This is an optimization exercise on Yosys and OpenROAD, whose aim is small area, not a production implementation.
In this exercise RTL edits were held to simulation tests only and were not proved equivalent to the original.
The series may have gaps, and a smaller design here may also do less where the tests do not look.
The clock cells of run 9 come from the design's own scripts or RTL, not from TritonCTS.
No driver is modelled on the clock port, so clock power and skew are understated where the tree is cut down; a real chip needs a root buffer or a tree.

==> design/flow/design.v <==
module debounce
#(
    parameter CLK_FREQ = 100_000_000,
    parameter STABLE_TIME_MS = 20
)
(
    input  wire clk,
    input  wire reset,
    input  wire button_in,
    output wire button_out
);
    localparam integer COUNTER_MAX  = (CLK_FREQ / 1000) * STABLE_TIME_MS;
    localparam integer COUNTER_BITS = $clog2(COUNTER_MAX);
    reg [1:0] sync_regs;
    always @(posedge clk or posedge reset) begin
        if (reset)
            sync_regs <= 2'b00;
        else
            sync_regs <= {sync_regs[0], button_in};
    end
    wire synchronized_in = sync_regs[1];
    reg [COUNTER_BITS-1:0] debounce_counter;
    reg debounced_state;
    always @(posedge clk or posedge reset) begin
        if (reset) begin
            debounce_counter <= 0;
            debounced_state  <= 0;
        end else begin
            if (synchronized_in != debounced_state) begin
                if (debounce_counter >= COUNTER_MAX) begin
                    debounced_state  <= synchronized_in;
                    debounce_counter <= 0;
                end else begin
                    debounce_counter <= debounce_counter + 1;
                end
            end else begin
                debounce_counter <= 0;
            end
        end
    end
    reg prev_debounced_state;
    always @(posedge clk or posedge reset) begin
        if (reset)
            prev_debounced_state <= 0;
        else
            prev_debounced_state <= debounced_state;
    end
    assign button_out = debounced_state && !prev_debounced_state;
endmodule  
`timescale 1ns / 1ps
module digital_watch_fsm
#(
    parameter CLK_FREQ = 2_000,            
    parameter LED_BLINK_RATE = 400,        
    parameter REFRESH_BITS = 10            
)
(
    input  wire clk,
    input  wire reset,
    input  wire btn_mode,   
    input  wire btn_start,  
    input  wire btn_pause,  
    input  wire btn_lap,    
    input  wire btn_set,    
    output wire [6:0] seg,  
    output wire [7:0] an,   
    output wire led,
    output wire [13:0] led1,        
    output wire mode_led    
);
    localparam IDLE    = 2'b00;
    localparam RUNNING = 2'b01;
    localparam PAUSED  = 2'b10;
    localparam TIME_UP = 2'b11;
    reg [1:0] state, next_state;
    localparam MODE_STOPWATCH = 1'b0;
    localparam MODE_TIMER     = 1'b1;
    wire mode;  
    assign mode = btn_mode;   
    reg [5:0] minutes, seconds;
    reg [5:0] lap_minutes, lap_seconds;
    reg set_mode_active;
    reg set_field;  
    reg [5:0] set_minutes, set_seconds;
    reg [11:0] timer_preset_value;
    wire start_tick, pause_tick, lap_tick, set_tick;
    debounce #(.CLK_FREQ(CLK_FREQ)) db_start (.clk(clk), .reset(reset), .button_in(btn_start), .button_out(start_tick));
    debounce #(.CLK_FREQ(CLK_FREQ)) db_pause (.clk(clk), .reset(reset), .button_in(btn_pause), .button_out(pause_tick));
    debounce #(.CLK_FREQ(CLK_FREQ)) db_lap   (.clk(clk), .reset(reset), .button_in(btn_lap),   .button_out(lap_tick));
    debounce #(.CLK_FREQ(CLK_FREQ)) db_set   (.clk(clk), .reset(reset), .button_in(btn_set),   .button_out(set_tick));
    always @(posedge clk or posedge reset) begin
        if (reset)
            state <= IDLE;
        else
            state <= next_state;
    end
    always @(*) begin
        next_state = state;
        case (state)
            IDLE: begin
                if (start_tick && !set_mode_active)
                    next_state = RUNNING;
            end
            RUNNING: begin
                if (pause_tick)
                    next_state = PAUSED;
                else if (mode == MODE_TIMER && minutes == 0 && seconds == 0)
                    next_state = TIME_UP;
            end
            PAUSED: begin
                if (start_tick)
                    next_state = RUNNING;
            end
            TIME_UP: begin
                if (start_tick)
                    next_state = IDLE;
            end
        endcase
    end
    always @(posedge clk or posedge reset) begin
        if (reset) begin
            set_mode_active <= 1'b0;
            set_field <= 1'b0;
            set_minutes <= 6'd0;
            set_seconds <= 6'd0;
            timer_preset_value <= 12'd0;
        end
        else if (set_tick) begin
            if (~set_mode_active) begin
                set_minutes <= minutes;
                set_seconds <= seconds;
                set_field <= 1'b0;  
            end 
            else begin
                timer_preset_value <= (set_minutes * 60) + set_seconds;
            end
            set_mode_active <= ~set_mode_active;
        end
        else if (set_mode_active && lap_tick) begin
            set_field <= ~set_field;  
        end
        else if (set_mode_active) begin
            if (start_tick) begin
                if (set_field == 1'b0) begin
                    set_minutes <= (set_minutes == 59) ? 0 : set_minutes + 1'b1;
                end else begin
                    if (set_seconds == 59) begin
                        set_seconds <= 0;
                        set_minutes <= (set_minutes == 59) ? 0 : set_minutes + 1'b1;
                    end else begin
                        set_seconds <= set_seconds + 1'b1;
                    end
                end
            end
            else if (pause_tick) begin
                if (set_field == 1'b0) begin
                    set_minutes <= (set_minutes == 0) ? 59 : set_minutes - 1'b1;
                end else begin
                    if (set_seconds == 0) begin
                        set_seconds <= 59;
                        set_minutes <= (set_minutes == 0) ? 59 : set_minutes - 1'b1;
                    end else begin
                        set_seconds <= set_seconds - 1'b1;
                    end
                end
            end
        end
    end
    reg [26:0] one_sec_counter;
    wire one_sec_tick;
    always @(posedge clk or posedge reset) begin
        if (reset)
            one_sec_counter <= 0;
        else if (one_sec_counter == CLK_FREQ - 1)
            one_sec_counter <= 0;
        else
            one_sec_counter <= one_sec_counter + 1'b1;
    end
    assign one_sec_tick = (one_sec_counter == CLK_FREQ - 1);
    always @(posedge clk or posedge reset) begin
        if (reset) begin
            minutes <= 0;
            seconds <= 0;
        end
        else if (!set_mode_active && mode == MODE_TIMER && set_tick) begin
            minutes <= set_minutes;
            seconds <= set_seconds;
        end
        else if (state == IDLE && start_tick && mode == MODE_TIMER) begin
            minutes <= set_minutes;
            seconds <= set_seconds;
        end
        else if (state == RUNNING && one_sec_tick && !set_mode_active) begin
            if (mode == MODE_STOPWATCH) begin
                if (seconds == 59) begin
                    seconds <= 0;
                    minutes <= (minutes == 59) ? 0 : minutes + 1'b1;
                end else seconds <= seconds + 1'b1;
            end 
            else begin
                if (minutes == 0 && seconds == 0) begin
                    minutes <= 0;
                    seconds <= 0;
                end
                else if (seconds == 0) begin
                    seconds <= 59;
                    minutes <= minutes - 1'b1;
                end
                else seconds <= seconds - 1'b1;
            end
        end
    end
    always @(posedge clk or posedge reset) begin
        if (reset) begin
            lap_minutes <= 0;
            lap_seconds <= 0;
        end
        else if (lap_tick && mode == MODE_STOPWATCH && !set_mode_active) begin
            lap_minutes <= minutes;
            lap_seconds <= seconds;
        end
    end
    reg [24:0] blink_timer;
    reg led_reg;
    always @(posedge clk or posedge reset) begin
        if (reset) begin
            blink_timer <= 0;
            led_reg <= 0;
        end 
        else if (state == TIME_UP) begin
            if (blink_timer >= LED_BLINK_RATE) begin
                blink_timer <= 0;
                led_reg <= ~led_reg;
            end else blink_timer <= blink_timer + 1'b1;
        end 
        else begin
            blink_timer <= 0;
            led_reg <= 0;
        end
    end
    assign led = led_reg;
    assign led1[0] = led_reg;
    assign led1[1] = led_reg;
    assign led1[2] = led_reg;
    assign led1[3] = led_reg;
    assign led1[4] = led_reg;
    assign led1[5] = led_reg;
    assign led1[6] = led_reg;
    assign led1[7] = led_reg;
    assign led1[8] = led_reg;
    assign led1[9] = led_reg;
    assign led1[10] = led_reg;
    assign led1[11] = led_reg;
    assign led1[12] = led_reg;
    assign led1[13] = led_reg;
    assign mode_led = mode;   
    wire [3:0] sec_tens  = seconds / 10;
    wire [3:0] sec_units = seconds % 10;
    wire [3:0] min_tens  = minutes / 10;
    wire [3:0] min_units = minutes % 10;
    wire [3:0] lap_sec_tens  = lap_seconds / 10;
    wire [3:0] lap_sec_units = lap_seconds % 10;
    wire [3:0] lap_min_tens  = lap_minutes / 10;
    wire [3:0] lap_min_units = lap_minutes % 10;
    wire [3:0] set_sec_tens  = set_seconds / 10;
    wire [3:0] set_sec_units = set_seconds % 10;
    wire [3:0] set_min_tens  = set_minutes / 10;
    wire [3:0] set_min_units = set_minutes % 10;
    reg [REFRESH_BITS-1:0] refresh_counter;
    always @(posedge clk or posedge reset)
        if (reset) refresh_counter <= 0;
        else refresh_counter <= refresh_counter + 1'b1;
    wire [2:0] anode_selector = refresh_counter[REFRESH_BITS-1:REFRESH_BITS-3];
    wire blink_flag = refresh_counter[REFRESH_BITS-1];
    reg [7:0] current_anode;
    reg [3:0] data_to_display;
    reg [6:0] current_segments;
    localparam AN0 = 8'b11111110, AN1 = 8'b11111101, AN2 = 8'b11111011, AN3 = 8'b11110111,
               AN4 = 8'b11101111, AN5 = 8'b11011111, AN6 = 8'b10111111, AN7 = 8'b01111111;
    always @(*) begin
        current_anode = 8'b11111111;
        data_to_display = 4'hF;
        if (set_mode_active) begin
            case (anode_selector)
                3'd0: begin current_anode = AN0; data_to_display = (set_field && blink_flag) ? 4'hF : set_sec_units; end
                3'd1: begin current_anode = AN1; data_to_display = (set_field && blink_flag) ? 4'hF : set_sec_tens; end
                3'd2: begin current_anode = AN2; data_to_display = (!set_field && blink_flag) ? 4'hF : set_min_units; end
                3'd3: begin current_anode = AN3; data_to_display = (!set_field && blink_flag) ? 4'hF : set_min_tens; end
                default: ;
            endcase
        end else begin
            case (anode_selector)
                3'd0: begin 
                        current_anode = AN0; 
                        data_to_display = sec_units; 
                      end
                3'd1: begin 
                        current_anode = AN1; 
                        data_to_display = sec_tens; 
                      end
                3'd2: begin 
                        current_anode = AN2; 
                        data_to_display = min_units; 
                      end
                3'd3: begin 
                        current_anode = AN3; 
                        data_to_display = min_tens; 
                      end
                3'd4: begin 
                        current_anode = AN4; 
                        data_to_display = lap_sec_units; 
                      end
                3'd5: begin 
                        current_anode = AN5; 
                        data_to_display = lap_sec_tens; 
                      end
                3'd6: begin 
                        current_anode = AN6; 
                        data_to_display = lap_min_units; 
                      end
                3'd7: begin 
                        current_anode = AN7; 
                        data_to_display = lap_min_tens; 
                      end
            endcase
        end
    end
    always @(*) begin
        case (data_to_display)
            4'd0: current_segments = 7'b1000000;
            4'd1: current_segments = 7'b1111001;
            4'd2: current_segments = 7'b0100100;
            4'd3: current_segments = 7'b0110000;
            4'd4: current_segments = 7'b0011001;
            4'd5: current_segments = 7'b0010010;
            4'd6: current_segments = 7'b0000010;
            4'd7: current_segments = 7'b1111000;
            4'd8: current_segments = 7'b0000000;
            4'd9: current_segments = 7'b0010000;
            default: current_segments = 7'b1111111;
        endcase
    end
    assign seg = current_segments;
    assign an  = current_anode;
endmodule
==> design/flow/run.sh <==
#!/bin/bash
# synth_recipe.tcl (not shown) runs the flow's synth.tcl, then flattens the netlist and writes it again
# the make line also repeats each setting of config.mk as NAME=value (left out here)
make -C /OpenROAD-flow-scripts/flow DESIGN_CONFIG=/design/flow/config.mk WORK_HOME=/design/flow/orfs CLKGATE_MAP_FILE= SYNTH_SCRIPT=/design/flow/synth_recipe.tcl finish
==> design/flow/config.mk <==
export PLATFORM = sky130hd
export DESIGN_NAME = digital_watch_fsm
export DESIGN_NICKNAME = digital_watch_fsm
export VERILOG_FILES = /design/flow/design.v
export SDC_FILE = /design/flow/constraint.sdc
export NUM_CORES = 4
export LEC_CHECK = 0
export CAP_MARGIN = 20
export CORE_MARGIN = 2
export CORE_UTILIZATION = 40
export SLEW_MARGIN = 20
==> design/flow/constraint.sdc <==
create_clock -name core_clock -period 10.0 [get_ports {clk}]
set_input_delay 2.0000 -clock core_clock [delete_from_list [all_inputs] [get_ports {clk}]]
set_output_delay 2.0000 -clock core_clock [all_outputs]
set_load 0.01 [all_outputs]
==> results by group, run 1 <==
Cells and area
  • # fillers: 2059
  • Most flops, register: one_sec_counter
  • Max FFs per register: 27
  • Layout Nets: 1047

Yosys
  • Post-synth cell types: 89
  • Netlist Area Pre-Place: 0.00901 sq mm
  • Post-Syn Area per Cell: 9.20 sq um
  • Leading post-synthesis cells by cell area: dfrtp_1 40%, ha_1 6.1%, xnor2_1 5.1%, nor2_1 3.7%, o21ai_0 3.4%
  • Asr flop ratio synth: 1.00
  • Post-synth EDFFs: 0
  • Synth Register Bits: 143
  • Share of the synthesized area in the top cell type: 0.397

Floorplanning
  • Core Box Area: 0.0220 sq mm
  • Starting density of the core: 0.410
  • Die Ht: 154 um

Place
  • Port-buffer cells: 37

Setup path
  • CP Capture Type: primary output
  • CP most frequent cell: ha_1
  • Critical path class: flop to primary output
  • CP Data Arrival Time: 5.58 ns
  • Maximum net fanout on the critical path: 12

Run status
  • Status: timing/DRC/antenna clean

Clocking
  • CTS Hold Bufs: 0
  • Clock Path Buffers: 2
  • CTS clk-pin slew, worst paths: 0.06 ns
  • H-tree depth: 4
  • Root Driver: clkbuf_16
  • Worst skew pair latency: 0.42 ns

Run
  • Maxcap violations: 0

STA
  • Hold WS: 0.351 ns
  • Final Cycle Share: 0.758
  • Max Freq: 132 MHz
  • Setup violators final: 0

Global routing
  • Vias in the first global route: 6825
  • Global route overflow: 0
  • Antenna violations before repair: 0
  • Largest net degree at the start of global routing: 76

Detailed routing
  • 1st-pass router iterations: 7
  • Vias per Instance: 5.56
  • Routed Antenna Nets: 0
## run 1: worst min-delay path by stage
stage | startpoint | end | cells past startpoint
3_5_place_dp | db_lap.sync_regs[0]$_DFF_PP0_ | db_lap.sync_regs[1]$_DFF_PP0_ | 0
4_1_cts | db_pause.sync_regs[0]$_DFF_PP0_ | db_pause.sync_regs[1]$_DFF_PP0_ | 0
2_1_floorplan | db_lap.sync_regs[0]$_DFF_PP0_ | db_lap.sync_regs[1]$_DFF_PP0_ | 0
5_1_grt | db_pause.sync_regs[0]$_DFF_PP0_ | db_pause.sync_regs[1]$_DFF_PP0_ | 0
6_report | db_lap.sync_regs[0]$_DFF_PP0_ | db_lap.sync_regs[1]$_DFF_PP0_ | 0
3_3_place_gp | db_lap.sync_regs[0]$_DFF_PP0_ | db_lap.sync_regs[1]$_DFF_PP0_ | 0
## run 1: kinds of logic after synthesis
kind of cell               count (synthesis)  synth area share
buffers and inverters                    105            0.0536
adders and majority gates                 44            0.0611
xor gates and xnor gates                  76            0.0739
and+or+nand+nor                          331             0.180
DFF                                      143             0.397
muxes                                     39            0.0490
AOI/OAI and AO/OA                        240             0.184
other                                      1          0.000416
## run 1: cell usage after synthesis (4+ instances only)
| master | number |
|---|---|
| o221ai_1 | 4 |
| nand2b_1 | 7 |
| nor2_1 | 89 |
| xor2_1 | 24 |
| or2_2 | 5 |
| mux2i_1 | 16 |
| and3_1 | 14 |
| a21oi_1 | 35 |
| mux2_2 | 19 |
| nor4_1 | 8 |
| buf_4 | 15 |
| nand2_1 | 81 |
| o21a_1 | 9 |
| o31ai_1 | 7 |
| nand4_1 | 14 |
| o211ai_1 | 12 |
| inv_1 | 39 |
| a221o_1 | 5 |
| o21ai_0 | 62 |
| a22o_1 | 5 |
| dfrtp_1 | 143 |
| a21o_1 | 6 |
| a22oi_1 | 7 |
| a31oi_1 | 17 |
| ha_1 | 44 |
| o22ai_1 | 14 |
| a211oi_1 | 8 |
| clkbuf_1 | 33 |
| nor2b_1 | 11 |
| buf_2 | 8 |
| or3_1 | 7 |
| nand3_1 | 46 |
| xnor2_1 | 52 |
| nor3_1 | 22 |
## run 1: layer usage
layer  vias up  track usage  wire length [um]  share of wire
met3        27       0.0341               897          0.045
met2       163        0.273              9020           0.45
met4         0       0.0534               312          0.016
li1       3520            -                 -              -
met5         -            0                 0              0
met1      3453        0.253              9870           0.49
## run 1: final cells by class
cell class                      count  area, sq um  share of cell area
Sequential cell                   143         3580               0.354
Clock buffer                       18          429              0.0424
Clock inverter                     14          159              0.0157
Tap cell                          280          350              0.0346
Multi-Input combinational cell    746         5000               0.494
Timing Repair Buffer               45          430              0.0425
Inverter                           43          166              0.0165
## run 1: through the flow
stage	utilization	setup slack, ns	instance area (sq um)	std cells
2_1_floorplan	-	3.94	9060	994
6_report	0.461	2.42	10100	1289
4_1_cts	0.461	2.45	10100	1289
3_5_place_dp	0.434	2.92	9530	1257
3_3_place_gp	0.434	3.09	9530	1257
5_1_grt	0.461	2.10	10100	1289
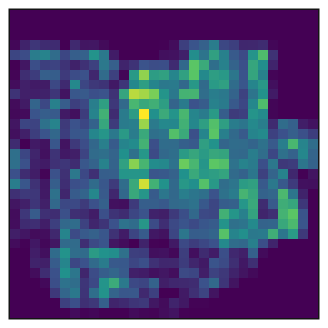
Figure 1: run 1, wiring heat map.
(2 px per um) 31 x 31 tiles, from dark purple (low) to yellow (high), scaled to the fullest tile. Values are wire area over tile area, all layers added.
densest ninth of the die: center
fullest tile: 0.60
nearly empty tiles: 27%
mean over tiles: 0.13

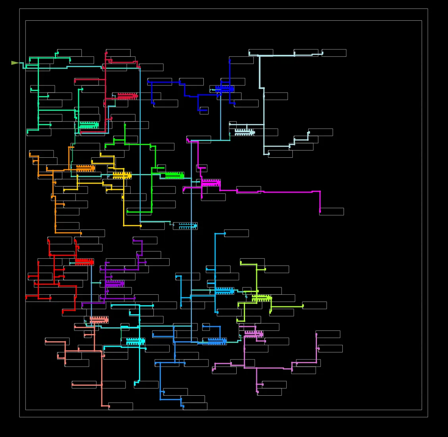
Figure 2: run 1, CTS result over the die.
CTS Buf Count: 17
Sink Count: 143

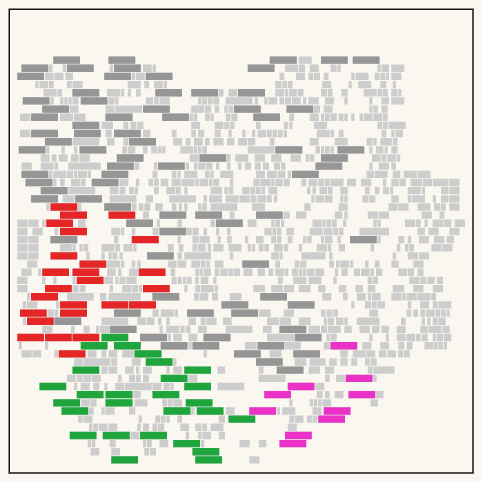
Figure 3: run 1, sequential cells grouped by signal name.
(3 px per um) Other sequential cells in the stronger gray, the rest of the logic in the fainter gray.
| color | netlist name | sequential cells |
|---|---|---|
| magenta | `refresh_counter` | 10 |
| green | `one_sec_counter` | 27 |
| red | `blink_timer` | 25 |
not colored: 81

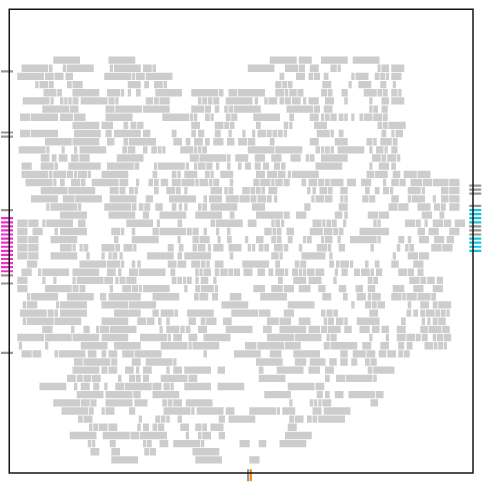
Figure 4: run 1, ports around the boundary.
(3 px per um) Pins as bars across the die edge, other pins in gray.
| color | port | pins | direction | edge |
|---|---|---|---|---|
| magenta | `led1` | 14 | output | west |
| cyan | `an` | 8 | output | east |
| orange | `mode_led` | 1 | output | south |
all pins by edge: 21 west, 15 east, 2 south

Figure 5. Routing congestion (run 1).
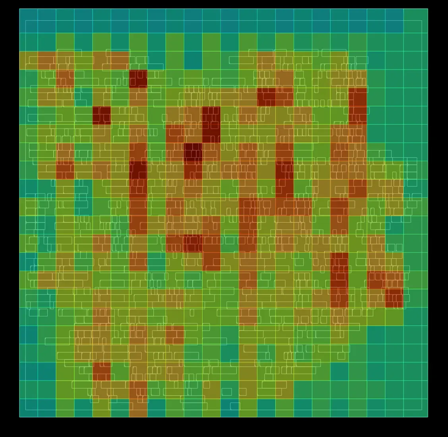

==> run 2: a larger rewrite; changed files in full <==
==> design/flow/design.v <==
module debounce
#(
    parameter CLK_FREQ = 100_000_000,
    parameter STABLE_TIME_MS = 20
)
(
    input  wire clk,
    input  wire reset,
    input  wire button_in,
    output wire button_out
);
    localparam integer COUNTER_MAX = (CLK_FREQ / 1000) * STABLE_TIME_MS;
    function [5:0] lfsr6;
        input [5:0] v;
        lfsr6 = {v[4:0], ~(v[5] ^ v[4])};
    endfunction
    function [5:0] lfsr6_n;
        input integer n;
        integer k;
        begin
            lfsr6_n = 6'd0;
            for (k = 0; k < n % 63; k = k + 1)
                lfsr6_n = lfsr6(lfsr6_n);
        end
    endfunction
    localparam [5:0] TERM = lfsr6_n(COUNTER_MAX);
    reg sync0, sync1, debounced_state, prev_debounced_state;
    reg [5:0] debounce_counter;
    always @(posedge clk or posedge reset)
        if (reset) sync0 <= 1'b0;
        else       sync0 <= button_in;
    always @(posedge clk)
        sync1 <= sync0;
    always @(posedge clk or posedge reset)
        if (reset)
            debounced_state <= 1'b0;
        else if (sync1 != debounced_state && debounce_counter == TERM)
            debounced_state <= sync1;
    always @(posedge clk)
        if (sync1 == debounced_state || debounce_counter == TERM)
            debounce_counter <= 6'd0;
        else
            debounce_counter <= lfsr6(debounce_counter);
    always @(posedge clk)
        prev_debounced_state <= debounced_state;
    assign button_out = debounced_state && !prev_debounced_state;
endmodule
`timescale 1ns / 1ps
module digital_watch_fsm
#(
    parameter CLK_FREQ = 2_000,            
    parameter LED_BLINK_RATE = 400,        
    parameter REFRESH_BITS = 10            
)
(
    input  wire clk,
    input  wire reset,
    input  wire btn_mode,
    input  wire btn_start,
    input  wire btn_pause,
    input  wire btn_lap,
    input  wire btn_set,
    output wire [6:0] seg,
    output wire [7:0] an,
    output wire led,
    output wire [13:0] led1,
    output wire mode_led
);
    localparam IDLE    = 2'b00;
    localparam RUNNING = 2'b01;
    localparam PAUSED  = 2'b10;
    localparam TIME_UP = 2'b11;
    wire mode = btn_mode;    
    reg [1:0] state;
    reg [5:0] minutes, seconds;
    reg [5:0] lap_minutes, lap_seconds;
    reg set_mode_active;
    reg set_field;           
    reg [5:0] set_minutes, set_seconds;
    wire start_tick, pause_tick, lap_tick, set_tick;
    debounce #(.CLK_FREQ(CLK_FREQ)) db_start (.clk(clk), .reset(reset), .button_in(btn_start), .button_out(start_tick));
    debounce #(.CLK_FREQ(CLK_FREQ)) db_pause (.clk(clk), .reset(reset), .button_in(btn_pause), .button_out(pause_tick));
    debounce #(.CLK_FREQ(CLK_FREQ)) db_lap   (.clk(clk), .reset(reset), .button_in(btn_lap),   .button_out(lap_tick));
    debounce #(.CLK_FREQ(CLK_FREQ)) db_set   (.clk(clk), .reset(reset), .button_in(btn_set),   .button_out(set_tick));
    function [6:0] lfsr7;
        input [6:0] v;
        lfsr7 = {v[5:0], ~(v[6] ^ v[5])};
    endfunction
    function [6:0] lfsr7_n;
        input integer n;
        integer k;
        begin
            lfsr7_n = 7'd0;
            for (k = 0; k < n % 127; k = k + 1)
                lfsr7_n = lfsr7(lfsr7_n);
        end
    endfunction
    localparam integer PRE_MOD = CLK_FREQ / 16;           
    localparam [6:0] PRE_LAST = lfsr7_n(PRE_MOD - 1);
    reg [REFRESH_BITS-1:0] refresh_counter;
    always @(posedge clk or posedge reset)
        if (reset) refresh_counter <= 0;
        else       refresh_counter <= refresh_counter + 1'b1;
    reg [6:0] pre_counter;
    always @(posedge clk or posedge reset)
        if (reset)                       pre_counter <= 7'd0;
        else if (pre_counter == PRE_LAST) pre_counter <= 7'd0;
        else                             pre_counter <= lfsr7(pre_counter);
    wire one_sec_tick = (pre_counter == PRE_LAST) && (&refresh_counter[3:0]);
    reg [1:0] next_state;
    wire time_zero = (minutes == 6'd0) && (seconds == 6'd0);
    always @(*) begin
        next_state = state;
        case (state)
            IDLE:    if (start_tick && !set_mode_active) next_state = RUNNING;
            RUNNING: if (pause_tick) next_state = PAUSED;
                     else if (mode && time_zero) next_state = TIME_UP;
            PAUSED:  if (start_tick) next_state = RUNNING;
            TIME_UP: if (start_tick) next_state = IDLE;
        endcase
    end
    always @(posedge clk or posedge reset)
        if (reset) state <= IDLE;
        else       state <= next_state;
    always @(posedge clk or posedge reset)
        if (reset) set_mode_active <= 1'b0;
        else if (set_tick) set_mode_active <= ~set_mode_active;
    always @(posedge clk)
        if (set_tick) set_field <= 1'b0;
        else if (set_mode_active && lap_tick) set_field <= ~set_field;
    wire [5:0] op_min = set_mode_active ? set_minutes : minutes;
    wire [5:0] op_sec = set_mode_active ? set_seconds : seconds;
    wire up     = set_mode_active ? start_tick : !mode;
    wire sec_en = !set_mode_active || set_field;
    wire sec_wrap = up ? (op_sec == 6'd59) : (op_sec == 6'd0);
    wire min_wrap = up ? (op_min == 6'd59) : (op_min == 6'd0);
    wire [5:0] sec_step = sec_wrap ? (up ? 6'd0 : 6'd59) : (up ? op_sec + 6'd1 : op_sec - 6'd1);
    wire [5:0] min_step = min_wrap ? (up ? 6'd0 : 6'd59) : (up ? op_min + 6'd1 : op_min - 6'd1);
    wire [5:0] res_sec = sec_en ? sec_step : op_sec;
    wire [5:0] res_min = (!sec_en || sec_wrap) ? min_step : op_min;
    wire set_step  = set_mode_active && !set_tick && !lap_tick && (start_tick || pause_tick);
    wire time_load = mode && ((!set_mode_active && set_tick) || (state == IDLE && start_tick));
    wire time_step = state == RUNNING && one_sec_tick && !set_mode_active && !(mode && time_zero);
    always @(posedge clk or posedge reset)
        if (reset) begin
            set_minutes <= 6'd0;
            set_seconds <= 6'd0;
        end else if (set_tick && !set_mode_active) begin
            set_minutes <= minutes;
            set_seconds <= seconds;
        end else if (set_step) begin
            set_minutes <= res_min;
            set_seconds <= res_sec;
        end
    always @(posedge clk or posedge reset)
        if (reset) begin
            minutes <= 6'd0;
            seconds <= 6'd0;
        end else if (time_load) begin
            minutes <= set_minutes;
            seconds <= set_seconds;
        end else if (time_step) begin
            minutes <= res_min;
            seconds <= res_sec;
        end
    always @(posedge clk or posedge reset)
        if (reset) begin
            lap_minutes <= 6'd0;
            lap_seconds <= 6'd0;
        end else if (lap_tick && !mode && !set_mode_active) begin
            lap_minutes <= minutes;
            lap_seconds <= seconds;
        end
    function [8:0] lfsr9;
        input [8:0] v;
        lfsr9 = {v[7:0], ~(v[8] ^ v[4])};
    endfunction
    function [8:0] lfsr9_n;
        input integer n;
        integer k;
        begin
            lfsr9_n = 9'd0;
            for (k = 0; k < n % 511; k = k + 1)
                lfsr9_n = lfsr9(lfsr9_n);
        end
    endfunction
    localparam [8:0] BLINK_LAST = lfsr9_n(LED_BLINK_RATE);
    reg [8:0] blink_timer;   
    reg led_reg;
    always @(posedge clk)
        if (state != TIME_UP || blink_timer == BLINK_LAST) blink_timer <= 9'd0;
        else                                               blink_timer <= lfsr9(blink_timer);
    always @(posedge clk or posedge reset)
        if (reset)                  led_reg <= 1'b0;
        else if (state != TIME_UP)  led_reg <= 1'b0;
        else if (blink_timer == BLINK_LAST) led_reg <= ~led_reg;
    assign led  = led_reg;
    assign led1 = {14{led_reg}};
    assign mode_led = mode;
    wire [2:0] digit = refresh_counter[REFRESH_BITS-1:REFRESH_BITS-3];
    reg [5:0] value;
    always @(*)
        case ({set_mode_active, digit[2:1]})
            3'b000:  value = seconds;
            3'b001:  value = minutes;
            3'b010:  value = lap_seconds;
            3'b011:  value = lap_minutes;
            3'b100:  value = set_seconds;
            3'b101:  value = set_minutes;
            default: value = 6'bxxxxxx;
        endcase
    wire blank = set_mode_active && digit[2];
    wire [3:0] tens  = value / 10;
    wire [3:0] units = value % 10;
    wire [3:0] data_to_display = digit[0] ? tens : units;
    reg [6:0] segments;
    always @(*)
        case (data_to_display)
            4'd0: segments = 7'b1000000;
            4'd1: segments = 7'b1111001;
            4'd2: segments = 7'b0100100;
            4'd3: segments = 7'b0110000;
            4'd4: segments = 7'b0011001;
            4'd5: segments = 7'b0010010;
            4'd6: segments = 7'b0000010;
            4'd7: segments = 7'b1111000;
            4'd8: segments = 7'b0000000;
            4'd9: segments = 7'b0010000;
            default: segments = 7'bxxxxxxx;
        endcase
    assign seg = blank ? 7'b1111111 : segments;
    assign an  = blank ? 8'b11111111 : ~(8'b00000001 << digit);
endmodule
==> design/flow/config.mk <==
export PLATFORM = sky130hd
export DESIGN_NAME = digital_watch_fsm
export DESIGN_NICKNAME = digital_watch_fsm
export VERILOG_FILES = /design/flow/design.v
export SDC_FILE = /design/flow/constraint.sdc
export NUM_CORES = 4
export LEC_CHECK = 0
export ABC_AREA = 1
export CAP_MARGIN = 20
export CORE_MARGIN = 2
export CORE_UTILIZATION = 40
export SLEW_MARGIN = 20
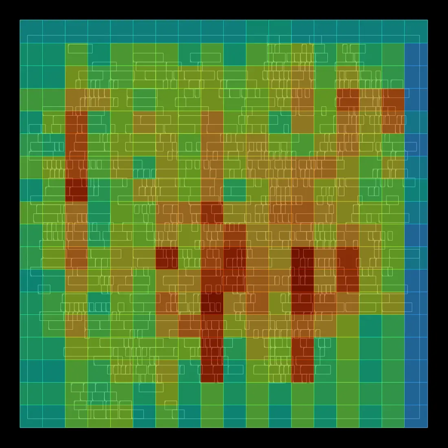
Figure 6: run 2, routing congestion.
Util after Layout: 0.468
met2 GRT Util: 0.281

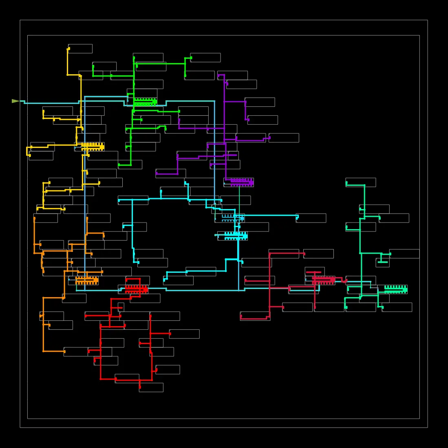
Figure 7: run 2, CTS result over the die.
Sink Count: 107
H-tree depth: 3

==> results by group, run 2 <==
Run status
  • Status: timing/DRC/antenna clean (unchanged)

Yosys
  • Synth Register Bits: 107 (was 143)
  • Post-synth EDFFs: 0 (unchanged)
  • Netlist Area Pre-Place: 0.00579 sq mm (was 0.00901 sq mm)
  • Asr flop ratio synth: 0.607 (was 1.00)
  • Synth cell count leaders: 126 x nand2_1, 113 x inv_1, 82 x nor2_1 (was 143 x dfrtp_1, 89 x nor2_1, 81 x nand2_1)
  • Share of the synthesized area in the top cell type: 0.281 (was 0.397)
  • Post-Syn Area per Cell: 7.98 sq um (was 9.20 sq um)
  • Post-synth cell types: 50 (was 89)
  • Post-Syn Instances: 726 (was 979)
  • Main synth FF type: dfrtp_1 (unchanged)
  • Leading post-synthesis cells by cell area: dfrtp_1 28%, dfxtp_1 15%, nand2_1 8.2%, inv_1 7.3%, nor2_1 5.3% (was dfrtp_1 40%, ha_1 6.1%, xnor2_1 5.1%, nor2_1 3.7%, o21ai_0 3.4%)
  • Count leader, synth: nand2_1 (was dfrtp_1)

Detailed routing
  • Routed Antenna Nets: 0 (unchanged)
  • 1st-pass router iterations: 5 (was 7)
  • Vias per Instance: 5.12 (was 5.56)

Clocking
  • CTS Buf Count: 9 (was 17)
  • CTS clk-pin slew, worst paths: 0.08 ns (was 0.06 ns)
  • Root Driver: clkbuf_16 (unchanged)
  • Clock Path Buffers: 2 (unchanged)
  • CTS Hold Bufs: 0 (unchanged)
  • Worst skew pair latency: 0.36 ns (was 0.42 ns)

Place
  • Port-buffer cells: 37 (unchanged)
  • Placed inst area: 0.00621 sq mm (was 0.00953 sq mm)
  • Worst slack at placement: 3.19 ns (was 2.92 ns)
  • Inst Count DP: 913 (was 1257)

Global routing
  • Largest net degree at the start of global routing: 66 (was 76)
  • Antenna violations before repair: 0 (unchanged)
  • Vias in the first global route: 4553 (was 6825)
  • Global route overflow: 0 (unchanged)

STA
  • Worst Slack Setup Final: 2.78 ns (was 2.42 ns)
  • Max-slew violation count: 0 (unchanged)
  • Final Cycle Share: 0.722 (was 0.758)
  • Hold WS: 0.343 ns (was 0.351 ns)
  • Max Freq: 138 MHz (was 132 MHz)
  • Setup violators final: 0 (unchanged)

Setup path
  • CP most frequent cell: nand2_1 (was ha_1)
  • Startpoint types: flop (unchanged)
  • Largest delay share family, worst path: simple AND/OR/NAND/NOR gates (was compound AO/OA/AOI/OAI gates)
  • Maximum net fanout on the critical path: 19 (was 12)
  • CP Data Arrival Time: 5.22 ns (was 5.58 ns)
  • CP Capture Type: primary output (unchanged)
  • Critical path class: flop to primary output (unchanged)

Floorplanning
  • Core Box Area: 0.0140 sq mm (was 0.0220 sq mm)
  • Die Ht: 124 um (was 154 um)
  • Die extent in x: 124 um (was 154 um)
  • Die ar.: 0.0155 sq mm (was 0.0237 sq mm)
  • IO Pins: 38 (unchanged)
  • Starting density of the core: 0.414 (was 0.410)

Run
  • Maxcap violations: 0 (unchanged)

Cells and area
  • # fillers: 1368 (was 2059)
  • Fin cells: 929 (was 1289)
  • Max FFs per register: 10 (was 27)
  • Most flops, register: refresh_counter (was one_sec_counter)
  • Fraction of layout cells with a size suffix above 1: 0.0774 (was 0.0882)
  • Largest regs: refresh_counter (10), blink_timer (9), pre_counter (7) (was one_sec_counter (27), blink_timer (25), refresh_counter (10))
  • Sequential cell area: 0.00247 sq mm (was 0.00358 sq mm)
  • Layout Nets: 774 (was 1047)
  • Area of the multi-input gates: 0.00268 sq mm (was 0.00500 sq mm)
  • Design area: 0.00654 sq mm (was 0.0101 sq mm)

Worst hold path
  • Path type of the worst min-delay path: flop to flop (unchanged)
  • Hold depth: 0 (unchanged)
-- run 2: kinds of logic (layout without fill, tap and decap cells) --
kind of cell | after synthesis | count (layout) | share of synthesized area
simple gates | 321 | 321 | 0.261
buf+inv | 153 | 176 | 0.112
flops | 107 | 107 | 0.426
compound gates | 99 | 99 | 0.114
fa+ha+maj | 23 | 23 | 0.0523
xor+xnor | 23 | 23 | 0.0348
-- run 2: layout make-up --
class / instances / area share
Inverter: 120 / 0.0688
Sequential cell: 107 / 0.377
Tap cell: 180 / 0.0344
Clock inverter: 6 / 0.0122
Multi-Input combinational cell: 466 / 0.409
Timing Repair Buffer: 40 / 0.0600
Clock buffer: 10 / 0.0382
-- run 2: worst register-to-register path, cell delays in order, from the launching register on --
cell and delay [ns]:
dfrtp_1 0.67, buf_4 0.32, nor2_1 0.08, a21oi_1 0.45
inv_1 0.13, ha_1 0.29, nand2_1 0.06, nor2_1 0.04
a211oi_1 0.23, or2_2 0.17, nand2_1 0.04, a21oi_1 0.16
a21oi_1 0.06, o21ai_0 0.21, o21ai_0 0.20, o221ai_1 0.21
-- run 2: routing by layer --
| metal | vias up | GRT usage | share of wire | wire [um] |
|---|---|---|---|---|
| met4 | 0 | 0.0516 | 0.013 | 175 |
| met3 | 16 | 0.0365 | 0.058 | 760 |
| met1 | 2220 | 0.226 | 0.46 | 6010 |
| met5 | - | 0 | 0 | 0 |
| met2 | 143 | 0.281 | 0.47 | 6140 |
| li1 | 2380 | - | - | - |
-- run 2: worst paths after layout --
| path | start | to | slack [ns] |
|---|---|---|---|
| max reg2reg | set_mode_active$_DFFE_PP0P_ | set_minutes[5]$_DFFE_PP0P_ | 6.57 |
| max | set_mode_active$_DFFE_PP0P_ | seg[3] | 2.78 |
| min in group asynchronous | reset | db_pause.sync0$_DFF_PP0_ | 2.20 |
| min | db_start.sync0$_DFF_PP0_ | db_start.sync1$_DFF_P_ | 0.34 |
| min reg2reg | db_start.sync0$_DFF_PP0_ | db_start.sync1$_DFF_P_ | 0.34 |
| max in group asynchronous | reset | minutes[1]$_DFFE_PP0P_ | 7.24 |
Figure 8. Cell sizes after repair (run 2).
(4 px per um)
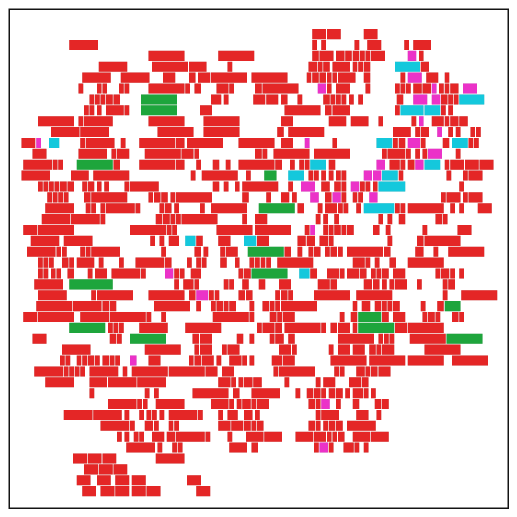

==> run 3: changes to the inputs <==
--- a/design/flow/config.mk
+++ b/design/flow/config.mk
@@ -8,5 +8,6 @@
 export ABC_AREA = 1
 export CAP_MARGIN = 20
 export CORE_MARGIN = 2
-export CORE_UTILIZATION = 40
+export CORE_UTILIZATION = 60
+export CTS_BUF_LIST = sky130_fd_sc_hd__clkbuf_4 sky130_fd_sc_hd__clkbuf_8
 export SLEW_MARGIN = 20
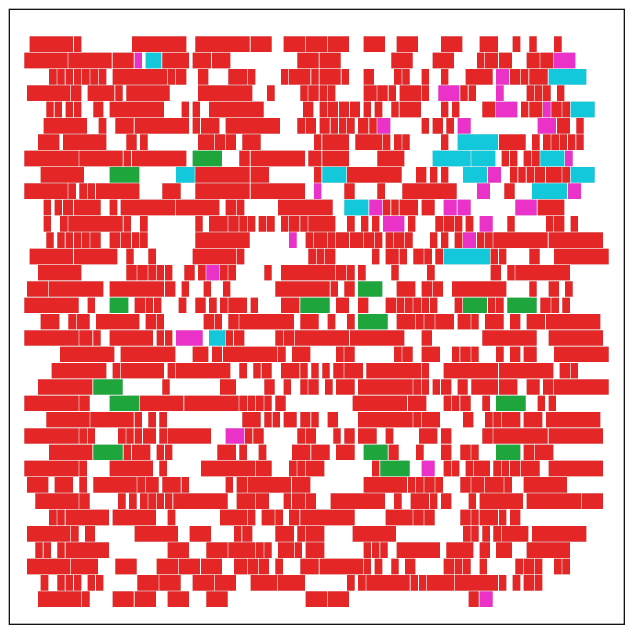
Figure 9: run 3, cell sizes after repair.
(6 px per um)
| color | size | cells |
|---|---|---|
| green | drive 6 and up | 15 |
| cyan | drive 3 to 4 | 15 |
| red | drive 1 or less | 690 |
| magenta | drive 2 | 28 |

==> results by group, run 3 <==
Run status
  • Status: timing/DRC/antenna clean (unchanged)

STA
  • Rel. slew slack: 0.266 (was 0.239)
  • Worst-margin pin slew: 1.10 ns (was 1.14 ns)
  • Final Cycle Share: 0.765 (was 0.722)
  • Setup violators final: 0 (unchanged)
  • Final worst path period need: 7.65 ns (was 7.22 ns)
  • Max Freq: 131 MHz (was 138 MHz)
  • Worst clock skew: 0.0133 ns (was 0.00803 ns)
  • Max-slew violation count: 0 (unchanged)
  • Post-route setup TNS: 0 ns (unchanged)
  • Hold WS: 0.352 ns (was 0.343 ns)

Floorplanning
  • Die Ht: 102 um (was 124 um)
  • Die ar.: 0.0105 sq mm (was 0.0155 sq mm)
  • FP Rows: 35 (was 43)
  • Core Box Area: 0.00928 sq mm (was 0.0140 sq mm)
  • Starting density of the core: 0.624 (was 0.414)
  • IO Pins: 38 (unchanged)
  • Die extent in x: 102 um (was 124 um)

Worst hold path
  • Path type of the worst min-delay path: flop to flop (unchanged)
  • Min-Delay Startpoint: db_pause.sync0$_DFF_PP0_ (was db_start.sync0$_DFF_PP0_)
  • Hold depth: 0 (unchanged)

Setup path
  • Startpoint types: flop (unchanged)
  • Maximum net fanout on the critical path: 36 (was 19)
  • CP Launch Point: set_mode_active$_DFFE_PP0P_ (unchanged)
  • CP most frequent cell: nand2_1 (unchanged)
  • Critical path class: flop to primary output (unchanged)
  • CP Capture Type: primary output (unchanged)
  • Reg2reg start: set_mode_active$_DFFE_PP0P_ (unchanged)
  • CP Data Arrival Time: 5.65 ns (was 5.22 ns)

Yosys
  • Leading post-synthesis cells by cell area: dfrtp_1 28%, dfxtp_1 15%, nand2_1 8.2%, inv_1 7.3%, nor2_1 5.3% (unchanged)
  • Post-synth cell types: 50 (unchanged)
  • Post-synth EDFFs: 0 (unchanged)
  • Synth cell count leaders: 126 x nand2_1, 113 x inv_1, 82 x nor2_1 (unchanged)
  • Netlist Area Pre-Place: 0.00579 sq mm (unchanged)
  • Count leader, synth: nand2_1 (unchanged)
  • Post-Syn Area per Cell: 7.98 sq um (unchanged)
  • Seq/Total Area, Yosys: 0.426 (unchanged)
  • Asr flop ratio synth: 0.607 (unchanged)
  • Post-synth top area cell: dfrtp_1 (unchanged)
  • Synth Register Bits: 107 (unchanged)
  • Ys Warns: 2 (unchanged)
  • Post-Syn Instances: 726 (unchanged)
  • Main synth FF type: dfrtp_1 (unchanged)
  • Share of the synthesized area in the top cell type: 0.281 (unchanged)

Clocking
  • PostCTS Resize Cnt: 0 (unchanged)
  • H-tree depth: 3 (unchanged)
  • CTS clk-pin slew, worst paths: 0.11 ns (was 0.08 ns)
  • Worst skew pair latency: 0.38 ns (was 0.36 ns)
  • CTS Hold Bufs: 0 (unchanged)
  • Clock Path Buffers: 2 (unchanged)
  • CTS Buf Count: 9 (unchanged)
  • Sink Count: 107 (unchanged)
  • Root Driver: clkbuf_8 (was clkbuf_16)

Detailed routing
  • Routed Antenna Nets: 0 (unchanged)
  • Total Routed Length: 12800 um (was 13100 um)
  • 1st-pass router iterations: 6 (was 5)
  • Vias per Instance: 5.52 (was 5.12)
  • Drt initial violations: 452 (was 325)

Cells and area
  • Most flops, register: refresh_counter (unchanged)
  • Largest regs: refresh_counter (10), blink_timer (9), pre_counter (7) (unchanged)
  • Layout Nets: 773 (was 774)
  • Fraction of layout cells with a size suffix above 1: 0.0775 (was 0.0774)
  • Commonest non-fill, non-tap cell in the layout: nand2_1 (unchanged)
  • N_diodes: 0 (unchanged)
  • Max FFs per register: 10 (unchanged)

Place
  • Port-buffer cells: 37 (unchanged)
  • Detail Placement HPWL: 9480 um (was 9660 um)

Global routing
  • Antenna violations before repair: 0 (unchanged)
  • Vias in the first global route: 4538 (was 4553)
  • Largest net degree at the start of global routing: 66 (unchanged)
  • Global route overflow: 0 (unchanged)
  • Tot GR Track Use: 0.262 (was 0.171)

Run
  • Maxcap violations: 0 (unchanged)
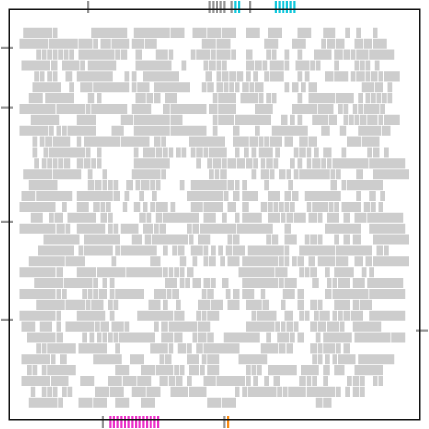
Figure 10: run 3, ports around the boundary.
(4 px per um) Pins as bars across the die edge, other pins in gray.
| color | port | pins | direction | edge |
|---|---|---|---|---|
| magenta | `led1` | 14 | output | south |
| orange | `mode_led` | 1 | output | south |
| cyan | `an` | 8 | output | north |
all pins by edge: 17 south, 16 north, 4 west, 1 east

## run 3: critical path, delay by kind of cell (launching register included)
| family | cells | cell delay [ns] |
|---|---|---|
| AO/OA/AOI/OAI | 1 | 0.16 |
| adder cells (fa/ha/maj) | 3 | 0.77 |
| buffers and inverters | 8 | 1.33 |
| flip-flops | 1 | 1.09 |
| AND/OR/NAND/NOR | 18 | 1.92 |
## run 3: area by class of cell
cell class / count / area [sq um]
Clock buffer: 10 / 138
Clock inverter: 6 / 62.6
Fill cell: 778 / 2940
Inverter: 120 / 450
Multi-Input combinational cell: 466 / 2680
Sequential cell: 107 / 2470
Tap cell: 129 / 161
Timing Repair Buffer: 39 / 385
## run 3: worst paths after layout
| check | slack (ns) | endpoint |
|---|---|---|
| setup / recovery | 2.35 | seg[3] |
| hold / removal | 0.35 | db_pause.sync1$_DFF_P_ |
| setup reg to reg | 6.07 | minutes[5]$_DFFE_PP0P_ |
| hold reg to reg | 0.35 | db_pause.sync1$_DFF_P_ |
| max in group asynchronous | 7.30 | minutes[2]$_DFFE_PP0P_ |
| min in group asynchronous | 2.16 | refresh_counter[1]$_DFF_PP0_ |
## run 3: layer usage
| metal | global-route usage | vias to the layer above | wire, um |
|---|---|---|---|
| li1 | - | 2385 | - |
| met5 | 0 | - | 0 |
| met2 | 0.443 | 147 | 6270 |
| met3 | 0.0506 | 26 | 826 |
| met1 | 0.337 | 2283 | 5420 |
| met4 | 0.0903 | 0 | 230 |
## run 3: kinds of logic after synthesis
| group | synth area share |
|---|---|
| flip-flops | 0.426 |
| XOR/XNOR | 0.0348 |
| adder cells (fa/ha/maj) | 0.0523 |
| AND/OR/NAND/NOR | 0.261 |
| buffers and inverters | 0.112 |
| AO/OA/AOI/OAI | 0.114 |
## run 3: per-stage QoR
step	setup WS, ns	cells	instance area, sq um	utilization
floorplan	4.51	726	5790	-
finish	2.35	877	6350	0.684
global route	1.89	877	6350	0.684
CTS	2.43	877	6340	0.683
detailed placement	2.85	861	6140	0.661
global placement	3.08	861	6140	0.661
Figure 11. Wiring heat map (run 3).
(4 px per um) 20 x 20 tiles, from dark purple (low) to yellow (high), scaled to the fullest tile. Values are wire area over tile area, all layers added.
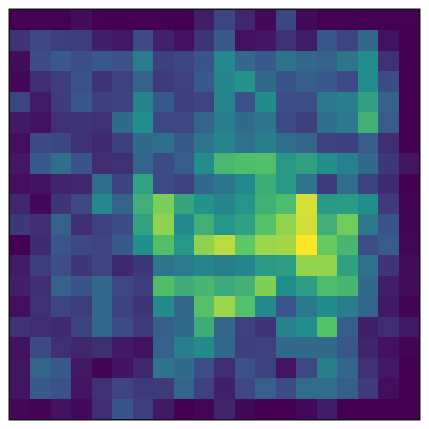

==> run 4: a larger rewrite; changed files in full <==
removed: design/flow/run.sh
==> design/flow/design.v <==
module debounce
#(
    parameter CLK_FREQ = 100_000_000,
    parameter STABLE_TIME_MS = 20
)
(
    input  wire clk,
    input  wire reset,
    input  wire button_in,
    output wire button_out
);
    localparam integer COUNTER_MAX = (CLK_FREQ / 1000) * STABLE_TIME_MS;
    function [5:0] lfsr6;
        input [5:0] v;
        lfsr6 = {v[4:0], ~(v[5] ^ v[4])};
    endfunction
    function [5:0] lfsr6_n;
        input integer n;
        integer k;
        begin
            lfsr6_n = 6'd0;
            for (k = 0; k < n % 63; k = k + 1)
                lfsr6_n = lfsr6(lfsr6_n);
        end
    endfunction
    localparam [5:0] TERM = lfsr6_n(COUNTER_MAX);
    reg sync0, sync1, debounced_state, prev_debounced_state;
    reg [5:0] debounce_counter;
    always @(posedge clk or posedge reset)
        if (reset) sync0 <= 1'b0;
        else       sync0 <= button_in;
    always @(posedge clk)
        sync1 <= sync0;
    always @(posedge clk or posedge reset)
        if (reset)
            debounced_state <= 1'b0;
        else if (sync1 != debounced_state && debounce_counter == TERM)
            debounced_state <= sync1;
    always @(posedge clk)
        if (sync1 == debounced_state || debounce_counter == TERM)
            debounce_counter <= 6'd0;
        else
            debounce_counter <= lfsr6(debounce_counter);
    always @(posedge clk)
        prev_debounced_state <= debounced_state;
    assign button_out = debounced_state && !prev_debounced_state;
endmodule
`timescale 1ns / 1ps
module digital_watch_fsm
#(
    parameter CLK_FREQ = 2_000,            
    parameter LED_BLINK_RATE = 400,        
    parameter REFRESH_BITS = 10            
)
(
    input  wire clk,
    input  wire reset,
    input  wire btn_mode,
    input  wire btn_start,
    input  wire btn_pause,
    input  wire btn_lap,
    input  wire btn_set,
    output wire [6:0] seg,
    output wire [7:0] an,
    output wire led,
    output wire [13:0] led1,
    output wire mode_led
);
    localparam IDLE    = 2'b00;
    localparam RUNNING = 2'b01;
    localparam PAUSED  = 2'b10;
    localparam TIME_UP = 2'b11;
    wire mode = btn_mode;    
    reg [1:0] state;
    reg [5:0] lap_minutes, lap_seconds;
    reg set_mode_active;
    reg set_field;           
    wire start_tick, pause_tick, lap_tick, set_tick;
    debounce #(.CLK_FREQ(CLK_FREQ)) db_start (.clk(clk), .reset(reset), .button_in(btn_start), .button_out(start_tick));
    debounce #(.CLK_FREQ(CLK_FREQ)) db_pause (.clk(clk), .reset(reset), .button_in(btn_pause), .button_out(pause_tick));
    debounce #(.CLK_FREQ(CLK_FREQ)) db_lap   (.clk(clk), .reset(reset), .button_in(btn_lap),   .button_out(lap_tick));
    debounce #(.CLK_FREQ(CLK_FREQ)) db_set   (.clk(clk), .reset(reset), .button_in(btn_set),   .button_out(set_tick));
    function [6:0] lfsr7;
        input [6:0] v;
        lfsr7 = {v[5:0], ~(v[6] ^ v[5])};
    endfunction
    function [6:0] lfsr7_n;
        input integer n;
        integer k;
        begin
            lfsr7_n = 7'd0;
            for (k = 0; k < n % 127; k = k + 1)
                lfsr7_n = lfsr7(lfsr7_n);
        end
    endfunction
    localparam integer PRE_MOD = CLK_FREQ / 16;           
    localparam [6:0] PRE_LAST = lfsr7_n(PRE_MOD - 1);
    reg [REFRESH_BITS-1:0] refresh_counter;
    always @(posedge clk or posedge reset)
        if (reset) refresh_counter <= 0;
        else       refresh_counter <= refresh_counter + 1'b1;
    reg [6:0] pre_counter;
    always @(posedge clk or posedge reset)
        if (reset)                       pre_counter <= 7'd0;
        else if (pre_counter == PRE_LAST) pre_counter <= 7'd0;
        else                             pre_counter <= lfsr7(pre_counter);
    wire one_sec_tick = (pre_counter == PRE_LAST) && (&refresh_counter[3:0]);
    reg [1:0] next_state;
    wire time_zero;
    always @(*) begin
        next_state = state;
        case (state)
            IDLE:    if (start_tick && !set_mode_active) next_state = RUNNING;
            RUNNING: if (pause_tick) next_state = PAUSED;
                     else if (mode && time_zero) next_state = TIME_UP;
            PAUSED:  if (start_tick) next_state = RUNNING;
            TIME_UP: if (start_tick) next_state = IDLE;
        endcase
    end
    always @(posedge clk or posedge reset)
        if (reset) state <= IDLE;
        else       state <= next_state;
    reg [5:0] act_min, act_sec, oth_min, oth_sec;
    always @(posedge clk or posedge reset)
        if (reset) set_mode_active <= 1'b0;
        else if (set_tick) set_mode_active <= ~set_mode_active;
    always @(posedge clk)
        if (set_tick) set_field <= 1'b0;
        else if (set_mode_active && lap_tick) set_field <= ~set_field;
    wire sm  = set_mode_active;
    wire up     = sm ? start_tick : !mode;
    wire sec_en = !sm || set_field;
    wire [5:0] res_sec, res_min;
    wire sec_carry;
    mod60_step u_sec (.v(act_sec), .up(up), .en(sec_en), .res(res_sec), .carry(sec_carry));
    mod60_step u_min (.v(act_min), .up(up), .en(!sec_en || sec_carry), .res(res_min), .carry());
    wire act_zero = (act_min == 6'd0) && (act_sec == 6'd0);
    wire oth_zero = (oth_min == 6'd0) && (oth_sec == 6'd0);
    assign time_zero = sm ? oth_zero : act_zero;
    wire ldm   = mode && state == IDLE && start_tick;        
    wire tstep = state == RUNNING && one_sec_tick && !(mode && act_zero);
    wire sstep = (start_tick || pause_tick) && !lap_tick;
    wire act_from_oth = sm ? (set_tick && !ldm) : (!set_tick && ldm);
    wire act_from_res = !set_tick && (sm ? sstep : (!ldm && tstep));
    wire oth_from_res = !sm && set_tick && !mode && tstep;
    wire oth_from_act = sm ? (set_tick || ldm) : (set_tick && !mode && !tstep);
    always @(posedge clk or posedge reset)
        if (reset) begin
            act_min <= 6'd0;
            act_sec <= 6'd0;
        end else if (act_from_oth) begin
            act_min <= oth_min;
            act_sec <= oth_sec;
        end else if (act_from_res) begin
            act_min <= res_min;
            act_sec <= res_sec;
        end
    always @(posedge clk or posedge reset)
        if (reset) begin
            oth_min <= 6'd0;
            oth_sec <= 6'd0;
        end else if (oth_from_act) begin
            oth_min <= act_min;
            oth_sec <= act_sec;
        end else if (oth_from_res) begin
            oth_min <= res_min;
            oth_sec <= res_sec;
        end
    always @(posedge clk or posedge reset)
        if (reset) begin
            lap_minutes <= 6'd0;
            lap_seconds <= 6'd0;
        end else if (lap_tick && !mode && !sm) begin
            lap_minutes <= act_min;
            lap_seconds <= act_sec;
        end
    function [8:0] lfsr9;
        input [8:0] v;
        lfsr9 = {v[7:0], ~(v[8] ^ v[4])};
    endfunction
    function [8:0] lfsr9_n;
        input integer n;
        integer k;
        begin
            lfsr9_n = 9'd0;
            for (k = 0; k < n % 511; k = k + 1)
                lfsr9_n = lfsr9(lfsr9_n);
        end
    endfunction
    localparam [8:0] BLINK_LAST = lfsr9_n(LED_BLINK_RATE);
    reg [8:0] blink_timer;   
    reg led_reg;
    always @(posedge clk)
        if (state != TIME_UP || blink_timer == BLINK_LAST) blink_timer <= 9'd0;
        else                                               blink_timer <= lfsr9(blink_timer);
    always @(posedge clk or posedge reset)
        if (reset)                  led_reg <= 1'b0;
        else if (state != TIME_UP)  led_reg <= 1'b0;
        else if (blink_timer == BLINK_LAST) led_reg <= ~led_reg;
    assign led  = led_reg;
    assign led1 = {14{led_reg}};
    assign mode_led = mode;
    wire [2:0] digit = refresh_counter[REFRESH_BITS-1:REFRESH_BITS-3];
    reg [5:0] value;
    always @(*)
        case (digit[2:1])
            2'b00:   value = act_sec;
            2'b01:   value = act_min;
            2'b10:   value = lap_seconds;
            default: value = lap_minutes;
        endcase
    wire blank = set_mode_active && digit[2];
    wire [3:0] tens  = value / 10;
    wire [3:0] units = value % 10;
    wire [3:0] data_to_display = digit[0] ? tens : units;
    reg [6:0] segments;
    always @(*)
        case (data_to_display)
            4'd0: segments = 7'b1000000;
            4'd1: segments = 7'b1111001;
            4'd2: segments = 7'b0100100;
            4'd3: segments = 7'b0110000;
            4'd4: segments = 7'b0011001;
            4'd5: segments = 7'b0010010;
            4'd6: segments = 7'b0000010;
            4'd7: segments = 7'b1111000;
            4'd8: segments = 7'b0000000;
            4'd9: segments = 7'b0010000;
            default: segments = 7'bxxxxxxx;
        endcase
    assign seg = blank ? 7'b1111111 : segments;
    assign an  = blank ? 8'b11111111 : ~(8'b00000001 << digit);
endmodule
module mod60_step (
    input  wire [5:0] v,
    input  wire up,
    input  wire en,
    output wire [5:0] res,
    output wire carry
);
    wire [5:0] p = up ? v : ~v;
    wire [6:0] t;
    assign t[0] = en;
    genvar i;
    generate
        for (i = 0; i < 6; i = i + 1) begin : g
            assign t[i+1] = t[i] & p[i];
        end
    endgenerate
    wire [5:0] n = v ^ t[5:0];
    wire wrap_up = &n[5:2] & ~n[0];
    wire wrap_dn = t[6];
    assign res = {n[5:3] & {3{~wrap_up}}, n[2] & ~wrap_up & ~wrap_dn, n[1:0]};
    assign carry = wrap_up | wrap_dn;
endmodule
==> design/flow/flow/run.sh <==
#!/bin/bash
# Standard flow, with three changes:
#  - after the standard synthesis, the combinational logic is re-mapped by ABC
#    with an area-oriented script (flip-flops, their names and cells untouched);
#  - port buffers use the smallest buffer cell;
#  - clock tree options from flow/cts_args.txt (no dummy loads).
# Each tool's output goes to a log file of its own in the work folder.
set -euo pipefail
W=$PWD
R=$W/orfs/results/$FLOW_PLATFORM/digital_watch_fsm/base
bash standard.sh $R/1_2_yosys.v > $W/synth.log 2>&1
cp $R/1_2_yosys.v $W/standard_netlist.v
RS_IN=$W/standard_netlist.v RS_OUT=$W/resynth.v RS_ABC=$W/flow/area.abc \
  yosys -c $W/flow/resynth.tcl > $W/resynth.log 2>&1
cp $W/resynth.v $R/1_2_yosys.v
bash standard.sh "BUFFER_PORTS_ARGS=-buffer_cell sky130_fd_sc_hd__buf_1" \
  "CTS_ARGS=$(cat $W/flow/cts_args.txt)" finish > $W/layout.log 2>&1
==> design/flow/flow/area.abc <==
strash; &get -n; &fraig -x; &put; scorr; dc2; dretime; strash; dc2; &get -n; &dch -f; &nf -R 1000 -p; &put
==> design/flow/flow/cts_args.txt <==
-sink_clustering_enable -repair_clock_nets -dont_use_dummy_load -buf_list {sky130_fd_sc_hd__clkbuf_4 sky130_fd_sc_hd__clkbuf_8}
==> design/flow/flow/resynth.tcl <==
# Re-map the combinational logic of the standard synthesis netlist for area.
# Flip-flops (and their instance names and cell types) are kept as they are.
set lib $::env(FLOW_HOME)/platforms/sky130hd/lib/sky130_fd_sc_hd__tt_025C_1v80.lib
set du {-dont_use sky130_fd_sc_hd__probe_p_8 -dont_use sky130_fd_sc_hd__probec_p_8 -dont_use sky130_fd_sc_hd__lpflow_bleeder_1 -dont_use sky130_fd_sc_hd__lpflow_clkbufkapwr_1 -dont_use sky130_fd_sc_hd__lpflow_clkbufkapwr_16 -dont_use sky130_fd_sc_hd__lpflow_clkbufkapwr_2 -dont_use sky130_fd_sc_hd__lpflow_clkbufkapwr_4 -dont_use sky130_fd_sc_hd__lpflow_clkbufkapwr_8 -dont_use sky130_fd_sc_hd__lpflow_clkinvkapwr_1 -dont_use sky130_fd_sc_hd__lpflow_clkinvkapwr_16 -dont_use sky130_fd_sc_hd__lpflow_clkinvkapwr_2 -dont_use sky130_fd_sc_hd__lpflow_clkinvkapwr_4 -dont_use sky130_fd_sc_hd__lpflow_clkinvkapwr_8 -dont_use sky130_fd_sc_hd__lpflow_decapkapwr_12 -dont_use sky130_fd_sc_hd__lpflow_decapkapwr_3 -dont_use sky130_fd_sc_hd__lpflow_decapkapwr_4 -dont_use sky130_fd_sc_hd__lpflow_decapkapwr_6 -dont_use sky130_fd_sc_hd__lpflow_decapkapwr_8 -dont_use sky130_fd_sc_hd__lpflow_inputiso0n_1 -dont_use sky130_fd_sc_hd__lpflow_inputiso0p_1 -dont_use sky130_fd_sc_hd__lpflow_inputiso1n_1 -dont_use sky130_fd_sc_hd__lpflow_inputiso1p_1 -dont_use sky130_fd_sc_hd__lpflow_inputisolatch_1 -dont_use sky130_fd_sc_hd__lpflow_isobufsrc_1 -dont_use sky130_fd_sc_hd__lpflow_isobufsrc_16 -dont_use sky130_fd_sc_hd__lpflow_isobufsrc_2 -dont_use sky130_fd_sc_hd__lpflow_isobufsrc_4 -dont_use sky130_fd_sc_hd__lpflow_isobufsrc_8 -dont_use sky130_fd_sc_hd__lpflow_isobufsrckapwr_16 -dont_use sky130_fd_sc_hd__lpflow_lsbuf_lh_hl_isowell_tap_1 -dont_use sky130_fd_sc_hd__lpflow_lsbuf_lh_hl_isowell_tap_2 -dont_use sky130_fd_sc_hd__lpflow_lsbuf_lh_hl_isowell_tap_4 -dont_use sky130_fd_sc_hd__lpflow_lsbuf_lh_isowell_4 -dont_use sky130_fd_sc_hd__lpflow_lsbuf_lh_isowell_tap_1 -dont_use sky130_fd_sc_hd__lpflow_lsbuf_lh_isowell_tap_2 -dont_use sky130_fd_sc_hd__lpflow_lsbuf_lh_isowell_tap_4 -dont_use sky130_fd_sc_hd__fill_1 -dont_use sky130_fd_sc_hd__fill_2 -dont_use sky130_fd_sc_hd__fill_4 -dont_use sky130_fd_sc_hd__fill_8 }
yosys read_liberty -ignore_miss_func $lib
yosys read_verilog $::env(RS_IN)
yosys hierarchy -top $::env(FLOW_TOP)
yosys setattr -mod -set keep_hierarchy 1 sky130_fd_sc_hd__df*
yosys flatten
yosys opt -purge
yosys tee -o resynth_before.txt stat -liberty $lib
yosys abc -liberty $lib {*}$du -script $::env(RS_ABC)
yosys opt_clean -purge
yosys hilomap -singleton -hicell sky130_fd_sc_hd__conb_1 HI -locell sky130_fd_sc_hd__conb_1 LO
yosys insbuf -buf sky130_fd_sc_hd__buf_1 A X
yosys splitnets
yosys opt_clean -purge
yosys tee -o resynth_after.txt stat -liberty $lib
yosys select $::env(FLOW_TOP)
yosys write_verilog -noattr -noexpr -nohex -nodec -selected $::env(RS_OUT)
==> design/flow/standard.sh <==
#!/bin/bash
# synth_recipe.tcl (not shown) runs the flow's synth.tcl, then flattens the netlist and writes it again
# the make line also repeats each setting of config.mk as NAME=value (left out here)
make -C /OpenROAD-flow-scripts/flow DESIGN_CONFIG=/design/flow/config.mk WORK_HOME=/design/flow/orfs CLKGATE_MAP_FILE= SYNTH_SCRIPT=/design/flow/synth_recipe.tcl "${@:-finish}"
==> design/flow/config.mk <==
export PLATFORM = sky130hd
export DESIGN_NAME = digital_watch_fsm
export DESIGN_NICKNAME = digital_watch_fsm
export VERILOG_FILES = /design/flow/design.v
export SDC_FILE = /design/flow/constraint.sdc
export NUM_CORES = 4
export LEC_CHECK = 0
export ABC_AREA = 1
export CAP_MARGIN = 20
export CORE_MARGIN = 2
export CORE_UTILIZATION = 60
export SLEW_MARGIN = 20
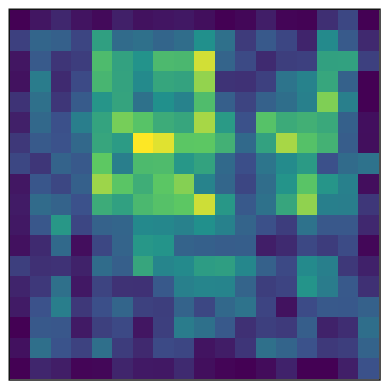
Figure 12: run 4, wiring heat map.
(4 px per um) 18 x 18 tiles, from dark purple (low) to yellow (high), scaled to the fullest tile. Values are wire area over tile area, all layers added.
nearly empty tiles: 5.2%
densest ninth of the die: center
fullest tile: 0.54
mean over tiles: 0.17

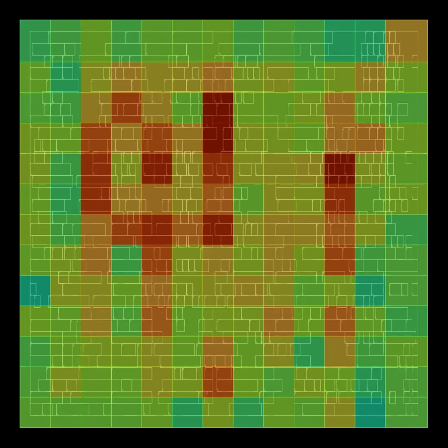
Figure 13: run 4, routing congestion.
Routed WL per cell: 15.3 um
Util after Layout: 0.661
layer with the highest usage: met2
met1 usage: 0.325

==> results by group, run 4 <==
Global routing
  • Vias in the first global route: 3281 (was 4538)
  • Tot GR Track Use: 0.233 (was 0.262)
  • Antenna violations before repair: 0 (unchanged)

Run
  • Maxcap violations: 0 (unchanged)

STA
  • Final worst path period need: 6.44 ns (was 7.65 ns)
  • Max-slew violation count: 0 (unchanged)
  • Post-route setup TNS: 0 ns (unchanged)
  • Worst clock skew: 0.0318 ns (was 0.0133 ns)
  • Final Cycle Share: 0.644 (was 0.765)
  • Worst-margin pin slew: 0.946 ns (was 1.10 ns)
  • Rel. slew slack: 0.367 (was 0.266)
  • Setup violators final: 0 (unchanged)
  • Max Freq: 155 MHz (was 131 MHz)

Floorplanning
  • Starting density of the core: 0.612 (was 0.624)
  • Die ar.: 0.00853 sq mm (was 0.0105 sq mm)
  • Die extent in x: 92.3 um (was 102 um)
  • Core Box Area: 0.00765 sq mm (was 0.00928 sq mm)
  • FP Rows: 32 (was 35)

Cells and area
  • Most flops, register: refresh_counter (unchanged)
  • Design area: 0.00505 sq mm (was 0.00635 sq mm)
  • # fillers: 625 (was 778)
  • Fraction of layout cells with a size suffix above 1: 0.0292 (was 0.0775)
  • Sequential cell area: 0.00247 sq mm (unchanged)
  • Layout Nets: 522 (was 773)
  • Area of the multi-input gates: 0.00212 sq mm (was 0.00268 sq mm)
  • Max FFs per register: 10 (unchanged)
  • Synth-to-layout area growth: 7.91% (was 9.52%)
  • Largest regs: refresh_counter (10), blink_timer (9), pre_counter (7) (unchanged)

Worst hold path
  • Path type of the worst min-delay path: flop to flop (unchanged)

Clocking
  • PostCTS Resize Cnt: 0 (unchanged)
  • Clock Path Buffers: 2 (unchanged)
  • CTS Hold Bufs: 0 (unchanged)
  • H-tree depth: 3 (unchanged)
  • Root Driver: clkbuf_8 (unchanged)
  • CTS Buf Count: 9 (unchanged)
  • CTS clk-pin slew, worst paths: 0.10 ns (was 0.11 ns)

Setup path
  • Largest delay share family, worst path: compound AO/OA/AOI/OAI gates (was simple AND/OR/NAND/NOR gates)
  • Critical path class: flop to primary output (unchanged)
  • CP Capture Type: primary output (unchanged)
  • CP bufs+invs: 1 (was 8)
  • CP Data Arrival Time: 4.44 ns (was 5.65 ns)
  • Startpoint types: flop (unchanged)

Place
  • Detail Placement HPWL: 6520 um (was 9480 um)
  • Placed inst area: 0.00493 sq mm (was 0.00614 sq mm)
  • Inst Count DP: 606 (was 861)
  • Port-buffer cells: 37 (unchanged)

Detailed routing
  • Total Routed Length: 9410 um (was 12800 um)
  • Vias per Instance: 5.75 (was 5.52)
  • Routed Antenna Nets: 0 (unchanged)
  • DR DRC count: 0 (unchanged)
  • 1st-pass router iterations: 5 (was 6)
  • Drt initial violations: 266 (was 452)

Run status
  • Status: timing/DRC/antenna clean (unchanged)

Yosys
  • Ys Warns: 2 (unchanged)
  • Post-Syn Area per Cell: 9.79 sq um (was 7.98 sq um)
  • Netlist Area Pre-Place: 0.00468 sq mm (was 0.00579 sq mm)
  • Post-Syn Instances: 478 (was 726)
run 4: stage by stage:
step	worst slack (ns)
after floorplan	4.46
after global placement	4.25
after detailed placement	4.04
after CTS	3.64
after global routing	3.11
final	3.56
run 4: path summary, 6_finish.rpt:
kind | from | to | slack (ns) | depth (start not counted)
max in group asynchronous | reset | db_set.debounced_state$_DFFE_PP0P_ | 7.59 | 3
worst max register to register | set_mode_active$_DFFE_PP0P_ | oth_min[5]$_DFFE_PP0P_ | 5.35 | 18
worst min-delay path | db_lap.sync0$_DFF_PP0_ | db_lap.sync1$_DFF_P_ | 0.34 | 0
worst max-delay path | refresh_counter[8]$_DFF_PP0_ | seg[3] | 3.56 | 20
min in group asynchronous | reset | led_reg$_DFFE_PP0P_ | 1.85 | 3
worst min register to register | db_lap.sync0$_DFF_PP0_ | db_lap.sync1$_DFF_P_ | 0.34 | 0
run 4: per-layer routing:
layer  part of all wire  global-route usage
met2               0.46               0.367
met5                  0                   0
met3              0.043              0.0391
met1               0.48               0.325
met4              0.014              0.0896
run 4: final cells by class:
| cell class | instances | share of cell area |
|---|---|---|
| timing repair buffer | 41 | 0.0334 |
| multi-input combinational | 345 | 0.420 |
| tap | 102 | 0.0253 |
| clock buffer | 9 | 0.0245 |
| sequential | 107 | 0.488 |
| inverter | 11 | 0.00817 |
==> run 5: changes to the inputs <==
==> design/flow/flow/cts_args.txt (replaced) <==
-sink_clustering_enable -repair_clock_nets -dont_use_dummy_load -buf_list {sky130_fd_sc_hd__clkbuf_8 sky130_fd_sc_hd__clkbuf_16} -sink_clustering_size 30 -sink_clustering_max_diameter 100
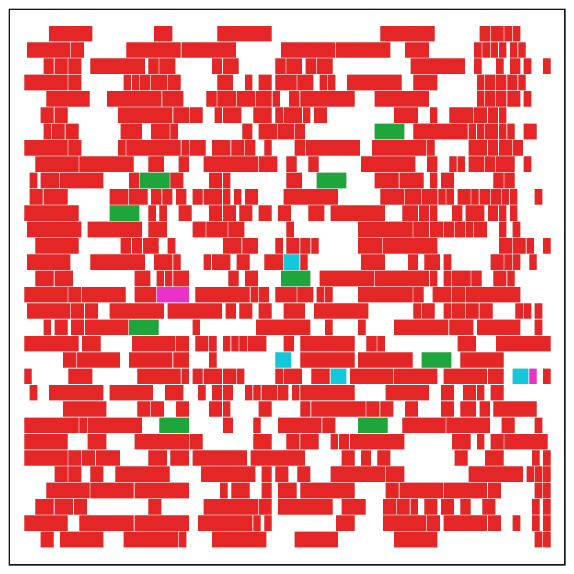
Figure 14: run 5, cell sizes after repair.
(6 px per um)
| color | size | cells |
|---|---|---|
| red | drive 1 or less | 498 |
| cyan | drive 3 to 4 | 4 |
| magenta | drive 2 | 2 |
| green | drive 6 and up | 9 |

==> results by group, run 5 <==
Run status
  • Status: timing/DRC/antenna clean (unchanged)

Setup path
  • Reg2reg start: set_mode_active$_DFFE_PP0P_ (unchanged)
  • Slowest CP cell: dfrtp_1 (unchanged)
  • Maximum net fanout on the critical path: 15 (unchanged)
  • Crit path required time: 8.00 ns (about the same)
  • Worst stage delay on the critical path: 0.61 ns (about the same)
  • CP Data Arrival Time: 4.44 ns (about the same)
  • Critical path class: flop to primary output (unchanged)
  • Startpoint types: flop (unchanged)
  • CP Launch Point: refresh_counter[8]$_DFF_PP0_ (unchanged)
  • CP Capture Type: primary output (unchanged)
  • Worst path cell trace: nor2b_1, nand2_1, o211ai_1, a21oi_1, xor2_1, nor2_1, nor2_1, o21ai_0, xnor2_1, nor2b_1, o21ai_0, nor2b_1, o22ai_1, o21ai_0, nand2b_1, o21ai_0, nand2_1, nand2_1, nand2_1, buf_1 (unchanged)

Place
  • Placer Congestion: 0.850 (unchanged)
  • Detail Placement HPWL: 6520 um (unchanged)
  • Placed inst area: 0.00493 sq mm (unchanged)
  • Port-buffer cells: 37 (unchanged)

Cells and area
  • Layout Nets: 522 (unchanged)
  • Synth-to-layout area growth: 7.91% (unchanged)
  • Largest regs: refresh_counter (10), blink_timer (9), pre_counter (7) (unchanged)
  • Most frequent cells in the layout: 65 x dfrtp_1, 43 x nand2_1, 42 x nor2_1, 42 x dfxtp_1, 37 x buf_1 (unchanged)
  • Fraction of layout cells with a size suffix above 1: 0.0292 (unchanged)
  • Max FFs per register: 10 (unchanged)
  • Commonest non-fill, non-tap cell in the layout: dfrtp_1 (unchanged)
  • N_diodes: 0 (unchanged)
  • Design area: 0.00505 sq mm (unchanged)
  • Most flops, register: refresh_counter (unchanged)

Floorplanning
  • Starting density of the core: 0.612 (unchanged)
  • Die extent in x: 92.3 um (unchanged)
  • Die ar.: 0.00853 sq mm (unchanged)
  • Die Ht: 92.3 um (unchanged)
  • FP Rows: 32 (unchanged)
  • Core Box Area: 0.00765 sq mm (unchanged)
  • IO Pins: 38 (unchanged)

Clocking
  • PostCTS Resize Cnt: 0 (unchanged)
  • H-tree depth: 3 (unchanged)
  • CTS Hold Bufs: 0 (unchanged)
  • Root Driver: clkbuf_8 (unchanged)
  • Clock Path Buffers: 2 (unchanged)
  • CTS tree: done (unchanged)
  • Sink Count: 107 (unchanged)
  • Setup bufs post-CTS: 0 (unchanged)
  • Worst skew pair latency: 0.36 ns (about the same)
  • CTS clk-pin slew, worst paths: 0.10 ns (about the same)
  • CTS Buf Count: 9 (unchanged)

Global routing
  • Vias in the first global route: 3281 (unchanged)
  • First-pass GRT wire length: 15700 um (unchanged)
  • Antenna violations before repair: 0 (unchanged)
  • Global route overflow: 0 (unchanged)
  • Largest net degree at the start of global routing: 66 (unchanged)
  • Tot GR Track Use: 0.233 (unchanged)

Yosys
  • Post-Syn Instances: 478 (unchanged)
  • Ys Warns: 2 (unchanged)
  • Post-Syn Area per Cell: 9.79 sq um (unchanged)
  • Netlist Area Pre-Place: 0.00468 sq mm (unchanged)

STA
  • Max Freq: 155 MHz (unchanged)
  • Final Cycle Share: 0.644 (unchanged)
  • Worst clock skew: 0.0318 ns (unchanged)
  • Worst-margin pin slew: 0.946 ns (unchanged)
  • Rel. slew slack: 0.367 (unchanged)
  • Setup violators final: 0 (unchanged)
  • Post-route setup TNS: 0 ns (unchanged)
  • Max-slew violation count: 0 (unchanged)
  • Unrepaired setup endpoints after global routing: false (unchanged)
  • Final worst path period need: 6.44 ns (unchanged)
  • Final Hold Fails: 0 (unchanged)

Detailed routing
  • Routed WL per cell: 15.3 um (unchanged)
  • Vias per Instance: 5.75 (unchanged)
  • 1st-pass router iterations: 5 (unchanged)
  • Total Routed Length: 9410 um (unchanged)
  • Routed Antenna Nets: 0 (unchanged)
  • Drt initial violations: 266 (unchanged)
  • DR DRC count: 0 (unchanged)
  • Via count: 3537 (unchanged)

Worst hold path
  • Min-Delay Startpoint: db_lap.sync0$_DFF_PP0_ (unchanged)
  • Path type of the worst min-delay path: flop to flop (unchanged)

Run
  • Maxcap violations: 0 (unchanged)
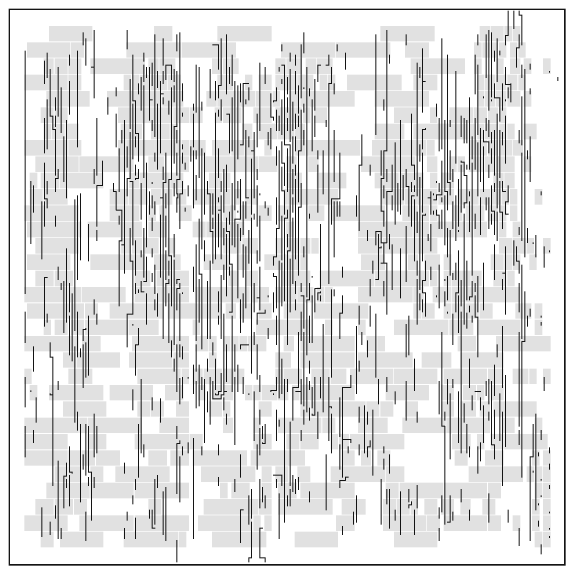
Figure 15: run 5, metal 2.
(6 px per um) Cells faint in the background.
share of all routed wire: 46%
wire length on this layer: 4360 um
main direction: vertical
longest straight run: 40.5 um
nets with wire on the layer: 446

-- run 5: cell counts in the layout (fill, tap and decap cells not counted) --
Identical to the previous run, type by type.
-- run 5: metal layers --
layer	vias to the layer above	wire (um)	GRT usage
li1	1731	-	-
met1	1695	4520	0.325
met2	101	4360	0.367
met3	10	405	0.0391
met4	0	129	0.0896
met5	-	0	0
-- run 5: layout make-up --
class | instances | area, sq um
fill | 625 | 2590
sequential | 107 | 2470
multi-input combinational | 345 | 2120
timing repair buffer | 41 | 169
tap | 102 | 128
clock buffer | 9 | 124
inverter | 11 | 41.3
-- run 5: stage by stage --
stage	instances	setup WS [ns]	hold WS [ns]	utilization
finish	615	3.56	0.335	0.661
global route	615	3.11	0.340	0.661
global placement	606	4.25	0.330	0.644
floorplan	478	4.46	0.324	-
detailed placement	606	4.04	0.330	0.644
CTS	615	3.64	0.342	0.661
-- run 5: final timing paths --
kind,cells past startpoint,endpoint,slack (ns)
worst min-delay path,0,db_lap.sync1$_DFF_P_,0.34
worst max register to register,18,oth_min[5]$_DFFE_PP0P_,5.35
worst max-delay path,20,seg[3],3.56
max in group asynchronous,3,db_set.debounced_state$_DFFE_PP0P_,7.59
min in group asynchronous,3,led_reg$_DFFE_PP0P_,1.85
worst min register to register,0,db_lap.sync1$_DFF_P_,0.34
-- run 5: critical path: cells and delay by family, from the launching register on --
kind / cells / cell delay, ns
AO/OA/AOI/OAI: 7 / 1.55
XOR/XNOR: 2 / 0.33
buffers and inverters: 1 / 0.15
flip-flops: 1 / 0.61
AND/OR/NAND/NOR: 10 / 1.47
Figure 16. Ports around the boundary (run 5).
(4 px per um) Pins as bars across the die edge, other pins in gray.
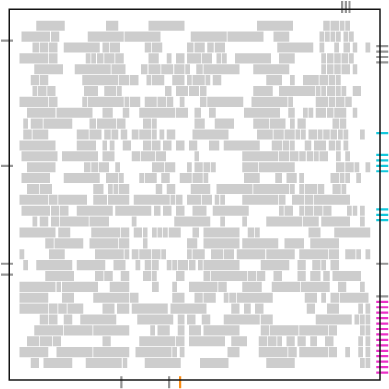

==> run 6: changes to the inputs <==
--- a/design/flow/design.v
+++ b/design/flow/design.v
@@ -80,31 +80,18 @@
     debounce #(.CLK_FREQ(CLK_FREQ)) db_pause (.clk(clk), .reset(reset), .button_in(btn_pause), .button_out(pause_tick));
     debounce #(.CLK_FREQ(CLK_FREQ)) db_lap   (.clk(clk), .reset(reset), .button_in(btn_lap),   .button_out(lap_tick));
     debounce #(.CLK_FREQ(CLK_FREQ)) db_set   (.clk(clk), .reset(reset), .button_in(btn_set),   .button_out(set_tick));
-    function [6:0] lfsr7;
-        input [6:0] v;
-        lfsr7 = {v[5:0], ~(v[6] ^ v[5])};
-    endfunction
-    function [6:0] lfsr7_n;
-        input integer n;
-        integer k;
-        begin
-            lfsr7_n = 7'd0;
-            for (k = 0; k < n % 127; k = k + 1)
-                lfsr7_n = lfsr7(lfsr7_n);
-        end
-    endfunction
-    localparam integer PRE_MOD = CLK_FREQ / 16;           
-    localparam [6:0] PRE_LAST = lfsr7_n(PRE_MOD - 1);
+    localparam [6:0] PRE_FIRST = 7'b1010100;
+    localparam [6:0] PRE_LAST  = 7'b1101010;
     reg [REFRESH_BITS-1:0] refresh_counter;
     always @(posedge clk or posedge reset)
         if (reset) refresh_counter <= 0;
         else       refresh_counter <= refresh_counter + 1'b1;
     reg [6:0] pre_counter;
-    always @(posedge clk or posedge reset)
-        if (reset)                       pre_counter <= 7'd0;
-        else if (pre_counter == PRE_LAST) pre_counter <= 7'd0;
-        else                             pre_counter <= lfsr7(pre_counter);
-    wire one_sec_tick = (pre_counter == PRE_LAST) && (&refresh_counter[3:0]);
+    wire pre_last = (pre_counter == PRE_LAST);
+    always @(posedge clk or posedge reset)
+        if (reset) pre_counter <= PRE_FIRST;
+        else       pre_counter <= {pre_counter[5:0], ~(pre_counter[6] ^ pre_counter[5]) ^ pre_last};
+    wire one_sec_tick = pre_last && (&refresh_counter[3:0]);
     reg [1:0] next_state;
     wire time_zero;
     always @(*) begin
@@ -210,9 +197,10 @@
             default: value = lap_minutes;
         endcase
     wire blank = set_mode_active && digit[2];
-    wire [3:0] tens  = value / 10;
-    wire [3:0] units = value % 10;
-    wire [3:0] data_to_display = digit[0] ? tens : units;
+    wire [4:0] half  = value[5:1];
+    wire [2:0] tens  = half / 5;
+    wire [2:0] rem5  = half % 5;
+    wire [3:0] data_to_display = digit[0] ? {1'b0, tens} : {rem5, value[0]};
     reg [6:0] segments;
     always @(*)
         case (data_to_display)
==> design/flow/flow/cts_args.txt (replaced) <==
-sink_clustering_enable -repair_clock_nets -dont_use_dummy_load -buf_list {sky130_fd_sc_hd__clkbuf_4 sky130_fd_sc_hd__clkbuf_8}
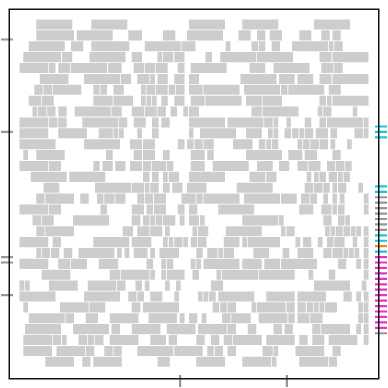
Figure 17: run 6, ports around the boundary.
(4 px per um) Pins as bars across the die edge, other pins in gray.
| color | port | pins | direction | edge |
|---|---|---|---|---|
| orange | `mode_led` | 1 | output | east |
| magenta | `led1` | 14 | output | east |
| cyan | `an` | 8 | output | east |
all pins by edge: 31 east, 5 west, 2 south

==> results by group, run 6 <==
Run status
  • Status: timing/DRC/antenna clean (unchanged)

Setup path
  • Worst path cell trace: nor2_1, a22oi_1, a21oi_1, o21ai_0, nor2_1, a21oi_1, nor2b_1, o21ai_0, xor2_1, nor2_1, nor2b_1, or2_0, nand2b_1, a21oi_1, a21oi_1, nand2b_1, nand2_1, a21o_1, o21ai_0, buf_1 (was nor2b_1, nand2_1, o211ai_1, a21oi_1, xor2_1, nor2_1, nor2_1, o21ai_0, xnor2_1, nor2b_1, o21ai_0, nor2b_1, o22ai_1, o21ai_0, nand2b_1, o21ai_0, nand2_1, nand2_1, nand2_1, buf_1)
  • CP Data Arrival Time: 4.54 ns (was 4.44 ns)
  • CP Capture Type: primary output (unchanged)
  • CP bufs+invs: 1 (unchanged)
  • CP most frequent cell: a21oi_1
  • Largest delay share family, worst path: compound AO/OA/AOI/OAI gates (unchanged)
  • Maximum net fanout on the critical path: 15 (unchanged)
  • Slowest CP cell: dfrtp_1 (unchanged)
  • Critical path class: flop to primary output (unchanged)
  • Crit path required time: 8.00 ns (about the same)
  • Startpoint types: flop (unchanged)

STA
  • Hold WS: 0.345 ns (was 0.335 ns)
  • Max Freq: 153 MHz (was 155 MHz)
  • Unrepaired setup endpoints after global routing: false (unchanged)
  • Post-route setup TNS: 0 ns (unchanged)
  • Worst-margin pin slew: 1.08 ns (was 0.946 ns)
  • Final Hold Fails: 0 (unchanged)
  • Rel. slew slack: 0.280 (was 0.367)
  • Final worst path period need: 6.54 ns (was 6.44 ns)
  • Max-slew violation count: 0 (unchanged)
  • Final Cycle Share: 0.654 (was 0.644)
  • Setup violators final: 0 (unchanged)
  • Worst clock skew: 0.0315 ns (was 0.0318 ns)

Clocking
  • Worst skew pair latency: 0.36 ns (about the same)
  • Setup bufs post-CTS: 0 (unchanged)
  • Sink Count: 107 (unchanged)
  • H-tree depth: 3 (unchanged)
  • CTS Hold Bufs: 0 (unchanged)
  • Clock Path Buffers: 2 (unchanged)
  • PostCTS Resize Cnt: 0 (unchanged)
  • CTS clk-pin slew, worst paths: 0.09 ns (was 0.10 ns)
  • CTS tree: done (unchanged)

Detailed routing
  • Routed Antenna Nets: 0 (unchanged)
  • DR DRC count: 0 (unchanged)
  • 1st-pass router iterations: 4 (was 5)
  • Total Routed Length: 9050 um (was 9410 um)
  • Via count: 3398 (was 3537)
  • Vias per Instance: 5.76 (was 5.75)

Floorplanning
  • FP Rows: 32 (unchanged)
  • IO Pins: 38 (unchanged)
  • Starting density of the core: 0.611 (was 0.612)
  • Die extent in x: 92.0 um (was 92.3 um)
  • Core Box Area: 0.00761 sq mm (was 0.00765 sq mm)
  • Die Ht: 92.0 um (was 92.3 um)
  • Die ar.: 0.00847 sq mm (was 0.00853 sq mm)

Cells and area
  • Largest regs: refresh_counter (10), blink_timer (9), pre_counter (7) (unchanged)
  • Commonest non-fill, non-tap cell in the layout: dfrtp_1 (unchanged)
  • Most frequent cells in the layout: 62 x dfrtp_1, 42 x dfxtp_1, 37 x buf_1 (was 65 x dfrtp_1, 43 x nand2_1, 42 x nor2_1, 42 x dfxtp_1, 37 x buf_1)
  • Layout Nets: 497 (was 522)
  • Synth-to-layout area growth: 7.70% (was 7.91%)
  • N_diodes: 0 (unchanged)
  • Fraction of layout cells with a size suffix above 1: 0.0369 (was 0.0292)
  • Max FFs per register: 10 (unchanged)

Global routing
  • Vias in the first global route: 3354 (was 3281)
  • Global route overflow: 0 (unchanged)
  • Tot GR Track Use: 0.234 (was 0.233)
  • First-pass GRT wire length: 15900 um (was 15700 um)
  • Antenna violations before repair: 0 (unchanged)

Worst hold path
  • Path type of the worst min-delay path: flop to flop (unchanged)

Yosys
  • Ys Warns: 2 (unchanged)
  • Netlist Area Pre-Place: 0.00465 sq mm (was 0.00468 sq mm)
  • Post-Syn Area per Cell: 10.2 sq um (was 9.79 sq um)
  • Post-Syn Instances: 455 (was 478)

Place
  • Placer Congestion: 0.899 (was 0.850)
  • Port-buffer cells: 37 (unchanged)
  • Detail Placement HPWL: 6420 um (was 6520 um)

Run
  • Maxcap violations: 0 (unchanged)
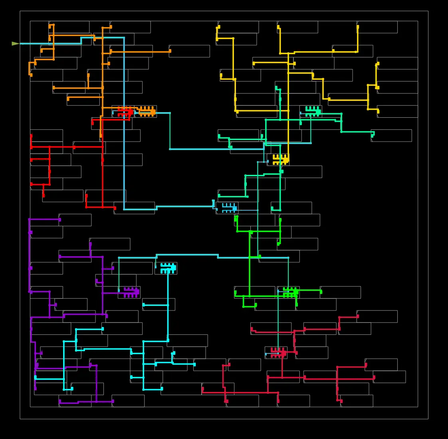
Figure 18: run 6, CTS result over the die.
CTS Buf Count: 9
num sequential: 107
Root Driver: clkbuf_8

run 6: worst paths after layout:
check                                                  start                      to  slack [ns]  depth (start not counted)
worst max register to register   set_mode_active$_DFFE_PP0P_  act_min[3]$_DFFE_PP0P_        5.15                         15
max in group asynchronous                              reset  act_min[0]$_DFFE_PP0P_        7.60                          3
worst min register to register      db_pause.sync0$_DFF_PP0_  db_pause.sync1$_DFF_P_        0.35                          0
worst max-delay path            refresh_counter[9]$_DFF_PP0_                  seg[0]        3.46                         20
min in group asynchronous                              reset    state[0]$_DFFE_PP0P_        1.85                          3
worst min-delay path                db_pause.sync0$_DFF_PP0_  db_pause.sync1$_DFF_P_        0.35                          0
run 6: area by class of cell:
cell class                 count  area [sq um]
inverter                       7          26.3
clock buffer                   9           124
timing repair buffer          39           154
sequential                   107          2470
tap                          102           128
fill                         640          2600
multi-input combinational    326          2100
run 6: metrics by stage:
step	std cells	utilization	worst slack [ns]	area, sq um
2_1_floorplan	455	-	4.12	4650
3_3_place_gp	581	0.641	3.57	4880
3_5_place_dp	581	0.642	3.64	4880
4_1_cts	590	0.658	3.50	5010
5_1_grt	590	0.658	3.03	5010
6_report	590	0.658	3.46	5010
run 6: routing by layer:
layer | vias to the layer above | GRT usage | wire [um]
li1 | 1680 | - | -
met1 | 1617 | 0.314 | 4180
met2 | 91 | 0.387 | 4270
met3 | 10 | 0.0337 | 472
met4 | 0 | 0.0920 | 129
met5 | - | 0 | 0
Figure 19. Routing congestion (run 6).
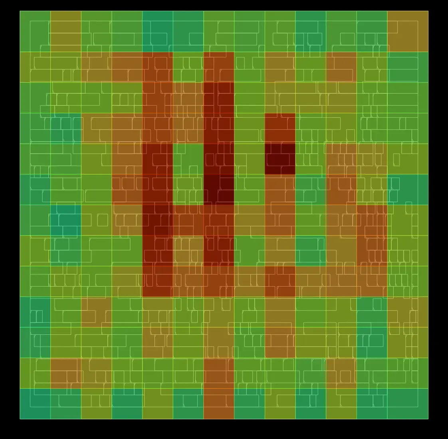

==> run 7: changes to the inputs <==
--- a/design/flow/config.mk
+++ b/design/flow/config.mk
@@ -6,7 +6,7 @@
 export NUM_CORES = 4
 export LEC_CHECK = 0
 export ABC_AREA = 1
-export CAP_MARGIN = 20
+export CAP_MARGIN = 0
 export CORE_MARGIN = 2
 export CORE_UTILIZATION = 60
-export SLEW_MARGIN = 20
+export SLEW_MARGIN = 0
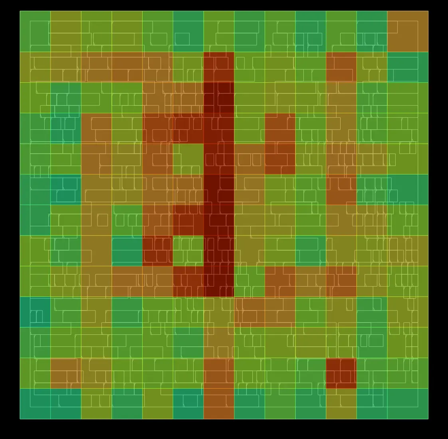
Figure 20: run 7, routing congestion.
met1 usage: 0.301
Tot GR Track Use: 0.231
Routed WL per cell: 15.2 um
met2 GRT Util: 0.387

==> results by group, run 7 <==
Clocking
  • Sink Count: 107 (unchanged)
  • Setup bufs post-CTS: 0 (unchanged)
  • H-tree depth: 3 (unchanged)
  • PostCTS Resize Cnt: 0 (unchanged)
  • CTS Hold Bufs: 0 (unchanged)
  • Clock Path Buffers: 2 (unchanged)
  • Worst skew pair latency: 0.36 ns (about the same)
  • CTS clk-pin slew, worst paths: 0.08 ns (was 0.09 ns)
  • CTS Buf Count: 9 (unchanged)
  • Root Driver: clkbuf_8 (unchanged)

Setup path
  • CP most frequent cell: a21oi_1 (unchanged)
  • Crit path required time: 8.00 ns (about the same)
  • Worst path depth: 20 (unchanged)
  • Worst path cell trace: nor2_1, a22oi_1, a21oi_1, o21ai_0, nor2_1, a21oi_1, nor2b_1, o21ai_0, xor2_1, nor2_1, nor2b_1, or2_0, nand2b_1, a21oi_1, a21oi_1, nand2b_1, nand2_1, a21o_1, o21ai_0, buf_1 (unchanged)
  • CP Data Arrival Time: 4.45 ns (was 4.54 ns)
  • Crit path to: seg[0] (unchanged)
  • CP Capture Type: primary output (unchanged)
  • CP Launch Point: refresh_counter[8]$_DFF_PP0_ (was refresh_counter[9]$_DFF_PP0_)
  • Largest delay share family, worst path: compound AO/OA/AOI/OAI gates (unchanged)
  • Worst stage delay on the critical path: 0.57 ns (was 0.59 ns)
  • R2r setup slk: 4.86 ns (was 5.15 ns)
  • Critical path class: flop to primary output (unchanged)
  • Slowest CP cell: dfrtp_1 (unchanged)
  • Maximum net fanout on the critical path: 15 (unchanged)
  • Register-to-Register Path Depth: 15 (unchanged)

STA
  • Max Freq: 155 MHz (was 153 MHz)
  • Worst-margin pin slew: 1.22 ns (was 1.08 ns)
  • Rel. slew slack: 0.164 (was 0.280)
  • Final Hold Fails: 0 (unchanged)
  • Setup violators final: 0 (unchanged)
  • Final worst path period need: 6.45 ns (was 6.54 ns)
  • Worst clock skew: 0.0290 ns (was 0.0315 ns)
  • Max-slew violation count: 0 (unchanged)
  • Final Cycle Share: 0.645 (was 0.654)

Yosys
  • Post-Syn Area per Cell: 10.2 sq um (unchanged)
  • Post-Syn Instances: 455 (unchanged)
  • Ys Warns: 2 (unchanged)
  • Netlist Area Pre-Place: 0.00465 sq mm (unchanged)

Place
  • Detail Placement HPWL: 6400 um (was 6420 um)
  • Inst Count DP: 581 (unchanged)
  • Port-buffer cells: 37 (unchanged)
  • Placer Congestion: 0.899 (unchanged)
  • Worst slack at placement: 3.40 ns (was 3.64 ns)

Floorplanning
  • Die extent in x: 92.0 um (unchanged)
  • Starting density of the core: 0.611 (unchanged)
  • Core Box Area: 0.00761 sq mm (unchanged)
  • FP Rows: 32 (unchanged)
  • Die ar.: 0.00847 sq mm (unchanged)
  • Die Ht: 92.0 um (unchanged)

Detailed routing
  • 1st-pass router iterations: 4 (unchanged)
  • Total Routed Length: 8940 um (was 9050 um)
  • Vias per Instance: 5.75 (was 5.76)
  • Routed Antenna Nets: 0 (unchanged)
  • Drt initial violations: 139 (was 193)
  • DR DRC count: 0 (unchanged)

Cells and area
  • Fraction of layout cells with a size suffix above 1: 0.0348 (was 0.0369)
  • Layout Nets: 497 (unchanged)
  • Util after Layout: 0.658 (about the same)
  • Most flops, register: refresh_counter (unchanged)
  • Fin cells: 590 (unchanged)
  • Max FFs per register: 10 (unchanged)
  • Largest regs: refresh_counter (10), blink_timer (9), pre_counter (7) (unchanged)
  • Synth-to-layout area growth: 7.62% (was 7.70%)
  • N_diodes: 0 (unchanged)

Global routing
  • Global route overflow: 0 (unchanged)
  • Largest net degree at the start of global routing: 66 (unchanged)
  • Vias in the first global route: 3317 (was 3354)
  • First-pass GRT wire length: 15500 um (was 15900 um)

Worst hold path
  • Path type of the worst min-delay path: flop to flop (unchanged)

Run
  • Maxcap violations: 0 (unchanged)

Run status
  • Status: timing/DRC/antenna clean (unchanged)
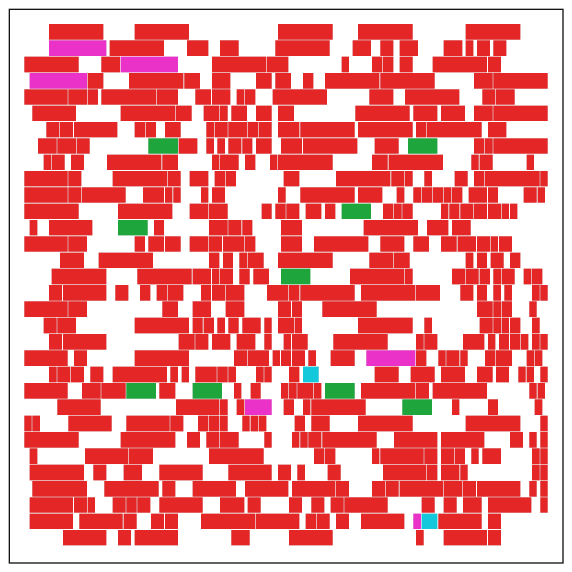
Figure 21: run 7, cell sizes after repair.
(6 px per um)
| color | size | cells |
|---|---|---|
| cyan | drive 3 to 4 | 2 |
| red | drive 1 or less | 471 |
| green | drive 6 and up | 9 |
| magenta | drive 2 | 6 |

## run 7: through the flow
stage               cell area, sq um  hold slack [ns]
floorplan                       4650            0.324
global placement                4880            0.326
detailed placement              4880            0.329
CTS                             5000            0.352
global route                    5000            0.358
finish                          5000            0.350
## run 7: worst min path at each step
stage	startpoint	to	slack (ns)	cells after the start
after floorplan	db_lap.sync0$_DFF_PP0_	db_lap.sync1$_DFF_P_	0.32	0
after global routing	db_pause.sync0$_DFF_PP0_	db_pause.sync1$_DFF_P_	0.36	0
after CTS	db_pause.sync0$_DFF_PP0_	db_pause.sync1$_DFF_P_	0.35	0
after global placement	db_lap.sync0$_DFF_PP0_	db_lap.sync1$_DFF_P_	0.33	0
final	db_pause.sync0$_DFF_PP0_	db_pause.sync1$_DFF_P_	0.35	0
after detailed placement	db_lap.sync0$_DFF_PP0_	db_lap.sync1$_DFF_P_	0.33	0
## run 7: final cells by class
class	instances	area, sq um
fill	644	2600
sequential	107	2470
multi-input combinational	326	2100
timing repair buffer	39	154
tap	102	128
clock buffer	9	124
inverter	7	26.3
## run 7: metal layers
layer  global-route usage  part of all wire  vias to the layer above
met3               0.0435             0.055                       14
met5                    0                 0                        -
met1                0.301              0.45                     1618
met2                0.387              0.47                       91
met4               0.0871             0.018                        0
li1                     -                 -                     1672
## run 7: worst reg2reg max path, delay by kind of cell, from the launching register on
kind / cells / cell delay (ns)
muxes: 1 / 1.04
DFF: 1 / 0.58
xor gates and xnor gates: 3 / 0.58
AOI/OAI and AO/OA: 5 / 1.18
and+or+nand+nor: 6 / 1.66
Figure 22. Wiring heat map (run 7).
(4 px per um) 18 x 18 tiles, from dark purple (low) to yellow (high), scaled to the fullest tile. Values are wire area over tile area, all layers added.
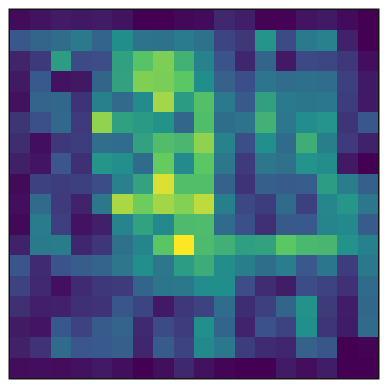

==> run 8: changes to the inputs <==
==> design/flow/flow/area.abc (replaced) <==
strash; dc2; &get -n; &dch -f; &put; amap
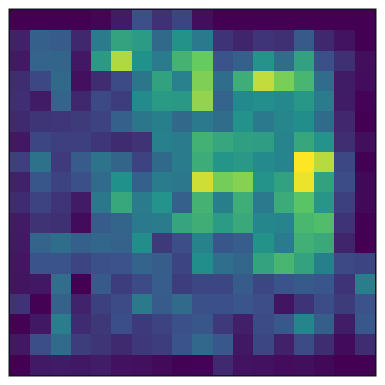
Figure 23: run 8, wiring heat map.
(4 px per um) 18 x 18 tiles, from dark purple (low) to yellow (high), scaled to the fullest tile. Values are wire area over tile area, all layers added.
nearly empty tiles: 8.3%
densest ninth of the die: center
mean over tiles: 0.19
fullest tile: 0.66
tiles over half the peak: 18%

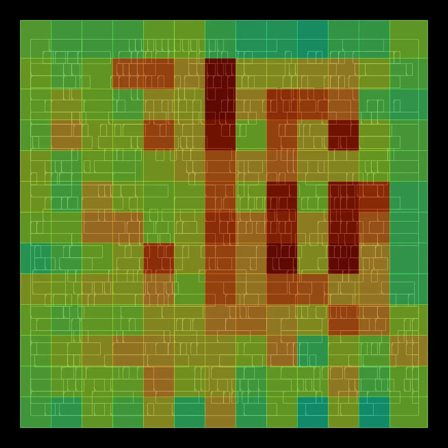
Figure 24: run 8, routing congestion.
Routed WL per cell: 15.2 um
met2 GRT Util: 0.386
Util after Layout: 0.672
M3 GR Usage: 0.0631
met1 usage: 0.347

==> results by group, run 8 <==
Run status
  • Status: timing/DRC/antenna clean (unchanged)

Clocking
  • Root Driver: clkbuf_8 (unchanged)
  • CTS Hold Bufs: 0 (unchanged)
  • Setup bufs post-CTS: 0 (unchanged)
  • H-tree depth: 3 (unchanged)
  • CTS clk-pin slew, worst paths: 0.11 ns (was 0.08 ns)
  • CTS tree: done (unchanged)
  • Sink Count: 107 (unchanged)
  • Clock Path Buffers: 2 (unchanged)

Global routing
  • Largest net degree at the start of global routing: 66 (unchanged)
  • First-pass GRT wire length: 16800 um (was 15500 um)
  • Global route overflow: 0 (unchanged)
  • Vias in the first global route: 3643 (was 3317)
  • Antenna violations before repair: 0 (unchanged)

Setup path
  • R2r setup slk: 4.73 ns (was 4.86 ns)
  • Reg-to-reg endpoint: act_min[4]$_DFFE_PP0P_ (was act_min[2]$_DFFE_PP0P_)
  • Maximum net fanout on the critical path: 10 (was 15)
  • Worst stage delay on the critical path: 0.47 ns (was 0.57 ns)
  • Startpoint types: flop (unchanged)
  • Crit path required time: 8.00 ns (about the same)
  • CP Data Arrival Time: 5.56 ns (was 4.45 ns)
  • CP Capture Type: primary output (unchanged)
  • Largest delay share family, worst path: compound AO/OA/AOI/OAI gates (unchanged)
  • Register-to-Register Path Depth: 20 (was 15)
  • Worst path cell trace: clkinv_1, nor2_1, clkinv_1, o21ai_0, clkinv_1, nor2b_1, nor2b_1, nand2_1, o21a_1, nand2_1, a32oi_1, a21oi_1, nor2b_1, nor2_1, nor2_1, nor2_1, nor2_1, o32ai_1, clkinv_1, o21ai_0, clkinv_1, o31ai_1, buf_1 (was nor2_1, a22oi_1, a21oi_1, o21ai_0, nor2_1, a21oi_1, nor2b_1, o21ai_0, xor2_1, nor2_1, nor2b_1, or2_0, nand2b_1, a21oi_1, a21oi_1, nand2b_1, nand2_1, a21o_1, o21ai_0, buf_1)
  • Slowest CP cell: dfrtp_1 (unchanged)
  • CP bufs+invs: 6 (was 1)
  • Critical path class: flop to primary output (unchanged)

STA
  • Rel. slew slack: 0.238 (was 0.164)
  • Max-slew violation count: 0 (unchanged)
  • Worst-margin pin slew: 1.14 ns (was 1.22 ns)
  • Max Freq: 132 MHz (was 155 MHz)
  • Worst clock skew: 0.0459 ns (was 0.0290 ns)
  • Final worst path period need: 7.56 ns (was 6.45 ns)
  • Final Hold Fails: 0 (unchanged)
  • Setup violators final: 0 (unchanged)

Run
  • Maxcap violations: 0 (unchanged)

Yosys
  • Post-Syn Area per Cell: 8.82 sq um (was 10.2 sq um)
  • Post-Syn Instances: 518 (was 455)
  • Netlist Area Pre-Place: 0.00457 sq mm (was 0.00465 sq mm)

Cells and area
  • Largest regs: refresh_counter (10), blink_timer (9), pre_counter (7) (unchanged)
  • Most flops, register: refresh_counter (unchanged)
  • Max FFs per register: 10 (unchanged)
  • Fin cells: 651 (was 590)
  • Most frequent cells in the layout: 74 x nor2_1, 62 x dfrtp_1, 60 x nand2_1 (was 62 x dfrtp_1, 42 x dfxtp_1, 37 x buf_1)
  • Fraction of layout cells with a size suffix above 1: 0.0290 (was 0.0348)
  • Commonest non-fill, non-tap cell in the layout: nor2_1 (was dfrtp_1)
  • N_diodes: 0 (unchanged)

Floorplanning
  • Starting density of the core: 0.623 (was 0.611)
  • Die extent in x: 91.3 um (was 92.0 um)
  • IO Pins: 38 (unchanged)
  • FP Rows: 31 (was 32)
  • Die Ht: 91.3 um (was 92.0 um)
  • Die ar.: 0.00833 sq mm (was 0.00847 sq mm)
  • Core Box Area: 0.00733 sq mm (was 0.00761 sq mm)

Worst hold path
  • Min-Delay Startpoint: db_pause.sync0$_DFF_PP0_ (unchanged)
  • Path type of the worst min-delay path: flop to flop (unchanged)
  • Hold Path End: db_pause.sync1$_DFF_P_ (unchanged)
  • Hold depth: 0 (unchanged)

Detailed routing
  • 1st-pass router iterations: 5 (was 4)
  • Via count: 3839 (was 3395)
  • Routed Antenna Nets: 0 (unchanged)

Place
  • Port-buffer cells: 37 (unchanged)
  • Placer Congestion: 0.951 (was 0.899)
  • Inst Count DP: 642 (was 581)
  • Placed inst area: 0.00480 sq mm (was 0.00488 sq mm)
  • Detail Placement HPWL: 7060 um (was 6400 um)
## run 8: cell types whose count changed in the layout (fill, tap and decap cells not counted), moves of 11 or more
| cell | delta |
|---|---|
| clkinv_1 | +49 |
| nor2_1 | +40 |
| nand2_1 | +29 |
| o221ai_1 | +29 |
| xor2_1 | -18 |
| and2_0 | -17 |
| o22ai_1 | +17 |
| xnor2_1 | -17 |
| mux2_1 | -16 |
| o21ai_0 | +12 |
| a22oi_1 | -11 |
## run 8: through the flow
stage	utilization	hold WS, ns
2_1_floorplan	-	0.324
3_3_place_gp	0.655	0.325
3_5_place_dp	0.655	0.329
4_1_cts	0.672	0.313
5_1_grt	0.672	0.322
6_report	0.672	0.316
## run 8: how the worst max path moves through the flow
stage                                       startpoint      to  slack, ns  cells after the start
after floorplan           refresh_counter[9]$_DFF_PP0_  seg[5]       3.98                     22
after global routing      refresh_counter[9]$_DFF_PP0_  seg[5]       1.89                     23
after CTS                 refresh_counter[9]$_DFF_PP0_  seg[5]       2.65                     23
after detailed placement  refresh_counter[9]$_DFF_PP0_  seg[5]       3.03                     23
after global placement    refresh_counter[9]$_DFF_PP0_  seg[5]       3.30                     23
final                     refresh_counter[9]$_DFF_PP0_  seg[5]       2.44                     23
## run 8: per-layer routing
layer	global-route usage	vias to the layer above	routed length, um
li1	-	1869	-
met1	0.347	1794	4640
met2	0.386	155	4500
met3	0.0631	21	522
met4	0.105	0	223
met5	0	-	0
## run 8: final cells by class
type,count,area [sq um]
Fill cell,597,2410
Tap cell,99,124
Sequential cell,107,2470
Timing Repair Buffer,40,161
Inverter,56,210
Clock buffer,9,124
Multi-Input combinational cell,340,1830
Figure 25. Ports around the boundary (run 8).
(4 px per um) Pins as bars across the die edge, other pins in gray.
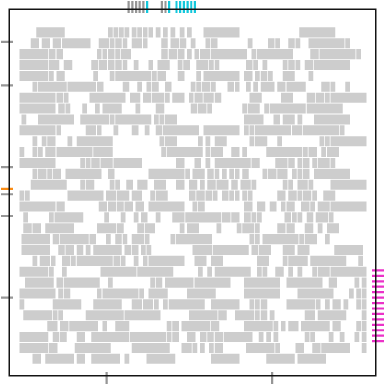

==> run 9: changes to the inputs <==
==> design/flow/flow/run.sh (replaced) <==
#!/bin/bash
# Standard flow, with three changes:
#  - after the standard synthesis, the combinational logic is re-mapped by ABC
#    with an area-oriented script (flip-flops, their names and cells untouched);
#  - port buffers use the smallest buffer cell;
#  - the clock tree is a few clock buffers driven by the clock port, one per
#    region of the placement (flow/pre_cts.tcl), instead of TritonCTS's tree.
# Each tool's output goes to a log file of its own in the work folder.
set -euo pipefail
W=$PWD
R=$W/orfs/results/$FLOW_PLATFORM/digital_watch_fsm/base
bash standard.sh $R/1_2_yosys.v > $W/synth.log 2>&1
cp $R/1_2_yosys.v $W/standard_netlist.v
RS_IN=$W/standard_netlist.v RS_OUT=$W/resynth.v RS_ABC=$W/flow/area.abc \
  yosys -c $W/flow/resynth.tcl > $W/resynth.log 2>&1
cp $W/resynth.v $R/1_2_yosys.v
export MCTS_N=4 MCTS_CELL=sky130_fd_sc_hd__clkbuf_16
bash standard.sh "BUFFER_PORTS_ARGS=-buffer_cell sky130_fd_sc_hd__buf_1" \
  "PRE_CTS_TCL=$W/flow/pre_cts.tcl" finish > $W/layout.log 2>&1
==> design/flow/flow/pre_cts.tcl (new file) <==
# Manual clock tree: the clock port drives MCTS_N clock buffers directly, each
# driving the flip-flops of one region of the placement (regions split at
# the median x, then at the median y).  Replaces TritonCTS's H-tree.
set mcts_n [expr {[info exists ::env(MCTS_N)] ? $::env(MCTS_N) : 2}]
set mcts_cell [expr {[info exists ::env(MCTS_CELL)] ? $::env(MCTS_CELL) : "sky130_fd_sc_hd__clkbuf_16"}]
set block [ord::get_db_block]
set dbu [$block getDbUnitsPerMicron]
set sinks {}
foreach pin [get_pins -of_objects [get_nets clk] -filter "direction == input"] {
  set it [sta::sta_to_db_pin $pin]
  set inst [$it getInst]
  set box [$inst getBBox]
  set x [expr {([$box xMin] + [$box xMax]) / 2.0 / $dbu}]
  set y [expr {([$box yMin] + [$box yMax]) / 2.0 / $dbu}]
  lappend sinks [list $x $y $pin]
}
proc mcts_split {group axis} {
  set s [lsort -real -index $axis $group]
  set h [expr {[llength $s] / 2}]
  return [list [lrange $s 0 [expr {$h - 1}]] [lrange $s $h end]]
}
set groups [list $sinks]
set axis 0
while {[llength $groups] < $mcts_n} {
  set next {}
  foreach g $groups { foreach h [mcts_split $g $axis] { lappend next $h } }
  set groups $next
  set axis [expr {1 - $axis}]
}
set i 0
foreach g $groups {
  set sx 0.0; set sy 0.0; set pins {}
  foreach s $g { set sx [expr {$sx + [lindex $s 0]}]; set sy [expr {$sy + [lindex $s 1]}]; lappend pins [lindex $s 2] }
  set n [llength $g]
  puts "manual clock buffer $i: $n sinks at [format %.1f [expr {$sx/$n}]] [format %.1f [expr {$sy/$n}]]"
  insert_buffer -buffer_cell $mcts_cell -net clk -load_pins $pins \
    -location [list [expr {$sx/$n}] [expr {$sy/$n}]] -buffer_name mcts_buf_$i -net_name mcts_clk_$i
  incr i
}
set_propagated_clock [all_clocks]
# The tree is built; TritonCTS is not run.
proc clock_tree_synthesis {args} { puts "clock_tree_synthesis skipped: manual clock buffers" }
removed: design/flow/flow/cts_args.txt
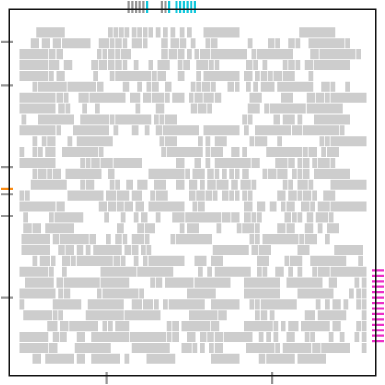
Figure 26: run 9, ports around the boundary.
(4 px per um) Pins as bars across the die edge, other pins in gray.
| color | port | pins | direction | edge |
|---|---|---|---|---|
| magenta | `led1` | 14 | output | east |
| orange | `mode_led` | 1 | output | west |
| cyan | `an` | 8 | output | north |
all pins by edge: 15 north, 14 east, 7 west, 2 south

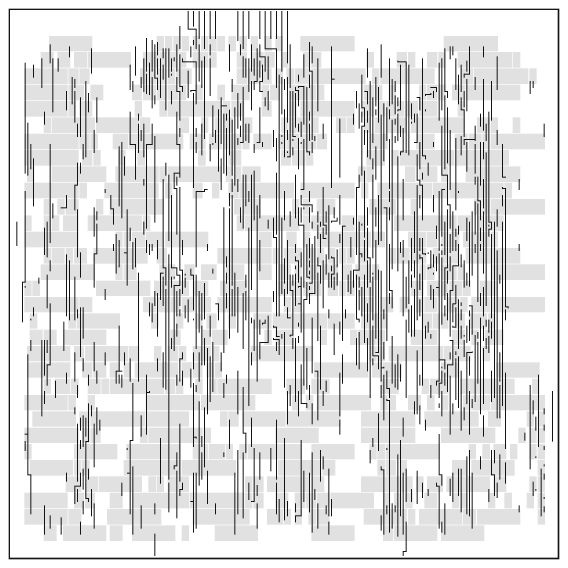
Figure 27: run 9, metal 2.
(6 px per um) Cells faint in the background.
wire length on this layer: 4480 um
nets with wire on the layer: 476
longest straight run: 40.1 um
main direction: vertical

==> results by group, run 9 <==
Cells and area
  • # fillers: 598 (was 597)
  • Max FFs per register: 10 (unchanged)
  • Fraction of layout cells with a size suffix above 1: 0.0201 (was 0.0290)
  • Synth-to-layout area growth: 7.20% (was 7.72%)
  • Commonest non-fill, non-tap cell in the layout: nor2_1 (unchanged)
  • Most frequent cells in the layout: 74 x nor2_1, 62 x dfrtp_1, 60 x nand2_1 (unchanged)
  • Layout Nets: 556 (was 561)
  • N_diodes: 0 (unchanged)
  • Largest regs: refresh_counter (10), blink_timer (9), pre_counter (7) (unchanged)
  • Most flops, register: refresh_counter (unchanged)
  • Fin cells: 646 (was 651)

STA
  • Unrepaired setup endpoints after global routing: false (unchanged)
  • Post-route setup TNS: 0 ns (unchanged)
  • Worst-margin pin slew: 1.15 ns (was 1.14 ns)
  • Final Hold Fails: 0 (unchanged)
  • Final worst path period need: 7.35 ns (was 7.56 ns)
  • Rel. slew slack: 0.230 (was 0.238)
  • Max Freq: 136 MHz (was 132 MHz)
  • Final Cycle Share: 0.735 (was 0.756)
  • Setup violators final: 0 (unchanged)
  • Max-slew violation count: 0 (unchanged)
  • Worst clock skew: 0.0201 ns (was 0.0459 ns)

Clocking
  • Worst skew pair latency: 0.17 ns (was 0.38 ns)
  • PostCTS Resize Cnt: 0 (unchanged)
  • CTS clk-pin slew, worst paths: 0.11 ns (about the same)
  • Setup bufs post-CTS: 0 (unchanged)
  • CTS Hold Bufs: 0 (unchanged)

Setup path
  • CP Launch Point: refresh_counter[9]$_DFF_PP0_ (unchanged)
  • Crit path required time: 8.00 ns (about the same)
  • Largest delay share family, worst path: compound AO/OA/AOI/OAI gates (unchanged)
  • Startpoint types: flop (unchanged)
  • Critical path class: flop to primary output (unchanged)
  • Maximum net fanout on the critical path: 10 (unchanged)
  • Register-to-Register Path Depth: 20 (unchanged)
  • Reg-to-reg endpoint: act_min[3]$_DFFE_PP0P_ (was act_min[4]$_DFFE_PP0P_)
  • Reg2reg start: set_mode_active$_DFFE_PP0P_ (unchanged)
  • CP Data Arrival Time: 5.35 ns (was 5.56 ns)
  • CP Capture Type: primary output (unchanged)
  • Worst path depth: 23 (unchanged)
  • Crit path to: seg[5] (unchanged)
  • Slowest CP cell: dfrtp_1 (unchanged)
  • Worst stage delay on the critical path: 0.49 ns (was 0.47 ns)
  • R2r setup slk: 4.72 ns (was 4.73 ns)
  • CP bufs+invs: 6 (unchanged)
  • Worst path cell trace: clkinv_1, nor2_1, clkinv_1, o21ai_0, clkinv_1, nor2b_1, nor2b_1, nand2_1, o21a_1, nand2_1, a32oi_1, a21oi_1, nor2b_1, nor2_1, nor2_1, nor2_1, nor2_1, o32ai_1, clkinv_1, o21ai_0, clkinv_1, o31ai_1, buf_1 (unchanged)

Floorplanning
  • Die ar.: 0.00833 sq mm (unchanged)
  • FP Rows: 31 (unchanged)
  • IO Pins: 38 (unchanged)
  • Die extent in x: 91.3 um (unchanged)
  • Core Box Area: 0.00733 sq mm (unchanged)
  • Die Ht: 91.3 um (unchanged)
  • Starting density of the core: 0.623 (unchanged)

Run status
  • Status: timing/DRC/antenna clean (unchanged)

Yosys
  • Post-Syn Area per Cell: 8.82 sq um (unchanged)
  • Post-Syn Instances: 518 (unchanged)
  • Ys Warns: 2 (unchanged)
  • Netlist Area Pre-Place: 0.00457 sq mm (unchanged)

Global routing
  • First-pass GRT wire length: 16700 um (was 16800 um)
  • Vias in the first global route: 3638 (was 3643)
  • Largest net degree at the start of global routing: 66 (unchanged)
  • Global route overflow: 0 (unchanged)
  • Tot GR Track Use: 0.237 (was 0.253)
  • Antenna violations before repair: 0 (unchanged)

Detailed routing
  • Routed Antenna Nets: 0 (unchanged)
  • Vias per Instance: 5.92 (was 5.90)
  • DR DRC count: 0 (unchanged)
  • 1st-pass router iterations: 5 (unchanged)
  • Via count: 3826 (was 3839)
  • Drt initial violations: 359 (was 348)
  • Routed WL per cell: 15.2 um (about the same)
  • Total Routed Length: 9810 um (was 9890 um)

Place
  • Inst Count DP: 642 (unchanged)
  • Placer Congestion: 0.951 (unchanged)
  • Port-buffer cells: 37 (unchanged)
  • Detail Placement HPWL: 7060 um (unchanged)

Worst hold path
  • Path type of the worst min-delay path: flop to flop (unchanged)
  • Hold depth: 0 (unchanged)

Run
  • Maxcap violations: 0 (unchanged)
run 9: how the worst min path moves through the flow:
stage | startpoint | end | slack [ns]
global route | db_lap.sync0$_DFF_PP0_ | db_lap.sync1$_DFF_P_ | 0.36
detailed placement | db_lap.sync0$_DFF_PP0_ | db_lap.sync1$_DFF_P_ | 0.33
floorplan | db_lap.sync0$_DFF_PP0_ | db_lap.sync1$_DFF_P_ | 0.32
global placement | db_start.sync0$_DFF_PP0_ | db_start.sync1$_DFF_P_ | 0.33
CTS | db_lap.sync0$_DFF_PP0_ | db_lap.sync1$_DFF_P_ | 0.35
finish | db_pause.sync0$_DFF_PP0_ | db_pause.sync1$_DFF_P_ | 0.35
run 9: final cells by class, without the clock buffers:
cell class                      instances  area [sq um]  area share
Sequential cell                       107          2470       0.504
Multi-Input combinational cell        340          1830       0.374
Inverter                               56           210      0.0429
Timing Repair Buffer                   40           161      0.0329
Tap cell                               99           124      0.0253
run 9: through the flow:
stage	utilization	worst slack (ns)	hold WS, ns	cell area, sq um
after global routing	0.668	2.06	0.357	4900
final	0.668	2.65	0.350	4900
after floorplan	-	3.98	0.324	4570
after detailed placement	0.655	3.03	0.329	4800
after CTS	0.668	2.82	0.351	4900
after global placement	0.655	3.30	0.325	4800
run 9: routing by layer:
metal / global-route usage / up-vias / wire, um
met5: 0 / - / 0
met4: 0.0505 / 0 / 189
met3: 0.0241 / 20 / 466
met2: 0.392 / 126 / 4480
met1: 0.343 / 1814 / 4670
li1: - / 1866 / -

## separate check: timing with driven ports
No port has a modelled driver above. Below, the same layouts with a new extraction and two added sets of constraints.
Step 1, drivers: a clkbuf_16 drives clk and a buf_2 each remaining input, both assumed.
Step 2 moves the port delays by t, midway between the first and last clock arrival at a register: inputs arrive t later, outputs are due t later. That takes back most of the time a late clock gives input paths.
Slacks: ideal ports / drivers / drivers and shift; pairs: ideal ports / drivers.
| run | shift t [ns] | setup WS [ns] | worst setup path after step 2 | latest minus earliest clock arrival (ns) | worst register clock-pin slew, ns |
|---|---|---|---|---|---|
| run 1 | 0.464 | 2.422 / 2.378 / 2.841 | register to output | 0.007 / 0.007 | 0.06 / 0.06 |
| run 2 | 0.390 | 2.779 / 2.740 / 3.130 | register to output | 0.008 / 0.008 | 0.08 / 0.08 |
| run 3 | 0.407 | 2.355 / 2.322 / 2.729 | register to output | 0.013 / 0.013 | 0.11 / 0.11 |
| run 4 | 0.381 | 3.560 / 3.527 / 3.908 | register to output | 0.032 / 0.032 | 0.10 / 0.10 |
| run 5 | 0.381 | 3.560 / 3.527 / 3.908 | register to output | 0.032 / 0.032 | 0.10 / 0.10 |
| run 6 | 0.378 | 3.457 / 3.423 / 3.605 | input to register | 0.032 / 0.032 | 0.10 / 0.10 |
| run 7 | 0.383 | 3.553 / 3.519 / 3.353 | input to register | 0.030 / 0.030 | 0.10 / 0.10 |
| run 8 | 0.395 | 2.438 / 2.401 / 2.796 | register to output | 0.046 / 0.046 | 0.11 / 0.11 |
| run 9 | 0.242 | 2.648 / 2.566 / 2.809 | register to output | 0.022 / 0.021 | 0.11 / 0.11 |
After both steps setup and hold are still met in every run listed. The setup slack of run 7, which loses most, moves by -0.034 ns with the drivers and by -0.200 ns with both steps.
